This design comes from an exercise in tuning for small area on the open sky130 flow, not from production work. Only simulation tests tie the RTL to the original design; equivalence was not proved. Some runs may be left out. An edit can pass the tests and still lose a function that they never use. No activity file was given, so power comes from the tool's default toggle rates.

==> flow/design.v <==
module img_rom(
        input         [ 9: 0]   hc                      ,
        input         [ 9: 0]   vc                      ,
        input                   is_end                  ,
        output        [ 7: 0]   img_q
);
  wire hc_0 = hc[0];
  wire hc_1 = hc[1];
  wire hc_2 = hc[2];
  wire hc_3 = hc[3];
  wire hc_4 = hc[4];
  wire hc_5 = hc[5];
  wire hc_6 = hc[6];
  wire hc_7 = hc[7];
  wire hc_8 = hc[8];
  wire hc_9 = hc[9];
  wire vc_0 = vc[0];
  wire vc_1 = vc[1];
  wire vc_2 = vc[2];
  wire vc_3 = vc[3];
  wire vc_4 = vc[4];
  wire vc_5 = vc[5];
  wire vc_6 = vc[6];
  wire vc_7 = vc[7];
  wire vc_8 = vc[8];
  wire vc_9 = vc[9];
  wire img_q_0, img_q_1, img_q_2, img_q_3, img_q_4, img_q_5, img_q_6, img_q_7;
  wire new_n30, new_n31, new_n32, new_n33, new_n34, new_n35, new_n36,
    new_n37, new_n38, new_n39, new_n40, new_n41, new_n42, new_n43, new_n44,
    new_n45, new_n46, new_n47, new_n48, new_n49, new_n50, new_n51, new_n52,
    new_n53, new_n54, new_n55, new_n56, new_n57, new_n58, new_n59, new_n60,
    new_n61, new_n62, new_n63, new_n64, new_n65, new_n66, new_n67, new_n68,
    new_n69, new_n70, new_n71, new_n72, new_n73, new_n74, new_n75, new_n76,
    new_n77, new_n78, new_n79, new_n80, new_n81, new_n82, new_n83, new_n84,
    new_n85, new_n86, new_n87, new_n88, new_n89, new_n90, new_n91, new_n92,
    new_n93, new_n94, new_n95, new_n96, new_n97, new_n98, new_n99,
    new_n100, new_n101, new_n102, new_n103, new_n104, new_n105, new_n106,
    new_n107, new_n108, new_n109, new_n110, new_n111, new_n112, new_n113,
    new_n114, new_n115, new_n116, new_n117, new_n118, new_n119, new_n120,
    new_n121, new_n122, new_n123, new_n124, new_n125, new_n126, new_n127,
    new_n128, new_n129, new_n130, new_n131, new_n132, new_n133, new_n134,
    new_n135, new_n136, new_n137, new_n138, new_n139, new_n140, new_n141,
    new_n142, new_n143, new_n144, new_n145, new_n146, new_n147, new_n148,
    new_n149, new_n150, new_n151, new_n152, new_n153, new_n154, new_n155,
    new_n156, new_n157, new_n158, new_n159, new_n160, new_n161, new_n162,
    new_n163, new_n164, new_n165, new_n166, new_n167, new_n168, new_n169,
    new_n170, new_n171, new_n172, new_n173, new_n174, new_n175, new_n176,
    new_n177, new_n178, new_n179, new_n180, new_n181, new_n182, new_n183,
    new_n184, new_n185, new_n186, new_n187, new_n188, new_n189, new_n190,
    new_n191, new_n192, new_n193, new_n194, new_n195, new_n196, new_n197,
    new_n198, new_n199, new_n200, new_n201, new_n202, new_n203, new_n204,
    new_n205, new_n206, new_n207, new_n208, new_n209, new_n210, new_n211,
    new_n212, new_n213, new_n214, new_n215, new_n216, new_n217, new_n218,
    new_n219, new_n220, new_n221, new_n222, new_n223, new_n224, new_n225,
    new_n226, new_n227, new_n228, new_n229, new_n230, new_n231, new_n232,
    new_n233, new_n234, new_n235, new_n236, new_n237, new_n238, new_n239,
    new_n240, new_n241, new_n242, new_n243, new_n244, new_n245, new_n246,
    new_n247, new_n248, new_n249, new_n250, new_n251, new_n252, new_n253,
    new_n254, new_n255, new_n256, new_n257, new_n258, new_n259, new_n260,
    new_n261, new_n262, new_n263, new_n264, new_n265, new_n266, new_n267,
    new_n268, new_n269, new_n270, new_n271, new_n272, new_n273, new_n274,
    new_n275, new_n276, new_n277, new_n278, new_n279, new_n280, new_n281,
    new_n282, new_n283, new_n284, new_n285, new_n286, new_n287, new_n288,
    new_n289, new_n290, new_n291, new_n292, new_n293, new_n294, new_n295,
    new_n296, new_n297, new_n298, new_n299, new_n300, new_n301, new_n302,
    new_n303, new_n304, new_n305, new_n306, new_n307, new_n308, new_n309,
    new_n310, new_n311, new_n312, new_n313, new_n314, new_n315, new_n316,
    new_n317, new_n318, new_n319, new_n320, new_n321, new_n322, new_n323,
    new_n324, new_n325, new_n326, new_n327, new_n328, new_n329, new_n330,
    new_n331, new_n332, new_n333, new_n334, new_n335, new_n336, new_n337,
    new_n338, new_n339, new_n340, new_n341, new_n342, new_n343, new_n344,
    new_n345, new_n346, new_n347, new_n348, new_n349, new_n350, new_n351,
    new_n352, new_n353, new_n354, new_n355, new_n356, new_n357, new_n358,
    new_n359, new_n360, new_n361, new_n362, new_n363, new_n364, new_n365,
    new_n366, new_n367, new_n368, new_n369, new_n370, new_n371, new_n372,
    new_n373, new_n374, new_n375, new_n376, new_n377, new_n378, new_n379,
    new_n380, new_n381, new_n382, new_n383, new_n384, new_n385, new_n386,
    new_n387, new_n388, new_n389, new_n390, new_n391, new_n392, new_n393,
    new_n394, new_n395, new_n396, new_n397, new_n398, new_n399, new_n400,
    new_n401, new_n402, new_n403, new_n404, new_n405, new_n406, new_n407,
    new_n408, new_n409, new_n410, new_n411, new_n412, new_n413, new_n414,
    new_n415, new_n416, new_n417, new_n418, new_n419, new_n420, new_n421,
    new_n422, new_n423, new_n424, new_n425, new_n426, new_n427, new_n428,
    new_n429, new_n430, new_n431, new_n432, new_n433, new_n434, new_n435,
    new_n436, new_n437, new_n438, new_n439, new_n440, new_n441, new_n442,
    new_n443, new_n444, new_n445, new_n446, new_n447, new_n448, new_n449,
    new_n450, new_n451, new_n453, new_n454, new_n455, new_n456, new_n457,
    new_n458, new_n459, new_n460, new_n461, new_n462, new_n463, new_n464,
    new_n465, new_n466, new_n467, new_n468, new_n469, new_n470, new_n471,
    new_n472, new_n473, new_n474, new_n475, new_n476, new_n477, new_n478,
    new_n479, new_n480, new_n481, new_n482, new_n483, new_n484, new_n485,
    new_n486, new_n487, new_n488, new_n489, new_n490, new_n491, new_n492,
    new_n493, new_n494, new_n495, new_n496, new_n497, new_n498, new_n499,
    new_n500, new_n501, new_n502, new_n503, new_n504, new_n505, new_n506,
    new_n507, new_n508, new_n509, new_n510, new_n511, new_n512, new_n513,
    new_n514, new_n515, new_n516, new_n517, new_n518, new_n519, new_n520,
    new_n521, new_n522, new_n523, new_n524, new_n525, new_n526, new_n527,
    new_n528, new_n529, new_n530, new_n531, new_n532, new_n533, new_n534,
    new_n535, new_n536, new_n537, new_n538, new_n539, new_n540, new_n541,
    new_n542, new_n543, new_n544, new_n545, new_n546, new_n547, new_n548,
    new_n549, new_n550, new_n551, new_n552, new_n553, new_n554, new_n555,
    new_n556, new_n557, new_n558, new_n559, new_n560, new_n561, new_n562,
    new_n563, new_n564, new_n565, new_n566, new_n567, new_n568, new_n569,
    new_n570, new_n571, new_n572, new_n574, new_n575, new_n576, new_n577,
    new_n578, new_n579, new_n580, new_n581, new_n582, new_n583, new_n584,
    new_n585, new_n586, new_n587, new_n588, new_n589, new_n590, new_n591,
    new_n592, new_n593, new_n594, new_n595, new_n596, new_n597, new_n598,
    new_n599, new_n600, new_n601, new_n602, new_n603, new_n604, new_n605,
    new_n606, new_n607, new_n608, new_n609, new_n610, new_n611, new_n612,
    new_n613, new_n614, new_n615, new_n616, new_n617, new_n618, new_n619,
    new_n620, new_n621, new_n622, new_n623, new_n624, new_n625, new_n626,
    new_n627, new_n628, new_n629, new_n630, new_n631, new_n632, new_n633,
    new_n634, new_n635, new_n636, new_n637, new_n638, new_n639, new_n640,
    new_n641, new_n642, new_n643, new_n644, new_n645, new_n646, new_n647,
    new_n648, new_n649, new_n650, new_n651, new_n652, new_n653, new_n654,
    new_n655, new_n656, new_n657, new_n658, new_n659, new_n660, new_n661,
    new_n662, new_n663, new_n664, new_n665, new_n666, new_n667, new_n668,
    new_n669, new_n670, new_n671, new_n672, new_n673, new_n674, new_n675,
    new_n676, new_n677, new_n678, new_n679, new_n680, new_n681, new_n682,
    new_n683, new_n684, new_n685, new_n686, new_n687, new_n688, new_n689,
    new_n690, new_n691, new_n692, new_n693, new_n694, new_n695, new_n696,
    new_n697, new_n698, new_n699, new_n700, new_n701, new_n702, new_n703,
    new_n704, new_n705, new_n706, new_n707, new_n708, new_n710, new_n711,
    new_n712, new_n713, new_n714, new_n715, new_n716, new_n717, new_n718,
    new_n719, new_n720, new_n721, new_n722, new_n723, new_n724, new_n725,
    new_n726, new_n727, new_n728, new_n729, new_n730, new_n731, new_n732,
    new_n733, new_n734, new_n735, new_n736, new_n737, new_n738, new_n739,
    new_n740, new_n741, new_n742, new_n743, new_n744, new_n745, new_n746,
    new_n747, new_n748, new_n749, new_n750, new_n751, new_n752, new_n753,
    new_n754, new_n755, new_n756, new_n757, new_n758, new_n759, new_n760,
    new_n761, new_n762, new_n763, new_n764, new_n765, new_n766, new_n767,
    new_n768, new_n769, new_n770, new_n771, new_n772, new_n773, new_n774,
    new_n775, new_n776, new_n777, new_n778, new_n779, new_n780, new_n781,
    new_n782, new_n783, new_n784, new_n785, new_n787, new_n788, new_n789,
    new_n790, new_n791, new_n792, new_n793, new_n794, new_n795, new_n796,
    new_n797, new_n798, new_n799, new_n800, new_n801, new_n802, new_n803,
    new_n804, new_n805, new_n806, new_n807, new_n808, new_n809, new_n810,
    new_n811, new_n812, new_n813, new_n814, new_n815, new_n816, new_n818,
    new_n819, new_n820, new_n821, new_n822, new_n823, new_n824, new_n825,
    new_n826, new_n827, new_n828, new_n829, new_n830, new_n831, new_n832,
    new_n833, new_n834, new_n835, new_n836, new_n837, new_n838, new_n839,
    new_n840, new_n841, new_n842, new_n843, new_n844, new_n845, new_n846,
    new_n847, new_n848, new_n849, new_n850, new_n851, new_n852, new_n853,
    new_n854, new_n855, new_n856, new_n857, new_n858, new_n859, new_n860,
    new_n861, new_n862, new_n863, new_n864, new_n865, new_n866, new_n867,
    new_n868, new_n869, new_n870, new_n871, new_n872, new_n873, new_n874,
    new_n875, new_n876, new_n877, new_n878, new_n879, new_n880, new_n881,
    new_n882, new_n883, new_n884, new_n885, new_n886, new_n887, new_n888,
    new_n889, new_n890, new_n891, new_n892, new_n893, new_n894, new_n895,
    new_n896, new_n897, new_n898, new_n899, new_n900, new_n901, new_n902,
    new_n903, new_n905, new_n906, new_n907, new_n908, new_n909, new_n910,
    new_n911, new_n912, new_n913, new_n914, new_n915, new_n916, new_n917,
    new_n918, new_n919, new_n920, new_n921, new_n922, new_n923, new_n924,
    new_n925, new_n926, new_n927, new_n928, new_n929, new_n930, new_n931,
    new_n932, new_n933, new_n934, new_n935, new_n936, new_n937, new_n938,
    new_n939, new_n940, new_n941, new_n942, new_n943, new_n944, new_n945,
    new_n946, new_n947, new_n948, new_n949, new_n950, new_n951, new_n952,
    new_n953, new_n954, new_n955, new_n956, new_n957, new_n958, new_n959,
    new_n960, new_n961, new_n962, new_n964, new_n965, new_n966, new_n967,
    new_n968, new_n969, new_n970, new_n971, new_n972, new_n973, new_n974,
    new_n975, new_n976, new_n977, new_n978, new_n979, new_n980, new_n981,
    new_n982, new_n983, new_n984, new_n985, new_n986;
  assign new_n30 = ~vc_2  & ~vc_3 ;
  assign new_n31 = vc_2  & vc_3 ;
  assign new_n32 = ~new_n30 & ~new_n31;
  assign new_n33 = ~hc_5  & hc_6 ;
  assign new_n34 = hc_1  & hc_2 ;
  assign new_n35 = hc_3  & new_n34;
  assign new_n36 = ~hc_3  & ~new_n34;
  assign new_n37 = ~new_n35 & ~new_n36;
  assign new_n38 = hc_4  & new_n37;
  assign new_n39 = ~hc_4  & ~new_n35;
  assign new_n40 = hc_5  & ~new_n39;
  assign new_n41 = ~hc_5  & new_n39;
  assign new_n42 = ~new_n40 & ~new_n41;
  assign new_n43 = hc_4  & ~new_n36;
  assign new_n44 = ~new_n39 & ~new_n43;
  assign new_n45 = ~new_n37 & ~new_n44;
  assign new_n46 = ~new_n42 & new_n45;
  assign new_n47 = ~new_n38 & ~new_n46;
  assign new_n48 = ~hc_5  & ~new_n43;
  assign new_n49 = hc_6  & ~new_n48;
  assign new_n50 = new_n47 & new_n49;
  assign new_n51 = ~new_n33 & ~new_n50;
  assign new_n52 = hc_5  & ~hc_6 ;
  assign new_n53 = ~new_n39 & new_n52;
  assign new_n54 = new_n51 & ~new_n53;
  assign new_n55 = hc_5  & new_n37;
  assign new_n56 = new_n54 & ~new_n55;
  assign new_n57 = hc_7  & ~new_n56;
  assign new_n58 = ~hc_6  & ~hc_7 ;
  assign new_n59 = hc_6  & hc_7 ;
  assign new_n60 = ~new_n58 & ~new_n59;
  assign new_n61 = new_n56 & new_n60;
  assign new_n62 = ~new_n57 & ~new_n61;
  assign new_n63 = ~hc_4  & new_n37;
  assign new_n64 = ~hc_5  & new_n63;
  assign new_n65 = new_n62 & ~new_n64;
  assign new_n66 = ~new_n32 & ~new_n65;
  assign new_n67 = vc_4  & ~new_n30;
  assign new_n68 = ~vc_4  & ~new_n31;
  assign new_n69 = ~new_n67 & ~new_n68;
  assign new_n70 = vc_4  & new_n32;
  assign new_n71 = ~new_n69 & ~new_n70;
  assign new_n72 = ~hc_7  & ~new_n45;
  assign new_n73 = new_n42 & new_n56;
  assign new_n74 = ~new_n72 & ~new_n73;
  assign new_n75 = new_n37 & new_n42;
  assign new_n76 = hc_7  & ~new_n75;
  assign new_n77 = ~new_n53 & ~new_n64;
  assign new_n78 = ~new_n76 & new_n77;
  assign new_n79 = ~new_n74 & ~new_n78;
  assign new_n80 = ~new_n44 & ~new_n63;
  assign new_n81 = ~hc_6  & new_n37;
  assign new_n82 = ~hc_7  & new_n81;
  assign new_n83 = ~new_n80 & ~new_n82;
  assign new_n84 = new_n32 & ~new_n83;
  assign new_n85 = hc_5  & new_n72;
  assign new_n86 = ~new_n84 & new_n85;
  assign new_n87 = ~new_n63 & new_n84;
  assign new_n88 = ~new_n85 & new_n87;
  assign new_n89 = ~new_n86 & ~new_n88;
  assign new_n90 = new_n42 & new_n80;
  assign new_n91 = ~hc_5  & ~new_n80;
  assign new_n92 = ~new_n90 & ~new_n91;
  assign new_n93 = hc_6  & ~new_n92;
  assign new_n94 = new_n74 & ~new_n93;
  assign new_n95 = new_n66 & ~new_n94;
  assign new_n96 = ~hc_6  & new_n44;
  assign new_n97 = ~new_n38 & ~new_n44;
  assign new_n98 = ~new_n33 & ~new_n52;
  assign new_n99 = new_n42 & new_n45;
  assign new_n100 = new_n98 & ~new_n99;
  assign new_n101 = new_n97 & new_n100;
  assign new_n102 = ~new_n96 & ~new_n101;
  assign new_n103 = new_n94 & new_n102;
  assign new_n104 = ~new_n95 & ~new_n103;
  assign new_n105 = new_n89 & ~new_n104;
  assign new_n106 = ~new_n90 & ~new_n96;
  assign new_n107 = ~new_n89 & ~new_n106;
  assign new_n108 = ~new_n105 & ~new_n107;
  assign new_n109 = ~new_n32 & new_n108;
  assign new_n110 = new_n54 & ~new_n80;
  assign new_n111 = hc_5  & new_n110;
  assign new_n112 = hc_7  & ~new_n46;
  assign new_n113 = ~new_n111 & new_n112;
  assign new_n114 = ~new_n109 & new_n113;
  assign new_n115 = hc_5  & hc_6 ;
  assign new_n116 = ~new_n80 & new_n115;
  assign new_n117 = new_n114 & new_n116;
  assign new_n118 = ~new_n79 & ~new_n117;
  assign new_n119 = ~new_n71 & ~new_n118;
  assign new_n120 = hc_7  & new_n37;
  assign new_n121 = hc_7  & new_n69;
  assign new_n122 = ~new_n70 & ~new_n121;
  assign new_n123 = ~new_n120 & ~new_n122;
  assign new_n124 = new_n92 & new_n123;
  assign new_n125 = ~new_n54 & new_n124;
  assign new_n126 = ~new_n119 & ~new_n125;
  assign new_n127 = new_n66 & ~new_n126;
  assign new_n128 = vc_5  & ~new_n71;
  assign new_n129 = ~vc_4  & new_n32;
  assign new_n130 = vc_5  & new_n129;
  assign new_n131 = ~vc_4  & vc_5 ;
  assign new_n132 = vc_4  & ~vc_5 ;
  assign new_n133 = ~new_n131 & ~new_n132;
  assign new_n134 = ~new_n32 & ~new_n69;
  assign new_n135 = ~new_n133 & new_n134;
  assign new_n136 = ~new_n130 & ~new_n135;
  assign new_n137 = ~new_n128 & new_n136;
  assign new_n138 = ~new_n38 & ~new_n98;
  assign new_n139 = ~new_n90 & ~new_n138;
  assign new_n140 = ~new_n99 & ~new_n139;
  assign new_n141 = new_n51 & ~new_n100;
  assign new_n142 = ~new_n140 & ~new_n141;
  assign new_n143 = hc_7  & ~new_n142;
  assign new_n144 = new_n133 & new_n134;
  assign new_n145 = hc_5  & hc_7 ;
  assign new_n146 = ~new_n45 & new_n145;
  assign new_n147 = hc_7  & ~new_n100;
  assign new_n148 = ~new_n146 & ~new_n147;
  assign new_n149 = new_n83 & new_n148;
  assign new_n150 = new_n144 & ~new_n149;
  assign new_n151 = new_n44 & ~new_n148;
  assign new_n152 = ~new_n144 & ~new_n151;
  assign new_n153 = ~new_n150 & ~new_n152;
  assign new_n154 = ~new_n143 & new_n153;
  assign new_n155 = new_n137 & ~new_n154;
  assign new_n156 = ~new_n127 & new_n155;
  assign new_n157 = ~hc_5  & new_n44;
  assign new_n158 = ~new_n32 & new_n90;
  assign new_n159 = ~new_n157 & ~new_n158;
  assign new_n160 = ~hc_7  & ~new_n159;
  assign new_n161 = ~hc_6  & ~new_n37;
  assign new_n162 = new_n32 & ~new_n161;
  assign new_n163 = ~new_n48 & ~new_n162;
  assign new_n164 = new_n48 & new_n162;
  assign new_n165 = ~new_n163 & ~new_n164;
  assign new_n166 = ~new_n160 & ~new_n165;
  assign new_n167 = ~new_n74 & new_n166;
  assign new_n168 = new_n135 & ~new_n167;
  assign new_n169 = new_n42 & ~new_n97;
  assign new_n170 = ~hc_6  & ~new_n45;
  assign new_n171 = ~new_n56 & ~new_n170;
  assign new_n172 = ~new_n169 & new_n171;
  assign new_n173 = new_n80 & new_n172;
  assign new_n174 = vc_5  & new_n32;
  assign new_n175 = ~new_n157 & new_n174;
  assign new_n176 = ~new_n148 & new_n175;
  assign new_n177 = ~new_n173 & new_n176;
  assign new_n178 = ~new_n168 & ~new_n177;
  assign new_n179 = ~hc_5  & new_n37;
  assign new_n180 = ~new_n62 & ~new_n179;
  assign new_n181 = hc_5  & new_n44;
  assign new_n182 = ~new_n54 & ~new_n181;
  assign new_n183 = ~new_n42 & new_n56;
  assign new_n184 = ~new_n182 & ~new_n183;
  assign new_n185 = new_n180 & new_n184;
  assign new_n186 = vc_5  & new_n69;
  assign new_n187 = ~new_n72 & new_n186;
  assign new_n188 = ~new_n185 & new_n187;
  assign new_n189 = new_n54 & new_n62;
  assign new_n190 = new_n135 & new_n189;
  assign new_n191 = vc_2  & new_n144;
  assign new_n192 = ~vc_6  & ~new_n191;
  assign new_n193 = vc_6  & new_n191;
  assign new_n194 = ~new_n192 & ~new_n193;
  assign new_n195 = ~new_n85 & new_n129;
  assign new_n196 = ~new_n194 & ~new_n195;
  assign new_n197 = ~new_n190 & new_n196;
  assign new_n198 = ~new_n188 & new_n197;
  assign new_n199 = new_n178 & new_n198;
  assign new_n200 = ~new_n156 & new_n199;
  assign new_n201 = new_n62 & new_n74;
  assign new_n202 = new_n148 & ~new_n201;
  assign new_n203 = vc_5  & new_n70;
  assign new_n204 = ~new_n67 & new_n90;
  assign new_n205 = new_n32 & new_n181;
  assign new_n206 = ~new_n68 & ~new_n205;
  assign new_n207 = ~new_n204 & new_n206;
  assign new_n208 = vc_5  & ~new_n207;
  assign new_n209 = ~vc_5  & new_n207;
  assign new_n210 = ~new_n208 & ~new_n209;
  assign new_n211 = new_n157 & ~new_n210;
  assign new_n212 = ~new_n203 & ~new_n211;
  assign new_n213 = ~new_n202 & ~new_n212;
  assign new_n214 = ~new_n42 & new_n98;
  assign new_n215 = new_n130 & ~new_n214;
  assign new_n216 = ~new_n169 & new_n215;
  assign new_n217 = new_n74 & new_n216;
  assign new_n218 = new_n135 & new_n182;
  assign new_n219 = ~new_n55 & new_n218;
  assign new_n220 = ~vc_7  & ~new_n193;
  assign new_n221 = vc_7  & new_n193;
  assign new_n222 = ~new_n220 & ~new_n221;
  assign new_n223 = ~new_n101 & new_n186;
  assign new_n224 = ~new_n44 & new_n76;
  assign new_n225 = new_n223 & new_n224;
  assign new_n226 = new_n222 & ~new_n225;
  assign new_n227 = ~new_n219 & new_n226;
  assign new_n228 = ~new_n217 & new_n227;
  assign new_n229 = ~new_n213 & new_n228;
  assign new_n230 = ~vc_7  & new_n194;
  assign new_n231 = ~new_n45 & new_n69;
  assign new_n232 = ~new_n45 & ~new_n98;
  assign new_n233 = ~new_n50 & ~new_n232;
  assign new_n234 = new_n32 & ~new_n233;
  assign new_n235 = new_n182 & new_n234;
  assign new_n236 = ~new_n70 & new_n137;
  assign new_n237 = new_n54 & ~new_n234;
  assign new_n238 = new_n236 & ~new_n237;
  assign new_n239 = ~new_n235 & new_n238;
  assign new_n240 = new_n180 & new_n239;
  assign new_n241 = ~new_n231 & new_n240;
  assign new_n242 = new_n230 & ~new_n241;
  assign new_n243 = is_end & ~new_n242;
  assign new_n244 = ~new_n229 & new_n243;
  assign new_n245 = ~new_n200 & new_n244;
  assign new_n246 = new_n144 & new_n192;
  assign new_n247 = vc_7  & ~new_n246;
  assign new_n248 = vc_8  & ~new_n247;
  assign new_n249 = vc_7  & ~vc_8 ;
  assign new_n250 = ~new_n192 & new_n249;
  assign new_n251 = ~new_n248 & ~new_n250;
  assign new_n252 = hc_0  & hc_2 ;
  assign new_n253 = hc_3  & new_n252;
  assign new_n254 = new_n39 & ~new_n253;
  assign new_n255 = new_n115 & ~new_n254;
  assign new_n256 = ~hc_7  & ~new_n255;
  assign new_n257 = hc_8  & ~hc_9 ;
  assign new_n258 = ~new_n256 & new_n257;
  assign new_n259 = new_n36 & ~new_n252;
  assign new_n260 = hc_4  & hc_5 ;
  assign new_n261 = ~new_n259 & new_n260;
  assign new_n262 = ~hc_8  & hc_9 ;
  assign new_n263 = new_n58 & new_n262;
  assign new_n264 = ~new_n261 & new_n263;
  assign new_n265 = ~new_n258 & ~new_n264;
  assign new_n266 = ~vc_9  & ~new_n265;
  assign new_n267 = ~new_n251 & new_n266;
  assign new_n268 = new_n76 & new_n233;
  assign new_n269 = ~new_n62 & new_n268;
  assign new_n270 = hc_6  & ~new_n76;
  assign new_n271 = ~hc_7  & ~new_n233;
  assign new_n272 = ~new_n270 & ~new_n271;
  assign new_n273 = ~new_n269 & new_n272;
  assign new_n274 = ~new_n146 & ~new_n273;
  assign new_n275 = ~new_n60 & ~new_n274;
  assign new_n276 = new_n42 & ~new_n100;
  assign new_n277 = ~new_n275 & ~new_n276;
  assign new_n278 = ~new_n167 & ~new_n274;
  assign new_n279 = new_n41 & new_n60;
  assign new_n280 = new_n40 & new_n81;
  assign new_n281 = ~hc_7  & ~new_n41;
  assign new_n282 = ~new_n280 & ~new_n281;
  assign new_n283 = ~new_n279 & new_n282;
  assign new_n284 = new_n106 & new_n283;
  assign new_n285 = ~new_n71 & ~new_n284;
  assign new_n286 = ~new_n278 & new_n285;
  assign new_n287 = ~new_n147 & ~new_n286;
  assign new_n288 = ~new_n42 & ~new_n145;
  assign new_n289 = ~new_n172 & ~new_n288;
  assign new_n290 = new_n186 & ~new_n289;
  assign new_n291 = ~new_n287 & new_n290;
  assign new_n292 = new_n62 & ~new_n291;
  assign new_n293 = ~new_n45 & ~new_n70;
  assign new_n294 = ~new_n69 & ~new_n293;
  assign new_n295 = ~new_n133 & new_n294;
  assign new_n296 = ~new_n42 & new_n218;
  assign new_n297 = new_n47 & ~new_n172;
  assign new_n298 = ~new_n96 & new_n297;
  assign new_n299 = ~new_n296 & ~new_n298;
  assign new_n300 = new_n295 & ~new_n299;
  assign new_n301 = ~new_n96 & new_n113;
  assign new_n302 = new_n186 & ~new_n301;
  assign new_n303 = ~vc_5  & ~new_n54;
  assign new_n304 = ~new_n42 & new_n69;
  assign new_n305 = new_n303 & new_n304;
  assign new_n306 = ~new_n302 & ~new_n305;
  assign new_n307 = ~new_n300 & new_n306;
  assign new_n308 = ~new_n292 & ~new_n307;
  assign new_n309 = ~vc_5  & new_n69;
  assign new_n310 = hc_4  & new_n82;
  assign new_n311 = new_n309 & new_n310;
  assign new_n312 = ~hc_7  & new_n44;
  assign new_n313 = new_n203 & new_n312;
  assign new_n314 = ~new_n311 & ~new_n313;
  assign new_n315 = ~new_n308 & new_n314;
  assign new_n316 = ~vc_5  & new_n278;
  assign new_n317 = ~new_n48 & new_n58;
  assign new_n318 = ~new_n71 & new_n317;
  assign new_n319 = ~new_n316 & new_n318;
  assign new_n320 = new_n315 & new_n319;
  assign new_n321 = ~new_n277 & ~new_n320;
  assign new_n322 = new_n38 & ~new_n182;
  assign new_n323 = ~new_n138 & ~new_n322;
  assign new_n324 = ~new_n50 & new_n70;
  assign new_n325 = new_n323 & new_n324;
  assign new_n326 = ~new_n186 & ~new_n325;
  assign new_n327 = ~new_n321 & ~new_n326;
  assign new_n328 = new_n77 & ~new_n274;
  assign new_n329 = new_n179 & new_n274;
  assign new_n330 = new_n130 & ~new_n329;
  assign new_n331 = ~new_n328 & new_n330;
  assign new_n332 = ~new_n110 & new_n331;
  assign new_n333 = new_n108 & ~new_n140;
  assign new_n334 = ~new_n113 & ~new_n140;
  assign new_n335 = new_n309 & ~new_n334;
  assign new_n336 = ~new_n333 & new_n335;
  assign new_n337 = new_n134 & new_n274;
  assign new_n338 = new_n134 & new_n179;
  assign new_n339 = ~new_n236 & ~new_n338;
  assign new_n340 = ~new_n271 & ~new_n339;
  assign new_n341 = new_n71 & new_n133;
  assign new_n342 = new_n340 & new_n341;
  assign new_n343 = ~new_n79 & new_n342;
  assign new_n344 = ~vc_5  & new_n32;
  assign new_n345 = ~new_n100 & new_n344;
  assign new_n346 = hc_7  & new_n181;
  assign new_n347 = new_n345 & ~new_n346;
  assign new_n348 = ~hc_7  & new_n128;
  assign new_n349 = hc_5  & new_n348;
  assign new_n350 = ~new_n194 & ~new_n349;
  assign new_n351 = ~new_n222 & new_n350;
  assign new_n352 = ~new_n347 & new_n351;
  assign new_n353 = ~new_n343 & new_n352;
  assign new_n354 = ~new_n337 & new_n353;
  assign new_n355 = ~new_n336 & new_n354;
  assign new_n356 = ~new_n332 & new_n355;
  assign new_n357 = ~new_n327 & new_n356;
  assign new_n358 = ~new_n39 & new_n55;
  assign new_n359 = new_n62 & ~new_n358;
  assign new_n360 = new_n108 & new_n359;
  assign new_n361 = ~new_n114 & ~new_n360;
  assign new_n362 = new_n128 & ~new_n361;
  assign new_n363 = ~new_n169 & ~new_n297;
  assign new_n364 = new_n135 & ~new_n363;
  assign new_n365 = ~new_n223 & ~new_n364;
  assign new_n366 = ~new_n181 & ~new_n358;
  assign new_n367 = ~new_n365 & new_n366;
  assign new_n368 = ~new_n215 & ~new_n367;
  assign new_n369 = hc_7  & ~new_n368;
  assign new_n370 = ~new_n106 & new_n295;
  assign new_n371 = new_n74 & new_n370;
  assign new_n372 = ~new_n369 & ~new_n371;
  assign new_n373 = ~new_n54 & new_n167;
  assign new_n374 = new_n71 & new_n373;
  assign new_n375 = ~new_n45 & new_n182;
  assign new_n376 = ~new_n32 & ~new_n375;
  assign new_n377 = ~new_n56 & ~new_n376;
  assign new_n378 = new_n32 & new_n42;
  assign new_n379 = new_n32 & ~new_n92;
  assign new_n380 = ~new_n80 & ~new_n379;
  assign new_n381 = ~new_n378 & ~new_n380;
  assign new_n382 = ~new_n54 & new_n381;
  assign new_n383 = ~new_n71 & ~new_n382;
  assign new_n384 = new_n147 & new_n383;
  assign new_n385 = new_n377 & new_n384;
  assign new_n386 = ~new_n374 & ~new_n385;
  assign new_n387 = new_n137 & ~new_n386;
  assign new_n388 = ~vc_5  & ~new_n71;
  assign new_n389 = ~new_n38 & new_n135;
  assign new_n390 = ~new_n388 & ~new_n389;
  assign new_n391 = ~new_n54 & ~new_n390;
  assign new_n392 = new_n130 & new_n189;
  assign new_n393 = ~new_n391 & ~new_n392;
  assign new_n394 = ~new_n171 & ~new_n393;
  assign new_n395 = vc_7  & new_n194;
  assign new_n396 = ~new_n394 & new_n395;
  assign new_n397 = ~new_n387 & new_n396;
  assign new_n398 = new_n372 & new_n397;
  assign new_n399 = ~new_n362 & new_n398;
  assign new_n400 = ~new_n180 & ~new_n202;
  assign new_n401 = ~new_n157 & ~new_n400;
  assign new_n402 = new_n188 & ~new_n401;
  assign new_n403 = ~new_n296 & ~new_n402;
  assign new_n404 = hc_7  & new_n130;
  assign new_n405 = new_n403 & ~new_n404;
  assign new_n406 = new_n172 & ~new_n405;
  assign new_n407 = ~hc_5  & ~hc_7 ;
  assign new_n408 = ~new_n145 & ~new_n407;
  assign new_n409 = hc_6  & new_n38;
  assign new_n410 = ~new_n44 & ~new_n409;
  assign new_n411 = ~new_n408 & ~new_n410;
  assign new_n412 = new_n129 & ~new_n411;
  assign new_n413 = new_n137 & ~new_n412;
  assign new_n414 = ~new_n63 & new_n182;
  assign new_n415 = new_n46 & ~new_n54;
  assign new_n416 = new_n71 & new_n415;
  assign new_n417 = ~new_n42 & ~new_n416;
  assign new_n418 = new_n414 & new_n417;
  assign new_n419 = new_n413 & new_n418;
  assign new_n420 = ~new_n75 & new_n218;
  assign new_n421 = ~new_n80 & new_n130;
  assign new_n422 = new_n407 & new_n421;
  assign new_n423 = new_n230 & ~new_n422;
  assign new_n424 = ~new_n420 & new_n423;
  assign new_n425 = ~new_n419 & new_n424;
  assign new_n426 = ~new_n406 & new_n425;
  assign new_n427 = new_n130 & new_n401;
  assign new_n428 = new_n275 & new_n427;
  assign new_n429 = ~new_n236 & ~new_n428;
  assign new_n430 = hc_7  & new_n99;
  assign new_n431 = ~new_n32 & ~new_n121;
  assign new_n432 = ~new_n430 & new_n431;
  assign new_n433 = ~new_n284 & new_n432;
  assign new_n434 = ~new_n32 & ~new_n42;
  assign new_n435 = ~new_n378 & ~new_n434;
  assign new_n436 = hc_7  & ~new_n435;
  assign new_n437 = ~new_n44 & new_n436;
  assign new_n438 = ~new_n160 & new_n344;
  assign new_n439 = ~new_n437 & new_n438;
  assign new_n440 = ~new_n414 & new_n439;
  assign new_n441 = ~new_n433 & ~new_n440;
  assign new_n442 = ~new_n100 & ~new_n172;
  assign new_n443 = new_n69 & ~new_n75;
  assign new_n444 = ~new_n442 & new_n443;
  assign new_n445 = new_n441 & ~new_n444;
  assign new_n446 = ~new_n429 & new_n445;
  assign new_n447 = new_n426 & new_n446;
  assign new_n448 = ~is_end & ~new_n447;
  assign new_n449 = ~new_n399 & new_n448;
  assign new_n450 = ~new_n357 & new_n449;
  assign new_n451 = new_n267 & ~new_n450;
  assign img_q_0  = ~new_n245 & new_n451;
  assign new_n453 = ~new_n148 & new_n200;
  assign new_n454 = new_n57 & ~new_n157;
  assign new_n455 = ~new_n32 & new_n54;
  assign new_n456 = ~new_n147 & ~new_n233;
  assign new_n457 = ~new_n455 & ~new_n456;
  assign new_n458 = ~new_n147 & new_n455;
  assign new_n459 = ~new_n457 & ~new_n458;
  assign new_n460 = ~new_n127 & new_n459;
  assign new_n461 = ~new_n70 & ~new_n460;
  assign new_n462 = ~new_n454 & ~new_n461;
  assign new_n463 = new_n231 & ~new_n310;
  assign new_n464 = new_n54 & new_n463;
  assign new_n465 = ~vc_6  & ~new_n144;
  assign new_n466 = ~new_n464 & new_n465;
  assign new_n467 = ~new_n462 & new_n466;
  assign new_n468 = new_n137 & ~new_n194;
  assign new_n469 = ~new_n100 & new_n363;
  assign new_n470 = ~new_n50 & ~new_n170;
  assign new_n471 = new_n469 & new_n470;
  assign new_n472 = ~new_n90 & ~new_n471;
  assign new_n473 = ~new_n54 & new_n144;
  assign new_n474 = new_n472 & new_n473;
  assign new_n475 = ~new_n468 & ~new_n474;
  assign new_n476 = ~new_n374 & ~new_n475;
  assign new_n477 = is_end & ~new_n476;
  assign new_n478 = ~new_n467 & new_n477;
  assign new_n479 = ~new_n222 & ~new_n478;
  assign new_n480 = ~new_n453 & ~new_n479;
  assign new_n481 = ~new_n141 & ~new_n274;
  assign new_n482 = new_n135 & ~new_n481;
  assign new_n483 = new_n331 & ~new_n346;
  assign new_n484 = ~new_n482 & ~new_n483;
  assign new_n485 = ~new_n100 & new_n203;
  assign new_n486 = ~new_n421 & ~new_n485;
  assign new_n487 = new_n38 & ~new_n486;
  assign new_n488 = hc_7  & new_n50;
  assign new_n489 = new_n376 & new_n488;
  assign new_n490 = ~new_n487 & ~new_n489;
  assign new_n491 = ~new_n202 & new_n490;
  assign new_n492 = new_n42 & new_n70;
  assign new_n493 = ~hc_7  & new_n48;
  assign new_n494 = ~new_n492 & new_n493;
  assign new_n495 = new_n128 & ~new_n494;
  assign new_n496 = ~new_n491 & new_n495;
  assign new_n497 = ~new_n194 & ~new_n496;
  assign new_n498 = new_n484 & new_n497;
  assign new_n499 = ~vc_4  & new_n344;
  assign new_n500 = ~new_n148 & new_n499;
  assign new_n501 = ~new_n471 & new_n500;
  assign new_n502 = new_n42 & new_n240;
  assign new_n503 = new_n150 & new_n283;
  assign new_n504 = ~vc_5  & new_n70;
  assign new_n505 = ~new_n44 & ~new_n504;
  assign new_n506 = new_n44 & new_n504;
  assign new_n507 = ~new_n505 & ~new_n506;
  assign new_n508 = new_n93 & new_n507;
  assign new_n509 = ~new_n42 & new_n508;
  assign new_n510 = ~new_n503 & ~new_n509;
  assign new_n511 = ~new_n502 & new_n510;
  assign new_n512 = ~new_n501 & new_n511;
  assign new_n513 = ~new_n498 & new_n512;
  assign new_n514 = new_n183 & ~new_n201;
  assign new_n515 = new_n43 & new_n288;
  assign new_n516 = new_n129 & ~new_n515;
  assign new_n517 = ~new_n514 & new_n516;
  assign new_n518 = hc_7  & new_n43;
  assign new_n519 = new_n60 & ~new_n518;
  assign new_n520 = new_n134 & ~new_n519;
  assign new_n521 = ~new_n517 & ~new_n520;
  assign new_n522 = new_n287 & new_n521;
  assign new_n523 = new_n468 & ~new_n522;
  assign new_n524 = ~is_end & ~new_n523;
  assign new_n525 = ~new_n513 & new_n524;
  assign new_n526 = ~new_n480 & ~new_n525;
  assign new_n527 = ~is_end & new_n222;
  assign new_n528 = new_n203 & new_n222;
  assign new_n529 = new_n55 & new_n528;
  assign new_n530 = ~new_n527 & ~new_n529;
  assign new_n531 = ~new_n32 & ~new_n169;
  assign new_n532 = new_n32 & new_n169;
  assign new_n533 = ~new_n284 & ~new_n532;
  assign new_n534 = ~new_n531 & ~new_n533;
  assign new_n535 = new_n362 & new_n534;
  assign new_n536 = new_n179 & ~new_n486;
  assign new_n537 = new_n368 & ~new_n536;
  assign new_n538 = hc_7  & ~new_n537;
  assign new_n539 = new_n182 & new_n534;
  assign new_n540 = new_n322 & ~new_n534;
  assign new_n541 = new_n441 & new_n540;
  assign new_n542 = ~new_n539 & ~new_n541;
  assign new_n543 = new_n341 & ~new_n542;
  assign new_n544 = ~hc_7  & new_n144;
  assign new_n545 = ~new_n77 & new_n544;
  assign new_n546 = ~new_n543 & ~new_n545;
  assign new_n547 = ~hc_7  & ~new_n100;
  assign new_n548 = ~new_n546 & new_n547;
  assign new_n549 = new_n194 & ~new_n548;
  assign new_n550 = ~new_n538 & new_n549;
  assign new_n551 = ~new_n535 & new_n550;
  assign new_n552 = ~new_n331 & ~new_n348;
  assign new_n553 = ~new_n108 & ~new_n552;
  assign new_n554 = ~new_n210 & ~new_n396;
  assign new_n555 = hc_7  & new_n128;
  assign new_n556 = ~vc_5  & ~new_n532;
  assign new_n557 = new_n385 & new_n556;
  assign new_n558 = ~new_n555 & ~new_n557;
  assign new_n559 = ~new_n94 & ~new_n558;
  assign new_n560 = new_n372 & ~new_n559;
  assign new_n561 = ~new_n158 & ~new_n341;
  assign new_n562 = new_n147 & new_n561;
  assign new_n563 = new_n560 & ~new_n562;
  assign new_n564 = ~new_n554 & ~new_n563;
  assign new_n565 = ~new_n553 & ~new_n564;
  assign new_n566 = new_n551 & new_n565;
  assign new_n567 = ~new_n530 & ~new_n566;
  assign new_n568 = is_end & new_n555;
  assign new_n569 = new_n222 & new_n568;
  assign new_n570 = new_n377 & new_n569;
  assign new_n571 = new_n267 & ~new_n570;
  assign new_n572 = ~new_n567 & new_n571;
  assign img_q_1  = ~new_n526 & new_n572;
  assign new_n574 = ~new_n60 & new_n485;
  assign new_n575 = ~new_n291 & ~new_n574;
  assign new_n576 = ~new_n415 & ~new_n575;
  assign new_n577 = ~new_n45 & ~new_n323;
  assign new_n578 = new_n135 & ~new_n577;
  assign new_n579 = new_n98 & new_n273;
  assign new_n580 = new_n578 & ~new_n579;
  assign new_n581 = new_n130 & new_n233;
  assign new_n582 = ~new_n62 & new_n581;
  assign new_n583 = new_n58 & new_n341;
  assign new_n584 = ~new_n89 & new_n583;
  assign new_n585 = ~new_n582 & ~new_n584;
  assign new_n586 = ~new_n580 & new_n585;
  assign new_n587 = ~new_n99 & ~new_n586;
  assign new_n588 = ~new_n167 & new_n202;
  assign new_n589 = new_n137 & ~new_n418;
  assign new_n590 = ~new_n489 & new_n589;
  assign new_n591 = ~new_n588 & new_n590;
  assign new_n592 = new_n388 & ~new_n591;
  assign new_n593 = hc_7  & new_n91;
  assign new_n594 = ~new_n59 & ~new_n593;
  assign new_n595 = new_n214 & new_n499;
  assign new_n596 = ~new_n433 & ~new_n595;
  assign new_n597 = ~new_n594 & ~new_n596;
  assign new_n598 = new_n194 & ~new_n597;
  assign new_n599 = ~new_n592 & new_n598;
  assign new_n600 = ~new_n587 & new_n599;
  assign new_n601 = ~new_n576 & new_n600;
  assign new_n602 = new_n91 & ~new_n178;
  assign new_n603 = ~new_n484 & new_n602;
  assign new_n604 = ~new_n194 & new_n546;
  assign new_n605 = ~new_n603 & new_n604;
  assign new_n606 = new_n315 & new_n605;
  assign new_n607 = ~new_n601 & ~new_n606;
  assign new_n608 = ~new_n203 & ~new_n392;
  assign new_n609 = ~new_n111 & new_n472;
  assign new_n610 = ~hc_6  & ~new_n80;
  assign new_n611 = new_n60 & ~new_n610;
  assign new_n612 = new_n609 & new_n611;
  assign new_n613 = ~new_n608 & new_n612;
  assign new_n614 = ~new_n607 & ~new_n613;
  assign new_n615 = ~is_end & ~new_n222;
  assign new_n616 = ~new_n614 & new_n615;
  assign new_n617 = ~new_n148 & new_n369;
  assign new_n618 = new_n64 & new_n94;
  assign new_n619 = ~new_n203 & ~new_n618;
  assign new_n620 = ~new_n130 & ~new_n409;
  assign new_n621 = new_n94 & new_n620;
  assign new_n622 = ~new_n65 & ~new_n621;
  assign new_n623 = ~new_n619 & new_n622;
  assign new_n624 = ~new_n62 & new_n135;
  assign new_n625 = new_n90 & new_n624;
  assign new_n626 = new_n157 & new_n555;
  assign new_n627 = ~is_end & new_n194;
  assign new_n628 = ~new_n626 & new_n627;
  assign new_n629 = ~new_n625 & new_n628;
  assign new_n630 = ~new_n557 & new_n629;
  assign new_n631 = ~new_n623 & new_n630;
  assign new_n632 = ~new_n617 & new_n631;
  assign new_n633 = new_n476 & ~new_n612;
  assign new_n634 = new_n222 & ~new_n633;
  assign new_n635 = ~new_n632 & new_n634;
  assign new_n636 = new_n186 & new_n273;
  assign new_n637 = new_n130 & ~new_n233;
  assign new_n638 = ~new_n469 & new_n637;
  assign new_n639 = ~new_n218 & ~new_n638;
  assign new_n640 = ~new_n148 & ~new_n639;
  assign new_n641 = ~new_n636 & ~new_n640;
  assign new_n642 = ~new_n62 & ~new_n641;
  assign new_n643 = new_n203 & ~new_n409;
  assign new_n644 = ~new_n202 & new_n643;
  assign new_n645 = is_end & ~new_n508;
  assign new_n646 = ~new_n644 & new_n645;
  assign new_n647 = ~new_n642 & new_n646;
  assign new_n648 = new_n635 & ~new_n647;
  assign new_n649 = new_n341 & new_n546;
  assign new_n650 = ~new_n508 & ~new_n649;
  assign new_n651 = new_n42 & new_n59;
  assign new_n652 = ~new_n650 & ~new_n651;
  assign new_n653 = new_n465 & ~new_n652;
  assign new_n654 = ~new_n373 & ~new_n653;
  assign new_n655 = ~new_n202 & ~new_n284;
  assign new_n656 = new_n179 & new_n284;
  assign new_n657 = new_n210 & ~new_n656;
  assign new_n658 = ~new_n655 & new_n657;
  assign new_n659 = ~new_n45 & new_n455;
  assign new_n660 = ~new_n380 & ~new_n659;
  assign new_n661 = ~new_n94 & ~new_n660;
  assign new_n662 = ~new_n190 & new_n661;
  assign new_n663 = ~new_n64 & new_n344;
  assign new_n664 = ~new_n64 & new_n69;
  assign new_n665 = ~new_n663 & ~new_n664;
  assign new_n666 = ~new_n662 & new_n665;
  assign new_n667 = ~new_n658 & new_n666;
  assign new_n668 = ~new_n346 & ~new_n415;
  assign new_n669 = ~new_n444 & ~new_n668;
  assign new_n670 = new_n50 & ~new_n436;
  assign new_n671 = new_n388 & ~new_n670;
  assign new_n672 = ~new_n669 & new_n671;
  assign new_n673 = new_n47 & new_n470;
  assign new_n674 = ~new_n33 & new_n44;
  assign new_n675 = new_n69 & ~new_n674;
  assign new_n676 = ~new_n72 & new_n675;
  assign new_n677 = vc_5  & new_n676;
  assign new_n678 = ~new_n673 & new_n677;
  assign new_n679 = ~new_n672 & ~new_n678;
  assign new_n680 = ~new_n667 & new_n679;
  assign new_n681 = ~new_n654 & new_n680;
  assign new_n682 = is_end & ~new_n222;
  assign new_n683 = ~new_n38 & ~new_n379;
  assign new_n684 = new_n42 & ~new_n683;
  assign new_n685 = ~new_n44 & ~new_n684;
  assign new_n686 = new_n344 & new_n685;
  assign new_n687 = ~new_n388 & ~new_n686;
  assign new_n688 = ~new_n70 & new_n201;
  assign new_n689 = ~new_n180 & ~new_n201;
  assign new_n690 = ~new_n492 & ~new_n689;
  assign new_n691 = ~new_n60 & ~new_n690;
  assign new_n692 = ~new_n688 & ~new_n691;
  assign new_n693 = ~new_n687 & ~new_n692;
  assign new_n694 = new_n32 & new_n685;
  assign new_n695 = ~new_n143 & new_n694;
  assign new_n696 = ~new_n56 & ~new_n695;
  assign new_n697 = ~new_n693 & ~new_n696;
  assign new_n698 = ~new_n32 & new_n233;
  assign new_n699 = new_n340 & ~new_n698;
  assign new_n700 = ~new_n383 & new_n699;
  assign new_n701 = ~new_n697 & new_n700;
  assign new_n702 = new_n388 & new_n471;
  assign new_n703 = new_n194 & ~new_n702;
  assign new_n704 = ~new_n701 & new_n703;
  assign new_n705 = new_n682 & ~new_n704;
  assign new_n706 = ~new_n681 & new_n705;
  assign new_n707 = new_n267 & ~new_n706;
  assign new_n708 = ~new_n648 & new_n707;
  assign img_q_2  = ~new_n616 & new_n708;
  assign new_n710 = new_n144 & new_n415;
  assign new_n711 = new_n194 & ~new_n710;
  assign new_n712 = new_n682 & ~new_n711;
  assign new_n713 = ~new_n80 & new_n203;
  assign new_n714 = ~new_n148 & new_n713;
  assign new_n715 = ~new_n64 & new_n190;
  assign new_n716 = ~new_n310 & new_n341;
  assign new_n717 = ~new_n149 & new_n716;
  assign new_n718 = ~new_n388 & ~new_n717;
  assign new_n719 = ~new_n715 & new_n718;
  assign new_n720 = ~new_n345 & new_n719;
  assign new_n721 = ~new_n119 & ~new_n720;
  assign new_n722 = ~new_n201 & new_n676;
  assign new_n723 = ~new_n167 & new_n722;
  assign new_n724 = new_n56 & new_n75;
  assign new_n725 = new_n624 & ~new_n724;
  assign new_n726 = ~new_n195 & ~new_n725;
  assign new_n727 = ~new_n723 & new_n726;
  assign new_n728 = ~new_n721 & new_n727;
  assign new_n729 = ~new_n714 & new_n728;
  assign new_n730 = new_n712 & ~new_n729;
  assign new_n731 = new_n551 & ~new_n557;
  assign new_n732 = ~hc_6  & hc_7 ;
  assign new_n733 = ~new_n609 & ~new_n732;
  assign new_n734 = ~new_n415 & ~new_n593;
  assign new_n735 = ~new_n194 & new_n734;
  assign new_n736 = ~new_n733 & new_n735;
  assign new_n737 = new_n527 & ~new_n736;
  assign new_n738 = ~new_n731 & new_n737;
  assign new_n739 = new_n484 & new_n650;
  assign new_n740 = ~new_n60 & new_n734;
  assign new_n741 = ~new_n217 & ~new_n740;
  assign new_n742 = ~new_n64 & ~new_n741;
  assign new_n743 = ~new_n739 & new_n742;
  assign new_n744 = new_n55 & new_n543;
  assign new_n745 = new_n309 & new_n430;
  assign new_n746 = ~new_n194 & ~new_n745;
  assign new_n747 = ~new_n744 & new_n746;
  assign new_n748 = ~new_n743 & new_n747;
  assign new_n749 = ~new_n320 & new_n748;
  assign new_n750 = ~new_n60 & new_n389;
  assign new_n751 = new_n609 & new_n750;
  assign new_n752 = ~new_n93 & new_n128;
  assign new_n753 = ~new_n734 & new_n752;
  assign new_n754 = ~new_n188 & new_n753;
  assign new_n755 = new_n92 & new_n130;
  assign new_n756 = new_n62 & new_n755;
  assign new_n757 = new_n323 & new_n756;
  assign new_n758 = ~new_n37 & ~new_n341;
  assign new_n759 = new_n160 & ~new_n758;
  assign new_n760 = new_n38 & ~new_n145;
  assign new_n761 = new_n135 & new_n760;
  assign new_n762 = new_n194 & ~new_n761;
  assign new_n763 = ~new_n759 & new_n762;
  assign new_n764 = ~new_n757 & new_n763;
  assign new_n765 = ~new_n754 & new_n764;
  assign new_n766 = ~new_n693 & new_n765;
  assign new_n767 = ~new_n751 & new_n766;
  assign new_n768 = new_n615 & ~new_n767;
  assign new_n769 = ~new_n749 & new_n768;
  assign new_n770 = ~new_n54 & ~new_n64;
  assign new_n771 = new_n70 & ~new_n770;
  assign new_n772 = ~vc_5  & ~new_n157;
  assign new_n773 = ~new_n771 & ~new_n772;
  assign new_n774 = ~new_n62 & new_n773;
  assign new_n775 = new_n635 & new_n774;
  assign new_n776 = ~vc_4  & ~new_n469;
  assign new_n777 = new_n32 & ~new_n776;
  assign new_n778 = ~new_n64 & new_n128;
  assign new_n779 = new_n102 & new_n778;
  assign new_n780 = new_n470 & new_n779;
  assign new_n781 = ~new_n777 & ~new_n780;
  assign new_n782 = new_n775 & ~new_n781;
  assign new_n783 = new_n267 & ~new_n782;
  assign new_n784 = ~new_n769 & new_n783;
  assign new_n785 = ~new_n738 & new_n784;
  assign img_q_3  = ~new_n730 & new_n785;
  assign new_n787 = ~vc_5  & new_n127;
  assign new_n788 = new_n128 & new_n489;
  assign new_n789 = ~is_end & ~new_n194;
  assign new_n790 = new_n536 & new_n734;
  assign new_n791 = new_n789 & ~new_n790;
  assign new_n792 = ~new_n788 & new_n791;
  assign new_n793 = new_n587 & new_n651;
  assign new_n794 = vc_5  & new_n54;
  assign new_n795 = ~new_n303 & ~new_n794;
  assign new_n796 = new_n46 & ~new_n795;
  assign new_n797 = new_n517 & new_n796;
  assign new_n798 = ~is_end & ~new_n797;
  assign new_n799 = ~new_n793 & new_n798;
  assign new_n800 = ~new_n355 & new_n799;
  assign new_n801 = ~new_n792 & ~new_n800;
  assign new_n802 = ~new_n383 & new_n413;
  assign new_n803 = ~new_n416 & ~new_n802;
  assign new_n804 = ~new_n38 & new_n413;
  assign new_n805 = ~new_n54 & ~new_n804;
  assign new_n806 = new_n134 & ~new_n805;
  assign new_n807 = ~new_n201 & new_n806;
  assign new_n808 = ~new_n803 & ~new_n807;
  assign new_n809 = new_n355 & new_n808;
  assign new_n810 = ~new_n801 & ~new_n809;
  assign new_n811 = ~new_n787 & ~new_n810;
  assign new_n812 = new_n479 & new_n811;
  assign new_n813 = new_n527 & ~new_n560;
  assign new_n814 = img_q_0  & ~new_n560;
  assign new_n815 = ~new_n571 & ~new_n814;
  assign new_n816 = ~new_n813 & ~new_n815;
  assign img_q_4  = ~new_n812 & new_n816;
  assign new_n818 = ~new_n44 & new_n104;
  assign new_n819 = new_n728 & new_n818;
  assign new_n820 = ~new_n578 & ~new_n819;
  assign new_n821 = ~new_n641 & ~new_n820;
  assign new_n822 = new_n32 & new_n157;
  assign new_n823 = new_n37 & ~new_n169;
  assign new_n824 = ~new_n531 & ~new_n823;
  assign new_n825 = ~new_n822 & new_n824;
  assign new_n826 = new_n51 & ~new_n650;
  assign new_n827 = ~new_n146 & ~new_n826;
  assign new_n828 = new_n825 & ~new_n827;
  assign new_n829 = ~new_n130 & ~new_n578;
  assign new_n830 = ~new_n104 & ~new_n829;
  assign new_n831 = ~new_n171 & new_n755;
  assign new_n832 = ~new_n60 & ~new_n134;
  assign new_n833 = ~new_n469 & ~new_n832;
  assign new_n834 = ~new_n831 & ~new_n833;
  assign new_n835 = new_n470 & new_n834;
  assign new_n836 = ~new_n120 & ~new_n835;
  assign new_n837 = new_n385 & ~new_n609;
  assign new_n838 = hc_6  & ~new_n385;
  assign new_n839 = new_n623 & new_n838;
  assign new_n840 = ~new_n309 & ~new_n839;
  assign new_n841 = ~new_n837 & new_n840;
  assign new_n842 = ~new_n836 & ~new_n841;
  assign new_n843 = ~new_n830 & ~new_n842;
  assign new_n844 = ~new_n828 & new_n843;
  assign new_n845 = ~new_n821 & new_n844;
  assign new_n846 = hc_6  & ~new_n45;
  assign new_n847 = ~new_n180 & ~new_n846;
  assign new_n848 = new_n504 & ~new_n847;
  assign new_n849 = ~new_n117 & new_n848;
  assign new_n850 = new_n845 & ~new_n849;
  assign new_n851 = new_n712 & ~new_n850;
  assign new_n852 = new_n51 & new_n146;
  assign new_n853 = ~new_n326 & new_n852;
  assign new_n854 = new_n160 & new_n294;
  assign new_n855 = hc_5  & new_n130;
  assign new_n856 = new_n82 & new_n855;
  assign new_n857 = ~vc_6  & ~new_n856;
  assign new_n858 = ~new_n137 & new_n857;
  assign new_n859 = ~new_n854 & new_n858;
  assign new_n860 = ~new_n853 & new_n859;
  assign new_n861 = new_n194 & new_n403;
  assign new_n862 = ~new_n428 & new_n861;
  assign new_n863 = ~new_n860 & ~new_n862;
  assign new_n864 = ~new_n808 & ~new_n863;
  assign new_n865 = ~hc_5  & ~new_n520;
  assign new_n866 = hc_5  & ~new_n231;
  assign new_n867 = ~new_n865 & ~new_n866;
  assign new_n868 = ~new_n104 & new_n867;
  assign new_n869 = new_n143 & ~new_n684;
  assign new_n870 = ~new_n71 & ~new_n869;
  assign new_n871 = new_n147 & ~new_n870;
  assign new_n872 = new_n314 & new_n468;
  assign new_n873 = ~new_n871 & new_n872;
  assign new_n874 = ~new_n868 & new_n873;
  assign new_n875 = new_n615 & ~new_n874;
  assign new_n876 = ~new_n864 & new_n875;
  assign new_n877 = ~new_n194 & ~new_n470;
  assign new_n878 = ~new_n51 & new_n194;
  assign new_n879 = new_n472 & new_n878;
  assign new_n880 = ~new_n877 & ~new_n879;
  assign new_n881 = new_n144 & new_n682;
  assign new_n882 = ~new_n880 & new_n881;
  assign new_n883 = new_n42 & ~new_n45;
  assign new_n884 = ~new_n469 & ~new_n883;
  assign new_n885 = ~new_n130 & ~new_n223;
  assign new_n886 = ~new_n884 & ~new_n885;
  assign new_n887 = new_n110 & ~new_n136;
  assign new_n888 = ~new_n100 & ~new_n210;
  assign new_n889 = ~new_n56 & new_n888;
  assign new_n890 = ~new_n887 & ~new_n889;
  assign new_n891 = ~new_n886 & new_n890;
  assign new_n892 = new_n527 & ~new_n891;
  assign new_n893 = ~is_end & ~new_n81;
  assign new_n894 = ~new_n53 & ~new_n893;
  assign new_n895 = ~new_n173 & new_n894;
  assign new_n896 = new_n92 & new_n893;
  assign new_n897 = new_n528 & ~new_n896;
  assign new_n898 = ~new_n895 & new_n897;
  assign new_n899 = ~new_n892 & ~new_n898;
  assign new_n900 = ~new_n882 & new_n899;
  assign new_n901 = ~new_n62 & ~new_n900;
  assign new_n902 = new_n267 & ~new_n901;
  assign new_n903 = ~new_n876 & new_n902;
  assign img_q_5  = ~new_n851 & new_n903;
  assign new_n905 = new_n203 & new_n845;
  assign new_n906 = ~new_n408 & new_n825;
  assign new_n907 = new_n92 & new_n408;
  assign new_n908 = ~new_n824 & new_n907;
  assign new_n909 = ~new_n379 & ~new_n908;
  assign new_n910 = ~new_n906 & new_n909;
  assign new_n911 = ~new_n51 & ~new_n588;
  assign new_n912 = ~new_n910 & ~new_n911;
  assign new_n913 = ~new_n51 & new_n910;
  assign new_n914 = new_n388 & ~new_n913;
  assign new_n915 = ~new_n912 & new_n914;
  assign new_n916 = ~new_n130 & ~new_n388;
  assign new_n917 = ~new_n89 & new_n916;
  assign new_n918 = ~new_n102 & new_n348;
  assign new_n919 = ~new_n194 & ~new_n918;
  assign new_n920 = ~new_n917 & new_n919;
  assign new_n921 = ~new_n915 & new_n920;
  assign new_n922 = ~new_n905 & new_n921;
  assign new_n923 = new_n54 & ~new_n377;
  assign new_n924 = ~new_n460 & new_n923;
  assign new_n925 = new_n170 & new_n389;
  assign new_n926 = ~new_n136 & ~new_n925;
  assign new_n927 = ~new_n924 & new_n926;
  assign new_n928 = ~new_n75 & new_n137;
  assign new_n929 = new_n233 & new_n928;
  assign new_n930 = ~new_n236 & ~new_n664;
  assign new_n931 = hc_7  & ~new_n930;
  assign new_n932 = ~new_n929 & new_n931;
  assign new_n933 = ~new_n927 & ~new_n932;
  assign new_n934 = new_n96 & new_n144;
  assign new_n935 = ~new_n933 & new_n934;
  assign new_n936 = ~new_n922 & ~new_n935;
  assign new_n937 = new_n922 & ~new_n933;
  assign new_n938 = new_n682 & ~new_n937;
  assign new_n939 = ~new_n936 & new_n938;
  assign new_n940 = ~new_n135 & ~new_n203;
  assign new_n941 = new_n143 & ~new_n940;
  assign new_n942 = ~new_n135 & ~new_n148;
  assign new_n943 = ~new_n941 & ~new_n942;
  assign new_n944 = ~new_n530 & ~new_n943;
  assign new_n945 = ~new_n563 & new_n944;
  assign new_n946 = new_n128 & ~new_n489;
  assign new_n947 = ~new_n688 & new_n946;
  assign new_n948 = ~new_n589 & new_n627;
  assign new_n949 = ~new_n947 & new_n948;
  assign new_n950 = new_n834 & new_n949;
  assign new_n951 = ~vc_5  & new_n143;
  assign new_n952 = ~new_n134 & ~new_n951;
  assign new_n953 = ~new_n358 & new_n952;
  assign new_n954 = new_n135 & ~new_n415;
  assign new_n955 = new_n147 & ~new_n954;
  assign new_n956 = ~new_n492 & new_n789;
  assign new_n957 = new_n955 & new_n956;
  assign new_n958 = ~new_n953 & new_n957;
  assign new_n959 = ~new_n950 & ~new_n958;
  assign new_n960 = new_n530 & ~new_n959;
  assign new_n961 = new_n267 & ~new_n960;
  assign new_n962 = ~new_n945 & new_n961;
  assign img_q_6  = ~new_n939 & new_n962;
  assign new_n964 = ~new_n52 & new_n344;
  assign new_n965 = new_n719 & ~new_n964;
  assign new_n966 = new_n126 & ~new_n965;
  assign new_n967 = new_n74 & ~new_n136;
  assign new_n968 = ~new_n188 & ~new_n967;
  assign new_n969 = ~new_n180 & new_n383;
  assign new_n970 = ~new_n968 & ~new_n969;
  assign new_n971 = ~new_n581 & ~new_n970;
  assign new_n972 = ~new_n966 & new_n971;
  assign new_n973 = ~new_n194 & ~new_n972;
  assign new_n974 = is_end & ~new_n973;
  assign new_n975 = new_n222 & new_n563;
  assign new_n976 = ~new_n333 & ~new_n341;
  assign new_n977 = new_n143 & ~new_n976;
  assign new_n978 = ~new_n684 & new_n955;
  assign new_n979 = ~new_n952 & new_n978;
  assign new_n980 = new_n792 & ~new_n979;
  assign new_n981 = ~new_n977 & new_n980;
  assign new_n982 = ~new_n426 & ~new_n981;
  assign new_n983 = ~new_n975 & new_n982;
  assign new_n984 = ~new_n974 & new_n983;
  assign new_n985 = new_n713 & new_n775;
  assign new_n986 = new_n267 & ~new_n985;
  assign img_q_7  = ~new_n984 & new_n986;
  assign img_q[0] = img_q_0;
  assign img_q[1] = img_q_1;
  assign img_q[2] = img_q_2;
  assign img_q[3] = img_q_3;
  assign img_q[4] = img_q_4;
  assign img_q[5] = img_q_5;
  assign img_q[6] = img_q_6;
  assign img_q[7] = img_q_7;
endmodule
module  Greedy_snake(
        input                   clk                     ,
        input                   rst_n                   ,
        input                   IRDA_RXD                ,
        output  wire            VGA_SYNC_N              ,
        output  wire            VGA_BLANK_N             ,
        output  wire            VGA_HS                  ,
        output  wire            VGA_VS                  ,
        output  wire  [ 7: 0]   VGA_R                   ,
        output  wire  [ 7: 0]   VGA_G                   ,
        output  wire  [ 7: 0]   VGA_B                   ,
        output  wire  [ 6: 0]   HEX0                    ,
        output  wire  [ 6: 0]   HEX1
);
reg     [ 9: 0]     hc;
reg     [ 9: 0]     vc;
wire                end_h = (hc == 10'd800);
wire                end_v = (vc == 10'd537);
always @(posedge clk or negedge rst_n) begin
    if (!rst_n)
        hc <= 10'd1;
    else if (end_h)
        hc <= 10'd1;
    else
        hc <= hc + 1'b1;
end
always @(posedge clk or negedge rst_n) begin
    if (!rst_n)
        vc <= 10'd13;
    else if (end_h) begin
        if (end_v)
            vc <= 10'd13;
        else
            vc <= vc + 1'b1;
    end
end
localparam  IR_IDLE = 2'd0, IR_C9 = 2'd1, IR_C45 = 2'd2, IR_DATA = 2'd3;
reg     [ 3: 0]     ir_din_r;
reg     [ 1: 0]     ir_st;
reg     [18: 0]     cnt_clk;
reg     [ 4: 0]     cnt_data;
reg     [ 7: 0]     ir_data;
reg                 ir_vld;
wire    ir_h2l  = !ir_din_r[2] &&  ir_din_r[3];
wire    ir_l2h  =  ir_din_r[2] && !ir_din_r[3];
wire    ir_edge = ir_din_r[2] ^ ir_din_r[3];
wire    ok_9ms    = (cnt_clk >= 19'd406) && (cnt_clk <= 19'd619);
wire    ok_4_5ms  = (cnt_clk >= 19'd191) && (cnt_clk <= 19'd347);
wire    ok_560us  = (cnt_clk >= 19'd25)  && (cnt_clk <= 19'd44);
wire    ok_1690us = (cnt_clk >= 19'd94)  && (cnt_clk <= 19'd112);
wire    in_data   = (ir_st == IR_DATA);
wire    add_data  = in_data && ir_h2l;
wire    bad_data  = in_data && ((ir_l2h && !ok_560us) || (ir_h2l && !ok_560us && !ok_1690us));
wire    last_bit  = add_data && (cnt_data == 5'd31);
always @(posedge clk or negedge rst_n) begin
    if (!rst_n)
        ir_din_r <= 4'd0;
    else
        ir_din_r <= {ir_din_r[2:0], IRDA_RXD};
end
always @(posedge clk or negedge rst_n) begin
    if (!rst_n)
        cnt_clk <= 19'd0;
    else if (ir_st != IR_IDLE) begin
        if (ir_edge)
            cnt_clk <= 19'd0;
        else
            cnt_clk <= cnt_clk + 1'b1;
    end
end
always @(posedge clk or negedge rst_n) begin
    if (!rst_n)
        ir_st <= IR_IDLE;
    else case (ir_st)
        IR_IDLE: if (ir_h2l) ir_st <= IR_C9;
        IR_C9:   if (ir_l2h) ir_st <= ok_9ms ? IR_C45 : IR_IDLE;
        IR_C45:  if (ir_h2l) ir_st <= ok_4_5ms ? IR_DATA : IR_IDLE;
        IR_DATA: if (bad_data || ir_vld) ir_st <= IR_IDLE;
    endcase
end
always @(posedge clk or negedge rst_n) begin
    if (!rst_n)
        cnt_data <= 5'd0;
    else if (add_data) begin
        if (bad_data)
            cnt_data <= 5'd0;
        else
            cnt_data <= cnt_data + 1'b1;
    end
end
always @(posedge clk or negedge rst_n) begin
    if (!rst_n)
        ir_vld <= 1'b0;
    else
        ir_vld <= last_bit;
end
always @(posedge clk) begin
    if (add_data && cnt_data[4:3] == 2'b10 && (ok_560us || ok_1690us))
        ir_data[cnt_data[2:0]] <= !ok_560us;
end
localparam  G_START = 2'd0, G_PLAY = 2'd1, G_END = 2'd2;
reg     [ 1: 0]     game_st;
reg                 hit_wall;
reg                 hit_body;
wire                play = (game_st == G_PLAY);
wire                cmd_go = ir_vld && (ir_data == 8'h12);
always @(posedge clk or negedge rst_n) begin
    if (!rst_n)
        game_st <= G_START;
    else case (game_st)
        G_PLAY:  if (hit_body || hit_wall) game_st <= G_END;
        G_END:   if (cmd_go) game_st <= G_START;
        default: if (cmd_go) game_st <= G_PLAY;
    endcase
end
reg     [13: 0]     move_cnt;
wire                move_tick = (move_cnt == 14'd12053);
always @(posedge clk or negedge rst_n) begin
    if (!rst_n)
        move_cnt <= 14'd0;
    else if (move_tick)
        move_cnt <= 14'd0;
    else
        move_cnt <= {move_cnt[12:0], ~(move_cnt[13] ^ move_cnt[12] ^ move_cnt[11] ^ move_cnt[1])};
end
localparam  D_RIGHT = 3'd0, D_LEFT = 3'd1, D_UP = 3'd2, D_DOWN = 3'd3, D_NONE = 3'd4;
reg                 ir_vld_d;
always @(posedge clk) begin
    ir_vld_d <= ir_vld;
end
reg     [ 2: 0]     direct;
always @(*) begin
    if (ir_vld_d && ir_data == 8'h07)
        direct = D_LEFT;
    else if (ir_vld_d && ir_data == 8'h09)
        direct = D_RIGHT;
    else if (ir_vld_d && ir_data == 8'h05)
        direct = D_UP;
    else if (ir_vld_d && ir_data == 8'h08)
        direct = D_DOWN;
    else
        direct = D_NONE;
end
localparam  S_IDLE = 3'd0, S_LEFT = 3'd1, S_RIGHT = 3'd2, S_UP = 3'd3, S_DOWN = 3'd4;
reg     [ 2: 0]     sdir;
always @(posedge clk) begin
    if (!play)
        sdir <= S_IDLE;
    else case (sdir)
        S_IDLE:         sdir <= S_RIGHT;
        S_LEFT, S_RIGHT: begin
            if (direct == D_UP)         sdir <= S_UP;
            else if (direct == D_DOWN)  sdir <= S_DOWN;
        end
        S_UP, S_DOWN: begin
            if (direct == D_RIGHT)      sdir <= S_RIGHT;
            else if (direct == D_LEFT)  sdir <= S_LEFT;
        end
        default:        sdir <= S_IDLE;
    endcase
end
localparam  [ 5: 0] HOME_X = 6'd19;      
localparam  [ 4: 0] HOME_Y = 5'd8;       
reg     [ 5: 0]     head_x;
reg     [ 4: 0]     head_y;
always @(posedge clk) begin
    if (play && sdir != S_IDLE) begin
        if (move_tick) case (sdir)
            S_UP:    head_y <= head_y - 1'b1;
            S_DOWN:  head_y <= head_y + 1'b1;
            S_RIGHT: head_x <= head_x + 1'b1;
            default: head_x <= head_x - 1'b1;
        endcase
    end
    else begin
        head_x <= HOME_X;
        head_y <= HOME_Y;
    end
end
wire                shift    = play && (sdir != S_IDLE) && move_tick;
wire                body_en  = shift || !play;
reg     [ 1: 0]     dcode [1:15];
reg     [ 3: 0]     moves;           
integer k;
always @(posedge clk) begin
    if (body_en) begin
        if (!play)
            dcode[1] <= 2'b00;
        else case (sdir)
            S_RIGHT: dcode[1] <= 2'b00;
            S_LEFT:  dcode[1] <= 2'b01;
            S_DOWN:  dcode[1] <= 2'b10;
            default: dcode[1] <= 2'b11;      
        endcase
        for (k = 2; k < 16; k = k + 1)
            dcode[k] <= dcode[k-1];
    end
end
always @(posedge clk) begin
    if (!play)
        moves <= 4'd0;
    else if (shift && moves != 4'd13)
        moves <= moves + 1'b1;
end
wire    signed [ 4: 0]  sx [0:15];
wire    signed [ 4: 0]  sy [0:15];
assign sx[0] = 5'sd0;
assign sy[0] = 5'sd0;
function [4:0] unit_step(input [4:0] a, input en, input up);
    integer i;
    reg t;
    begin
        t = en;
        for (i = 0; i < 5; i = i + 1) begin
            unit_step[i] = a[i] ^ t;
            t = t && (up ? a[i] : !a[i]);
        end
    end
endfunction
genvar gi;
generate
    for (gi = 1; gi < 16; gi = gi + 1) begin : g_off
        localparam integer W = (gi < 2) ? 2 : (gi < 4) ? 3 : (gi < 8) ? 4 : 5;
        wire [ 4: 0] nx = unit_step(sx[gi-1], !dcode[gi][1], dcode[gi][0]);
        wire [ 4: 0] ny = unit_step(sy[gi-1],  dcode[gi][1], dcode[gi][0]);
        assign sx[gi] = {{(6-W){nx[W-1]}}, nx[W-2:0]};
        assign sy[gi] = {{(6-W){ny[W-1]}}, ny[W-2:0]};
    end
endgenerate
wire    [15: 0]     origin;
generate
    for (gi = 0; gi < 16; gi = gi + 1) begin : g_origin
        if (gi < 3)
            assign origin[gi] = 1'b0;
        else
            assign origin[gi] = (moves <= gi - 3);
    end
endgenerate
reg     [ 3: 0]     grow;
reg                 body_add_sig;
wire    [15: 0]     light;
generate
    for (gi = 0; gi < 16; gi = gi + 1) begin : g_light
        if (gi < 3)
            assign light[gi] = 1'b1;
        else
            assign light[gi] = (grow >= gi - 1);
    end
endgenerate
always @(posedge clk or negedge rst_n) begin
    if (!rst_n)
        grow <= 4'd1;
    else if (!play)
        grow <= 4'd1;
    else if (body_add_sig && grow != 4'd14)
        grow <= grow + 1'b1;
end
always @(posedge clk) begin
    hit_wall <= play && ((sdir == S_UP    && head_y == 5'd3)  ||      
                             (sdir == S_DOWN  && head_y == 5'd0)  ||      
                             (sdir == S_RIGHT && head_x == 6'd48) ||      
                             (sdir == S_LEFT  && head_x == 6'd9));        
end
wire                head_origin = (head_x == 6'd9) && (head_y == 5'd3);
reg     [15: 1]     hit_k;
always @(*) begin
    for (k = 1; k < 16; k = k + 1)
        hit_k[k] = light[k] && (origin[k] ? head_origin : (sx[k] == 5'sd0 && sy[k] == 5'sd0));
end
always @(posedge clk) begin
    hit_body <= |hit_k;
end
reg     [ 5: 0]     rnd_x;       
reg     [ 4: 0]     rnd_y;       
reg     [ 8: 0]     eat_cnt;
reg     [ 5: 0]     apple_x;
reg     [ 4: 0]     apple_y;
wire                eat_tick = (eat_cnt == 9'd333);
wire                eat = eat_tick && (apple_x == head_x) && (apple_y == head_y);
always @(posedge clk or negedge rst_n) begin
    if (!rst_n) begin
        rnd_x   <= 6'd9;
        rnd_y   <= 5'd3;
        eat_cnt <= 9'd0;
    end
    else begin
        rnd_x   <= (rnd_x == 6'd46)    ? 6'd9 : rnd_x + 1'b1;
        rnd_y   <= (rnd_y == 5'd30)    ? 5'd3 : rnd_y + 1'b1;
        eat_cnt <= eat_tick            ? 9'd0 : {eat_cnt[7:0], ~(eat_cnt[8] ^ eat_cnt[4])};
    end
end
always @(posedge clk) begin
    body_add_sig <= eat;
end
always @(posedge clk or negedge rst_n) begin
    if (!rst_n) begin
        apple_x      <= 6'd19;       
        apple_y      <= 5'd16;
    end
    else begin
        if (eat) begin
            apple_x <= rnd_x;
            apple_y <= rnd_y;
        end
    end
end
wire    [ 5: 0]     blk_x = hc[9:4];
wire    [ 4: 0]     blk_y = vc[8:4];
localparam  O_NONE = 2'd0, O_HEAD = 2'd1, O_BODY = 2'd2;
wire    [ 5: 0]     rel_x = blk_x - head_x;
wire    [ 4: 0]     rel_y = blk_y - head_y;
reg     [ 1: 0]     object;
reg     [15: 1]     on_k;
always @(*) begin
    for (k = 1; k < 16; k = k + 1)
        on_k[k] = light[k] && !origin[k] &&
                  (rel_x == {sx[k][4], sx[k]}) && (rel_y == sy[k]);
end
always @(posedge clk) begin
    if (rel_x == 6'd0 && rel_y == 5'd0)
        object <= O_HEAD;
    else if (|on_k)
        object <= O_BODY;
    else
        object <= O_NONE;
end
wire    valid = (hc >= 10'd144) && (hc < 10'd784) && (vc >= 10'd48) && (vc < 10'd528);
wire    wall  = (hc < 10'd160) || (hc >= 10'd768) || (vc < 10'd64) || (vc >= 10'd512);
wire    apple_here = (blk_x == apple_x) && (blk_y == apple_y);
wire    corner = (hc[3:1] == 3'd0) && (vc[3:0] == 4'd0 || vc[3:0] == 4'd15);
reg                 play_r, play_g, play_b;
always @(posedge clk) begin
    play_r <= valid && (wall || apple_here);
    play_g <= valid && !wall && (apple_here || (object != O_NONE && !corner));
    play_b <= valid && !wall && !apple_here && object == O_BODY && !corner;
end
wire    [ 7: 0]     img_q;       
img_rom img_rom_inst(
        .hc                     (hc                     ),
        .vc                     (vc                     ),
        .is_end                 (game_st == G_END       ),
        .img_q                  (img_q                  )
);
reg     [ 2: 0]     out_r_hi;
reg     [ 2: 0]     out_g_hi;
reg     [ 1: 0]     out_b_hi;
reg                 out_r_lo, out_g_lo, out_b_lo;
reg                 out_hs, out_vs;
reg     [ 3: 0]     len_d;
reg     [ 3: 0]     len_code;
always @(posedge clk or negedge rst_n) begin
    if (!rst_n) begin
        out_r_hi <= 3'd0;
        out_g_hi <= 3'd0;
        out_b_hi <= 2'd0;
        out_r_lo <= 1'b0;
        out_g_lo <= 1'b0;
        out_b_lo <= 1'b0;
        out_hs   <= 1'b0;
        out_vs   <= 1'b0;
    end
    else begin
        out_r_hi <= play ? {3{play_r}} : img_q[7:5];
        out_g_hi <= play ? {3{play_g}} : img_q[4:2];
        out_b_hi <= play ? {2{play_b}} : img_q[1:0];
        out_r_lo <= play && play_r;
        out_g_lo <= play && play_g;
        out_b_lo <= play && play_b;
        out_hs   <= (hc >= 10'd97);
        out_vs   <= (vc >= 10'd15);
    end
end
always @(posedge clk or negedge rst_n) begin
    if (!rst_n) begin
        len_d    <= 4'd1;
        len_code <= 4'd0;
    end
    else begin
        len_d    <= grow;
        len_code <= len_d;
    end
end
reg     [ 6: 0]     hex_units;
always @(*) begin
    case (len_code)
        4'd0, 4'd8:  hex_units = 7'b100_0000;    
        4'd9:        hex_units = 7'b111_1001;    
        4'd10:       hex_units = 7'b010_0100;    
        4'd1, 4'd11: hex_units = 7'b011_0000;    
        4'd2, 4'd12: hex_units = 7'b001_1001;    
        4'd3, 4'd13: hex_units = 7'b001_0010;    
        4'd4, 4'd14: hex_units = 7'b000_0010;    
        4'd5:        hex_units = 7'b111_1000;    
        4'd6:        hex_units = 7'b000_0000;    
        4'd7:        hex_units = 7'b001_0000;    
        default:     hex_units = 7'b100_0000;
    endcase
end
assign  HEX0        = hex_units;
assign  HEX1        = len_code[3] ? 7'b111_1001 : 7'b100_0000;
assign  VGA_R       = {out_r_hi, {5{out_r_lo}}};
assign  VGA_G       = {out_g_hi, {5{out_g_lo}}};
assign  VGA_B       = {out_b_hi, {6{out_b_lo}}};
assign  VGA_HS      = out_hs;
assign  VGA_VS      = out_vs;
assign  VGA_BLANK_N = out_hs && out_vs;
assign  VGA_SYNC_N  = 1'b0;
endmodule
==> flow/flow/run.sh <==
#!/bin/bash
# Own layout flow: the standard flow (standard.sh), with
#  - clock tree synthesis without dummy loads, with larger sink clusters;
#  - the smallest buffer on the ports.
# Each ORFS step writes its full log under orfs/logs/; make's own output goes
# to make_synth.log and make_finish.log here.
set -euo pipefail
W=$PWD
rm -rf "$W/scripts_mod"
cp -r "$FLOW_HOME/scripts" "$W/scripts_mod"
cp "$W/flow/abc_area.script" "$W/scripts_mod/abc_area.script"
export SCRIPTS_DIR="$W/scripts_mod"
export CTS_ARGS="-sink_clustering_enable -repair_clock_nets -dont_use_dummy_load -sink_clustering_size 12 -sink_clustering_max_diameter 50 -buf_list {sky130_fd_sc_hd__clkbuf_4 sky130_fd_sc_hd__clkbuf_8}"
export BUFFER_PORTS_ARGS="-inputs -outputs -buffer_cell sky130_fd_sc_hd__buf_1"
bash standard.sh synth > "$W/make_synth.log" 2>&1
bash standard.sh > "$W/make_finish.log" 2>&1
==> flow/flow/abc_area.script <==
strash
&get -n
&deepsyn -T 1200
&dch -f
&nf -p -R 1000 -F 16 -A 8 -C 32
&put
topo
==> flow/standard.sh <==
#!/bin/bash
# synth_recipe.tcl (not shown) runs the flow's synth.tcl, then flattens the netlist and writes it again
# the make line also repeats each setting of config.mk as NAME=value (left out here)
make -C /OpenROAD-flow-scripts/flow DESIGN_CONFIG=/design/flow/config.mk WORK_HOME=/design/flow/orfs CLKGATE_MAP_FILE= SYNTH_SCRIPT=/design/flow/synth_recipe.tcl "${@:-finish}"
==> flow/config.mk <==
export PLATFORM = sky130hd
export DESIGN_NAME = Greedy_snake
export DESIGN_NICKNAME = Greedy_snake
export VERILOG_FILES = /design/flow/design.v
export SDC_FILE = /design/flow/constraint.sdc
export NUM_CORES = 4
export LEC_CHECK = 0
export ABC_AREA = 1
export CAP_MARGIN = 10
export CORE_MARGIN = 2
export CORE_UTILIZATION = 50
export GPL_TIMING_DRIVEN = 0
export SLEW_MARGIN = 10
export SYNTH_MEMORY_MAX_BITS = 16384
==> flow/constraint.sdc <==
create_clock -name core_clock -period 40.0 [get_ports {clk}]
set_input_delay 8.0000 -clock core_clock [delete_from_list [all_inputs] [get_ports {clk}]]
set_output_delay 8.0000 -clock core_clock [all_outputs]
set_load 0.01 [all_outputs]
==> impl_results.md, run 1 <==
* Final hold slack at 0.359 ns
* Max_cap viols at 0
* Flip-flop and latch area at 0.00478 mm^2
* First-pass GRT wire length at 91800 um
* FFs & Latches at 188
* R2r worst-path depth at 30
* Max Used Layer: met4
* Syn_area_per_cell at 7.94 um^2
* Top post-synthesis cells by count: nand2_1 (217), nor2_1 (211), a21oi_1 (179)
* Final instance area at 0.0166 mm^2
* Reg2reg end: out_g_hi[2]
* CTS tree: yes
* Placed instance area at 0.0163 mm^2
* CP Capture Type: flop
* Dpl hpwl at 44000 um
* Synth Area in Compound Gates at 0.240
* Tot Pwr at 313 uW
* Multi-input combinational area share at 0.618
* CP max stage cell: a21oi_1
* Worst-path fanout max at 33
* CP delay by family, top: compound AO/OA/AOI/OAI gates
* Critical Path Max Stage Delay at 1.16 ns
* Antenna Cells at 0
* Clock Skew at 0.0448 ns
* Clock transition at path regs at 0.09 ns
* Synth Area in XOR/XNOR at 0.0812
* Hold-fix buffers at CTS at 0
* Worst Hold Class: reg2reg
* Ys flop type: dfrtp_1
* Combinational share of power at 0.041
* Power Dens Cells at 18.9 mW/mm^2
* Slew Limit Fails at 0
* Fillers at 2875
* Initial antenna violation count at 0
* CP endpoint: out_g_hi[2]
* Clk_buf instances at 17
* F_max at 87.5 MHz
* Die ar. at 0.0325 mm^2
* Post-Synth Simple-Gate Area at 0.251
* CTS HTree Levels at 4
* R2r startpoint: hc[5]
* Post-Synthesis Cells at 1956
* Worst hold endpoint: len_code[2]
* DR pass1 iterations at 8
* Vias in the first global route at 15.6k
* Sequential-to-total area share from yosys stat at 0.308
* Buffers on Ports at 40
* P_sw at 75.0 uW
* Global-route usage over all layers at 0.363
* Overflow after GRT at 0
* Final WS setup at 28.58 ns
* Hold Startpoint: len_d[2]
* Met1 usage at 0.448
* Flop pwr share at 0.640
* Ys Warns at 2
* Die Span Y at 180 um
* Largest family of logic cells by synthesized area: simple AND/OR/NAND/NOR gates
* Hold Path Stages at 0
* Placed cells at 2402
* Actual slew at the worst max-slew pin at 1.37 ns
* TritonCTS buffer count at 17
* Library cells used by synthesis at 72
* DP Worst Slack at 29.41 ns
* Routed Antenna Nets at 0
* WP depth at 30
* Buffer and inverter count on the worst path at 4
* Layout cell share with drive strength beyond 1 at 0.0351
* Rel. slew slack at 0.0849
* DRC at 0
* I/O pin count at 45
* Final core utilization at 0.541
* Multi-input logic area at 0.0102 mm^2
* Adder-cell area share of the yosys netlist at 0.0680
* Row cnt at 64
* Top cells by area, synth: dfrtp_1 (18%), edfxtp_1 (7.3%), ha_1 (6.3%)
* Critical Path AT at 11.77 ns
* Seq area share at 0.289
* Final hold viol count at 0
* Post-CTS Setup Repair Bufs at 0
* Yosys top cell by area: dfrtp_1
* Setup tns final at 0 ns
* FFs w/ async S/R, synth at 0.654
* Status: timing/DRC/antenna clean
* Routed vias/inst at 6.81
* Clk latency of the worst-skew pair at 0.49 ns
* Largest net degree at the start of global routing at 37
* Setup CP Type: reg2reg
* Cell Int Power at 238 uW
* NonClk Buf Share at 0.0293
* Fin cells at 2420
* Flop-to-flop setup slack at 28.58 ns
* DRT met1 WL at 23000 um
* Clock Power Share at 0.319
* Seq cells post-synth at 188
* CTS root buf: clkbuf_8
* Layout area overhead at 6.61%
* Signal inverters at 89
* Most frequent CP cell: nand2_1
* Switching Fraction at 0.239
* # setup viols final at 0
* EDFF count, synth at 38
* Metal3 WL at 5610 um
* Worst setup startpoint: hc[5]
* Crit start category: flop
* Die Wd at 180 um
* CTS resizes at 0
* Initial Util at 0.508
* CTS max path bufs at 2
* Multi-In Gates at 1648
* Mux cell area share after synthesis at 0.0168
* Period utilisation layout at 0.286
* Most frequent cell after synthesis: nand2_1
* Clock sink count at 188
* Bufs w/o clock at 82
* Min cycle time layout at 11.42 ns
* Area-dominant class: multi-input combinational cells
* Leak at 0.00631 uW
* Mapped Area at 0.0155 mm^2
* Core Box Area at 0.0306 mm^2
* Clock-cell share at 0.0141
* Initial DRC count at 1800
* WL met2 at 27200 um
* RSZ-0062 raised after global routing: false
* Peak supply drop at 0.0304 mV
* Routed wire per std cell at 24.7 um
* Busiest grt layer: met2
* Tapcell Cnt at 396
* Net count, final at 2111
* Post-synth top area share at 0.176
* Routability cong. at 1.05
* CP Data Required Time at 40.34 ns
==> run 1: registers in the layout, summed over array words and instances, names as in the netlist, 5 cells and up <==
| signal | count |
|---|---|
| rnd_y | 5 |
| rnd_x | 6 |
| dcode | 30 |
| hc | 10 |
| cnt_data | 5 |
| head_x | 6 |
| apple_y | 5 |
| ir_data | 8 |
| vc | 10 |
| cnt_clk | 19 |
| move_cnt | 14 |
| apple_x | 6 |
| head_y | 5 |
| eat_cnt | 9 |
==> run 1: cell usage in the layout (no fill, tap or decap), drive strengths merged, types with 66 or more instances in the layout <==
| cell | netlist | routed |
|---|---|---|
| nand2 | 217 | 217 |
| nor2 | 211 | 211 |
| a21oi | 179 | 179 |
| o21ai | 129 | 129 |
| dfrtp | 109 | 109 |
| clkinv | 89 | 89 |
| nor3 | 83 | 83 |
| buf | 33 | 81 |
| ha | 78 | 78 |
| xnor2 | 76 | 76 |
| xor2 | 68 | 68 |
| nand3 | 66 | 66 |
==> run 1: power by group through the flow <==
stage,logic (uW),registers (uW),clock network [uW]
floorplan,7.75,203,0
global placement,11.9,204,0
detailed placement,12.8,204,0
CTS,12.9,200,103
global route,14.6,201,109
finish,12.7,201,100
Figure 1. Metal 1 (run 1).
Supply wires on this layer in gray. Cells faint in the background.
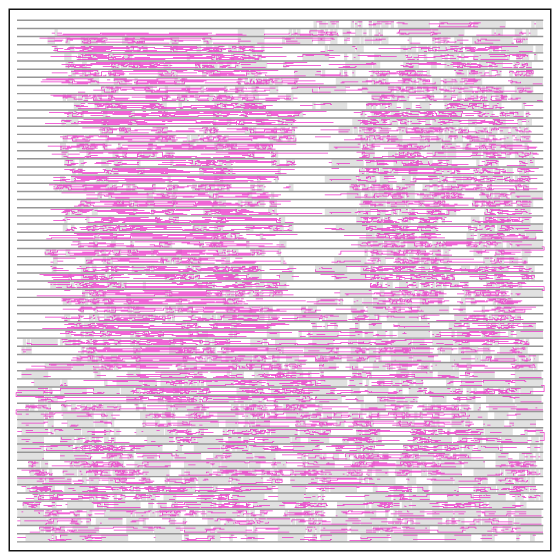
nets with wire on the layer = 1964
longest straight run = 68.1 um
main direction = horizontal
wire length on this layer = 23.0 mm

Figure 2. Signal wires on met2 (run 1).
Bar = 50 um. Cells faint in the background.
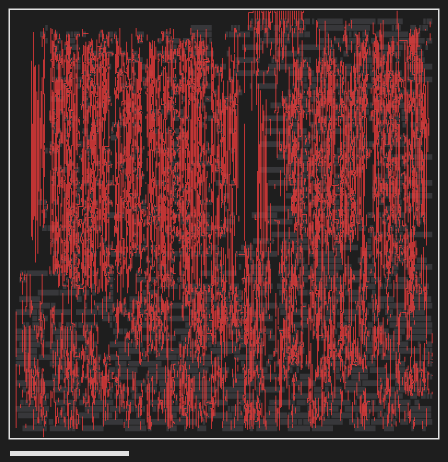
main direction = vertical
share of all routed wire = 46%
wire length on this layer = 27.2 mm
nets with wire on the layer = 1773
longest straight run = 83.0 um
GRT met2 Usage: 0.587
Via Count: 16.5k
final WL: 59700 um

Figure 3. Signal wires on met3 (run 1).
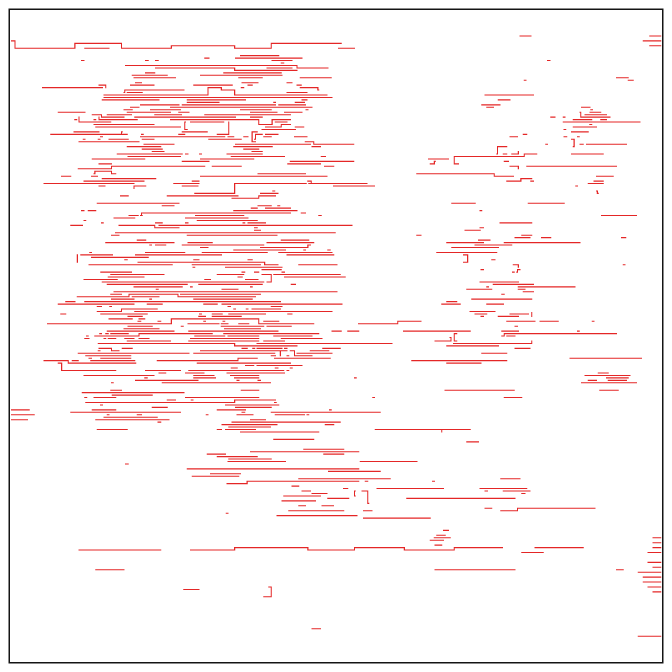
longest straight run = 63.0 um
nets with wire on the layer = 319
main direction = horizontal
wire length on this layer = 5610 um
M3 GR Usage: 0.0881

Figure 4. The metal 4 layer (run 1).
Supply wires on this layer in gray.
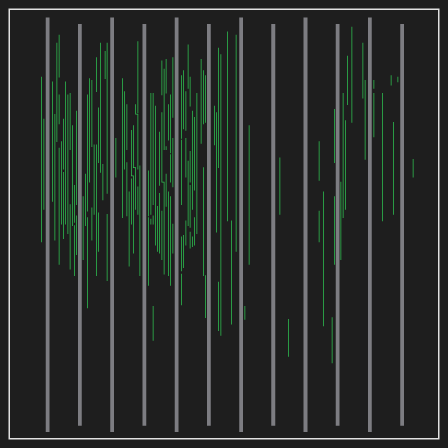
share of all routed wire = 6.6%
nets with wire on the layer = 110
main direction = vertical
longest straight run = 118 um
wire length on this layer = 3930 um

Figure 5. Track usage over the die (run 1).
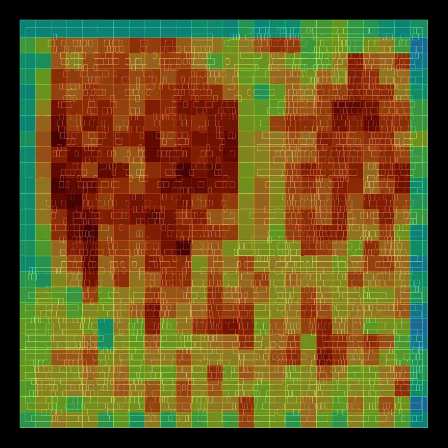

==> run 2: too many edits to list; what changed since run 1 <==
flow/design.v: 1537 -> 2695 lines; modules unchanged: 1
  body_cmp: new, 1194 lines
  Greedy_snake: edited, 408 -> 372 lines
==> flow/flow/abc_area.script (replaced) <==
strash
&get -n
&deepsyn -T 900
&dch -f
&nf -p -R 1000 -F 16 -A 8 -C 32
&put
topo
Figure 6. Track usage over the die (run 2).
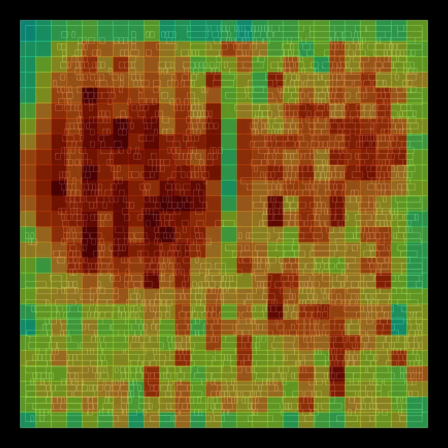
GRT met2 Usage: 0.579
M3 GR Usage: 0.0726

Figure 7. The metal 4 layer (run 2).
Supply wires on this layer in gray.
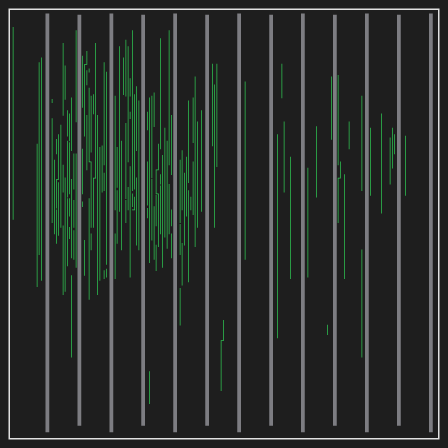
main direction = vertical
share of all routed wire = 7.1%
wire length on this layer = 4200 um
longest straight run = 94.5 um
final WL: 59000 um
Via Count: 16.3k

==> run 2 against run 1 <==
Still clean; non-clock buffer count decreased by 1; cell count increased by 0.29%; via count decreased by 1.3%; hold slack improved by 0.0066 ns; sequential power about the same; register-to-register slack got worse by 1.2 ns; first-iteration DRC count increased by 6.4%; die area increased by 1.7%; combinational power decreased by 8%; power increased by 0.28%; clock skew decreased by 0.011 ns; critical endpoint is now out_b_hi[1]; largest power group unchanged; highest routed layer unchanged.
==> impl_results.md, run 2 <==
* Final instance area at 0.0169 mm^2 (+1.8%)
* Max_cap viols at 0 (unchanged)
* Post-Synth Simple-Gate Area at 0.214 (-0.0366)
* Fillers at 2983 (+3.8%)
* Core Box Area at 0.0313 mm^2 (+2.4%)
* DRC at 0 (unchanged)
* Ys Warns at 2 (unchanged)
* Critical Path Max Stage Delay at 1.06 ns (-0.10 ns)
* RSZ-0062 raised after global routing: false
* Power Dens Cells at 18.6 mW/mm^2 (-1.5%)
* CTS root buf: clkbuf_8
* CTS max path bufs at 2 (unchanged)
* Top post-synthesis cells by count: nor2_1 (204), nand2_1 (194), a21oi_1 (182)
* CTS tree: yes
* EDFF count, synth at 38 (unchanged)
* Largest net degree at the start of global routing at 38 (+2.7%)
* Hold Startpoint: ir_din_r[1]
* Layout cell share with drive strength beyond 1 at 0.0356 (+0.000477)
* Routability cong. at 1.10 (+5.0%)
* Slew Limit Fails at 0 (unchanged)
* Library cells used by synthesis at 70 (-2.8%)
* Seq cells post-synth at 188 (unchanged)
* Flop-to-flop setup slack at 27.38 ns (-1.20 ns)
* WL met2 at 26200 um (-4.0%)
* Ys flop type: dfrtp_1
* Max Used Layer: met4
* Yosys top cell by area: dfrtp_1
* Period utilisation layout at 0.316 (+0.0300)
* Routed Antenna Nets at 0 (unchanged)
* Rel. slew slack at 0.141 (+0.0563)
* TritonCTS buffer count at 17 (unchanged)
* Syn_area_per_cell at 8.07 um^2 (+1.7%)
* Synth Area in XOR/XNOR at 0.0715 (-0.00972)
* Largest family of logic cells by synthesized area: compound AO/OA/AOI/OAI gates
* First-pass GRT wire length at 91100 um (-0.77%)
* Clock transition at path regs at 0.09 ns (about the same)
* Global-route usage over all layers at 0.360 (-0.00365)
* Sequential-to-total area share from yosys stat at 0.302 (-0.00531)
* Die ar. at 0.0330 mm^2 (+1.7%)
* Metal3 WL at 5480 um (-2.3%)
* Setup tns final at 0 ns (unchanged)
* DR pass1 iterations at 8 (unchanged)
* Mapped Area at 0.0158 mm^2 (+1.8%)
* Routed wire per std cell at 24.3 um (-1.6%)
* Hold-fix buffers at CTS at 0 (unchanged)
* Most frequent cell after synthesis: nor2_1
* Initial antenna violation count at 0 (unchanged)
* Net count, final at 2168 (+2.7%)
* Final hold slack at 0.365 ns (+0.00655 ns)
* F_max at 79.2 MHz (-9.5%)
* FFs w/ async S/R, synth at 0.654 (unchanged)
* CP Capture Type: flop
* DP Worst Slack at 28.90 ns (-0.509 ns)
* Crit start category: flop
* Antenna Cells at 0 (unchanged)
* DRT met1 WL at 23100 um (+0.84%)
* R2r startpoint: hc[4]
* Top cells by area, synth: dfrtp_1 (17%), ha_1 (10%), edfxtp_1 (7.2%)
* Vias in the first global route at 15.6k (-0.23%)
* Mux cell area share after synthesis at 0.0205 (+0.00375)
* Most frequent CP cell: a21oi_1
* Multi-input logic area at 0.0104 mm^2 (+1.2%)
* Reg2reg end: out_b_hi[1]
* Status: timing/DRC/antenna clean
* Fin cells at 2427 (+0.29%)
* Tot Pwr at 314 uW (+0.28%)
* Layout area overhead at 6.68% (about the same)
* Biggest regs: dcode (30), cnt_clk (19), move_cnt (14)
* Actual slew at the worst max-slew pin at 1.28 ns (-0.0959 ns)
* Post-CTS Setup Repair Bufs at 0 (unchanged)
* Worst Hold Class: reg2reg
* Busiest grt layer: met2
* R2r worst-path depth at 26 (-13%)
* Final WS setup at 27.38 ns (-1.20 ns)
* I/O pin count at 45 (unchanged)
* Most frequent cells in the layout: nor2_1 (204), nand2_1 (193), a21oi_1 (181), o21ai_0 (136)
* Flip-flop and latch area at 0.00478 mm^2 (unchanged)
* Critical Path AT at 13.00 ns (+1.23 ns)
* Initial DRC count at 1916 (+6.4%)
* Post-Synthesis Cells at 1958 (+0.10%)
* Leading cell type in the layout, fill and taps excluded: nor2_1
* Overflow after GRT at 0 (unchanged)
* Routed vias/inst at 6.70 (-1.5%)
* Dpl hpwl at 43300 um (-1.6%)
* Buffers on Ports at 40 (unchanged)
* WP depth at 26 (-13%)
* Initial Util at 0.505 (-0.00299)
* Hold Path Stages at 0 (unchanged)
* CP delay by family, top: compound AO/OA/AOI/OAI gates
* Leak at 0.00664 uW (+5.2%)
* Post-synth top area share at 0.173 (-0.00303)
Figure 8. Metal 1 (run 2).
Supply wires on this layer in gray. Cells faint in the background.
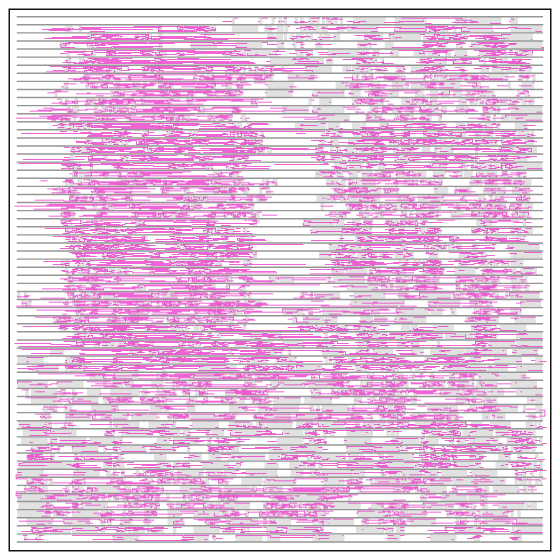
nets with wire on the layer = 1995
wire length on this layer = 23.1 mm
met1 usage: 0.450

[run 2: power breakdown]
group / switching (uW) / total (uW) / internal, uW
Sequential: 4.30 / 200 / 196
Combinational: 7.54 / 11.7 / 4.16
Clock: 64.4 / 102 / 37.6
Total: 76.2 / 314 / 238
[run 2: how the worst max path moves through the flow]
| stage | to | from | slack (ns) |
|---|---|---|---|
| after floorplan | HEX0[3] | len_code[3] | 30.93 |
| after global placement | out_r_hi[0] | rst_n | 25.49 |
| after detailed placement | out_b_hi[1] | hc[4] | 28.90 |
| after CTS | out_b_hi[1] | hc[5] | 28.85 |
| after global routing | out_b_hi[1] | hc[4] | 27.82 |
| final | out_b_hi[1] | hc[4] | 27.38 |
[run 2: final cells by class]
class,count,share of cell area
plain buffers,33,0.0127
clock buffers,17,0.0139
inverters,132,0.0294
multi-input cells,1607,0.614
flip-flops and latches,188,0.284
well taps,402,0.0298
repair buffers,48,0.0166
[run 2: cells by family after synthesis]
group	Yosys count
flops	188
buf+inv	165
fa+ha+maj	139
compound gates	586
xor+xnor	129
other cells	2
mux	31
simple gates	718
==> run 3, diff against run 2 <==
==> flow/flow/abc_area.script (replaced) <==
strash
&get -n
&deepsyn -T 1500
&dch -f
&nf -p -R 1000 -F 16 -A 8 -C 32
&put
topo
Figure 9. Signal wires on met3 (run 3).
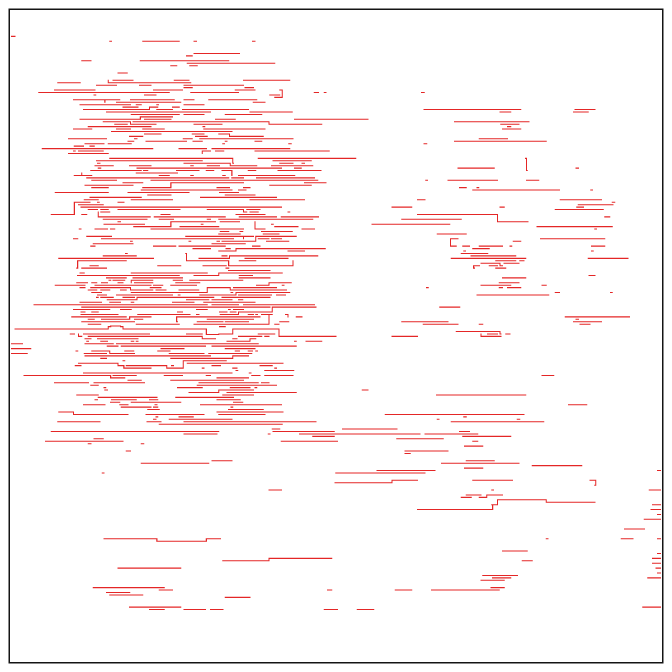
main direction = horizontal
wire length on this layer = 5480 um

==> run 3 against run 2 <==
Via count did not move; largest cell class unchanged; core utilization is the same; still clean; cell area unchanged.
==> impl_results.md, run 3 <==
* CTS tree: yes
* Top reg by flops: dcode
* Hold Path Stages at 0 (unchanged)
* Final core utilization at 0.538
* Yosys top cell by area: dfrtp_1
* Final WS setup at 27.38 ns (unchanged)
* Via Count at 16.3k (unchanged)
* CTS max path bufs at 2 (unchanged)
* Most frequent cell after synthesis: nor2_1
* Syn_area_per_cell at 8.07 um^2 (unchanged)
* Fillers at 2983 (unchanged)
* Most frequent cells in the layout: nor2_1 (204), nand2_1 (193), a21oi_1 (181), o21ai_0 (136)
* Actual slew at the worst max-slew pin at 1.28 ns (unchanged)
* Biggest regs: dcode (30), cnt_clk (19), move_cnt (14)
* Antenna Cells at 0 (unchanged)
* Global-route usage over all layers at 0.360 (unchanged)
* Largest family of logic cells by synthesized area: compound AO/OA/AOI/OAI gates
* Routability cong. at 1.10 (unchanged)
* Seq area share at 0.284 (unchanged)
* DP Worst Slack at 28.90 ns (unchanged)
* Net count, final at 2168 (unchanged)
* Tot Pwr at 314 uW (unchanged)
* Multi-input combinational area share at 0.614 (unchanged)
* Vias in the first global route at 15.6k (unchanged)
* Flop-to-flop setup slack at 27.38 ns (about the same)
* Dpl hpwl at 43300 um (unchanged)
* Rel. slew slack at 0.141 (unchanged)
* First-pass GRT wire length at 91100 um (unchanged)
* Max_cap viols at 0 (unchanged)
* Buffers on Ports at 40 (unchanged)
* Most frequent CP cell: a21oi_1
* TritonCTS buffer count at 17 (unchanged)
* Post-synth top area share at 0.173 (unchanged)
* Ys Warns at 2 (unchanged)
* Sequential-to-total area share from yosys stat at 0.302 (unchanged)
* Initial Util at 0.505 (unchanged)
* Routed wire per std cell at 24.3 um (unchanged)
* Slew Limit Fails at 0 (unchanged)
* EDFF count, synth at 38 (unchanged)
* CP Capture Type: flop
* Layout area overhead at 6.68% (unchanged)
* R2r startpoint: hc[4]
* Overflow after GRT at 0 (unchanged)
* Top cells by area, synth: dfrtp_1 (17%), ha_1 (10%), edfxtp_1 (7.2%)
* Critical Path Max Stage Delay at 1.06 ns (about the same)
* Hold Startpoint: ir_din_r[1]
* Setup tns final at 0 ns (unchanged)
* Worst setup startpoint: hc[4]
* Signal inverters at 132 (unchanged)
* CP delay by family, top: compound AO/OA/AOI/OAI gates
* RSZ-0062 raised after global routing: false
* Clock transition at path regs at 0.09 ns (about the same)
* CP endpoint: out_b_hi[1]
* R2r worst-path depth at 26 (unchanged)
* Routed Antenna Nets at 0 (unchanged)
* I/O pin count at 45 (unchanged)
* Worst Hold Class: reg2reg
* Mux cell area share after synthesis at 0.0205 (unchanged)
* Library cells used by synthesis at 70 (unchanged)
* Hold-fix buffers at CTS at 0 (unchanged)
* Largest net degree at the start of global routing at 38 (unchanged)
* Critical Path AT at 13.00 ns (about the same)
* Power Dens Cells at 18.6 mW/mm^2 (unchanged)
* Bufs w/o clock at 81 (unchanged)
* Area-dominant class: multi-input combinational cells
* Final hold slack at 0.365 ns (unchanged)
* Reg2reg end: out_b_hi[1]
* Multi-input logic area at 0.0104 mm^2 (unchanged)
* DR pass1 iterations at 8 (unchanged)
* Tapcell Cnt at 402 (unchanged)
* Die ar. at 0.0330 mm^2 (unchanged)
* Status: timing/DRC/antenna clean
* Clk_buf instances at 17 (unchanged)
* FFs w/ async S/R, synth at 0.654 (unchanged)
* Mapped Area at 0.0158 mm^2 (unchanged)
* Seq cells post-synth at 188 (unchanged)
* Flip-flop and latch area at 0.00478 mm^2 (unchanged)
* Layout cell share with drive strength beyond 1 at 0.0356 (unchanged)
* Synth Area in XOR/XNOR at 0.0715 (unchanged)
* DRC at 0 (unchanged)
* Initial antenna violation count at 0 (unchanged)
* Final instance area at 0.0169 mm^2 (unchanged)
* Initial DRC count at 1916 (unchanged)
* WP depth at 26 (unchanged)
* Clock-cell share at 0.0139 (unchanged)
* Crit start category: flop
* Post-CTS Setup Repair Bufs at 0 (unchanged)
* Leak at 0.00664 uW (unchanged)
* F_max at 79.2 MHz (unchanged)
* CTS root buf: clkbuf_8
* Fin cells at 2427 (unchanged)
* FFs & Latches at 188 (unchanged)
* Ys flop type: dfrtp_1
* Multi-In Gates at 1607 (unchanged)
* Leading cell type in the layout, fill and taps excluded: nor2_1
* Period utilisation layout at 0.316 (unchanged)
* Routed vias/inst at 6.70 (unchanged)
* Core Box Area at 0.0313 mm^2 (unchanged)
Figure 10. Signal wires on met2 (run 3).
Bar = 50 um. Cells faint in the background.
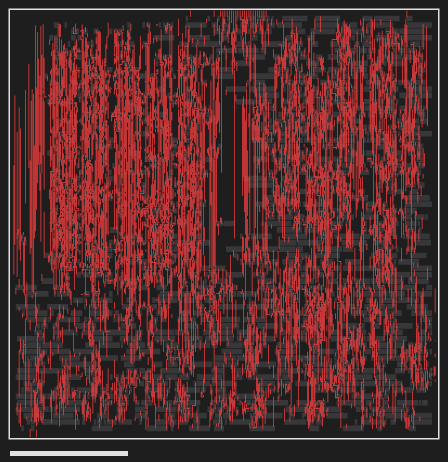
nets with wire on the layer = 1801
longest straight run = 87.4 um

## run 3: cell counts after synthesis
No cell type changed its count.
## run 3: worst reg2reg max path, stage by stage (launching register included)
cell      delay (ns)
dfrtp_1         0.76
clkinv_1        0.60
o21ai_2         0.53
buf_8           0.24
nand2_1         0.49
o21ai_0         1.06
nor2_1          0.52
nor2_1          0.56
and2_0          0.86
clkinv_1        0.73
a21oi_1         1.05
a21oi_1         0.61
a21boi_1        0.47
a21oi_1         0.76
mux2i_1         0.37
a21o_1          0.36
o21ai_0         0.19
and2_0          0.30
a31oi_1         0.10
nor3_1          0.65
a211oi_1        0.14
o22ai_1         0.34
nand2_1         0.11
a31oi_1         0.26
a21oi_1         0.07
a21oi_1         0.27
o21ai_0         0.14
## run 3: power breakdown
group / switching (uW) / total, uW / internal [uW]
clock network: 64.4 / 102 / 37.6
logic: 7.54 / 11.7 / 4.16
registers: 4.30 / 200 / 196
total: 76.2 / 314 / 238
## run 3: layer usage
metal | routed length, um | global-route usage | vias up
met4 | 4200 | 0.208 | 0
met1 | 23100 | 0.450 | 7653
met2 | 26200 | 0.579 | 995
met5 | 0 | 0 | -
met3 | 5480 | 0.0726 | 310
li1 | - | - | 7303

[afterwards: timing with drivers on the ports]
Ports are ideal in the flow. The routed layouts listed here were re-timed in OpenROAD.
Step 1 (the two cells are an assumption about what drives the block):
set clk [get_ports {clk}]
set_driving_cell -lib_cell sky130_fd_sc_hd__clkbuf_16 $clk
set_driving_cell -lib_cell sky130_fd_sc_hd__buf_2 [delete_from_list [all_inputs] $clk]
Step 2 times the ports against the registers' clock, not the clock port: input delays grow and output delays shrink by t, the midpoint of the rising clock arrivals with the driver on.
a / b / c = ideal / step 1 / step 2; a / b = the first two.
run	shift t [ns]	slack for setup (ns)	worst slew at a driven data input, ns
run 1	0.519	28.577 / 28.577 / 28.577	0.03
run 2	0.545	27.379 / 27.379 / 27.379	0.03
run 3	0.545	27.379 / 27.379 / 27.379	0.03
After both steps every run listed still meets setup and hold.
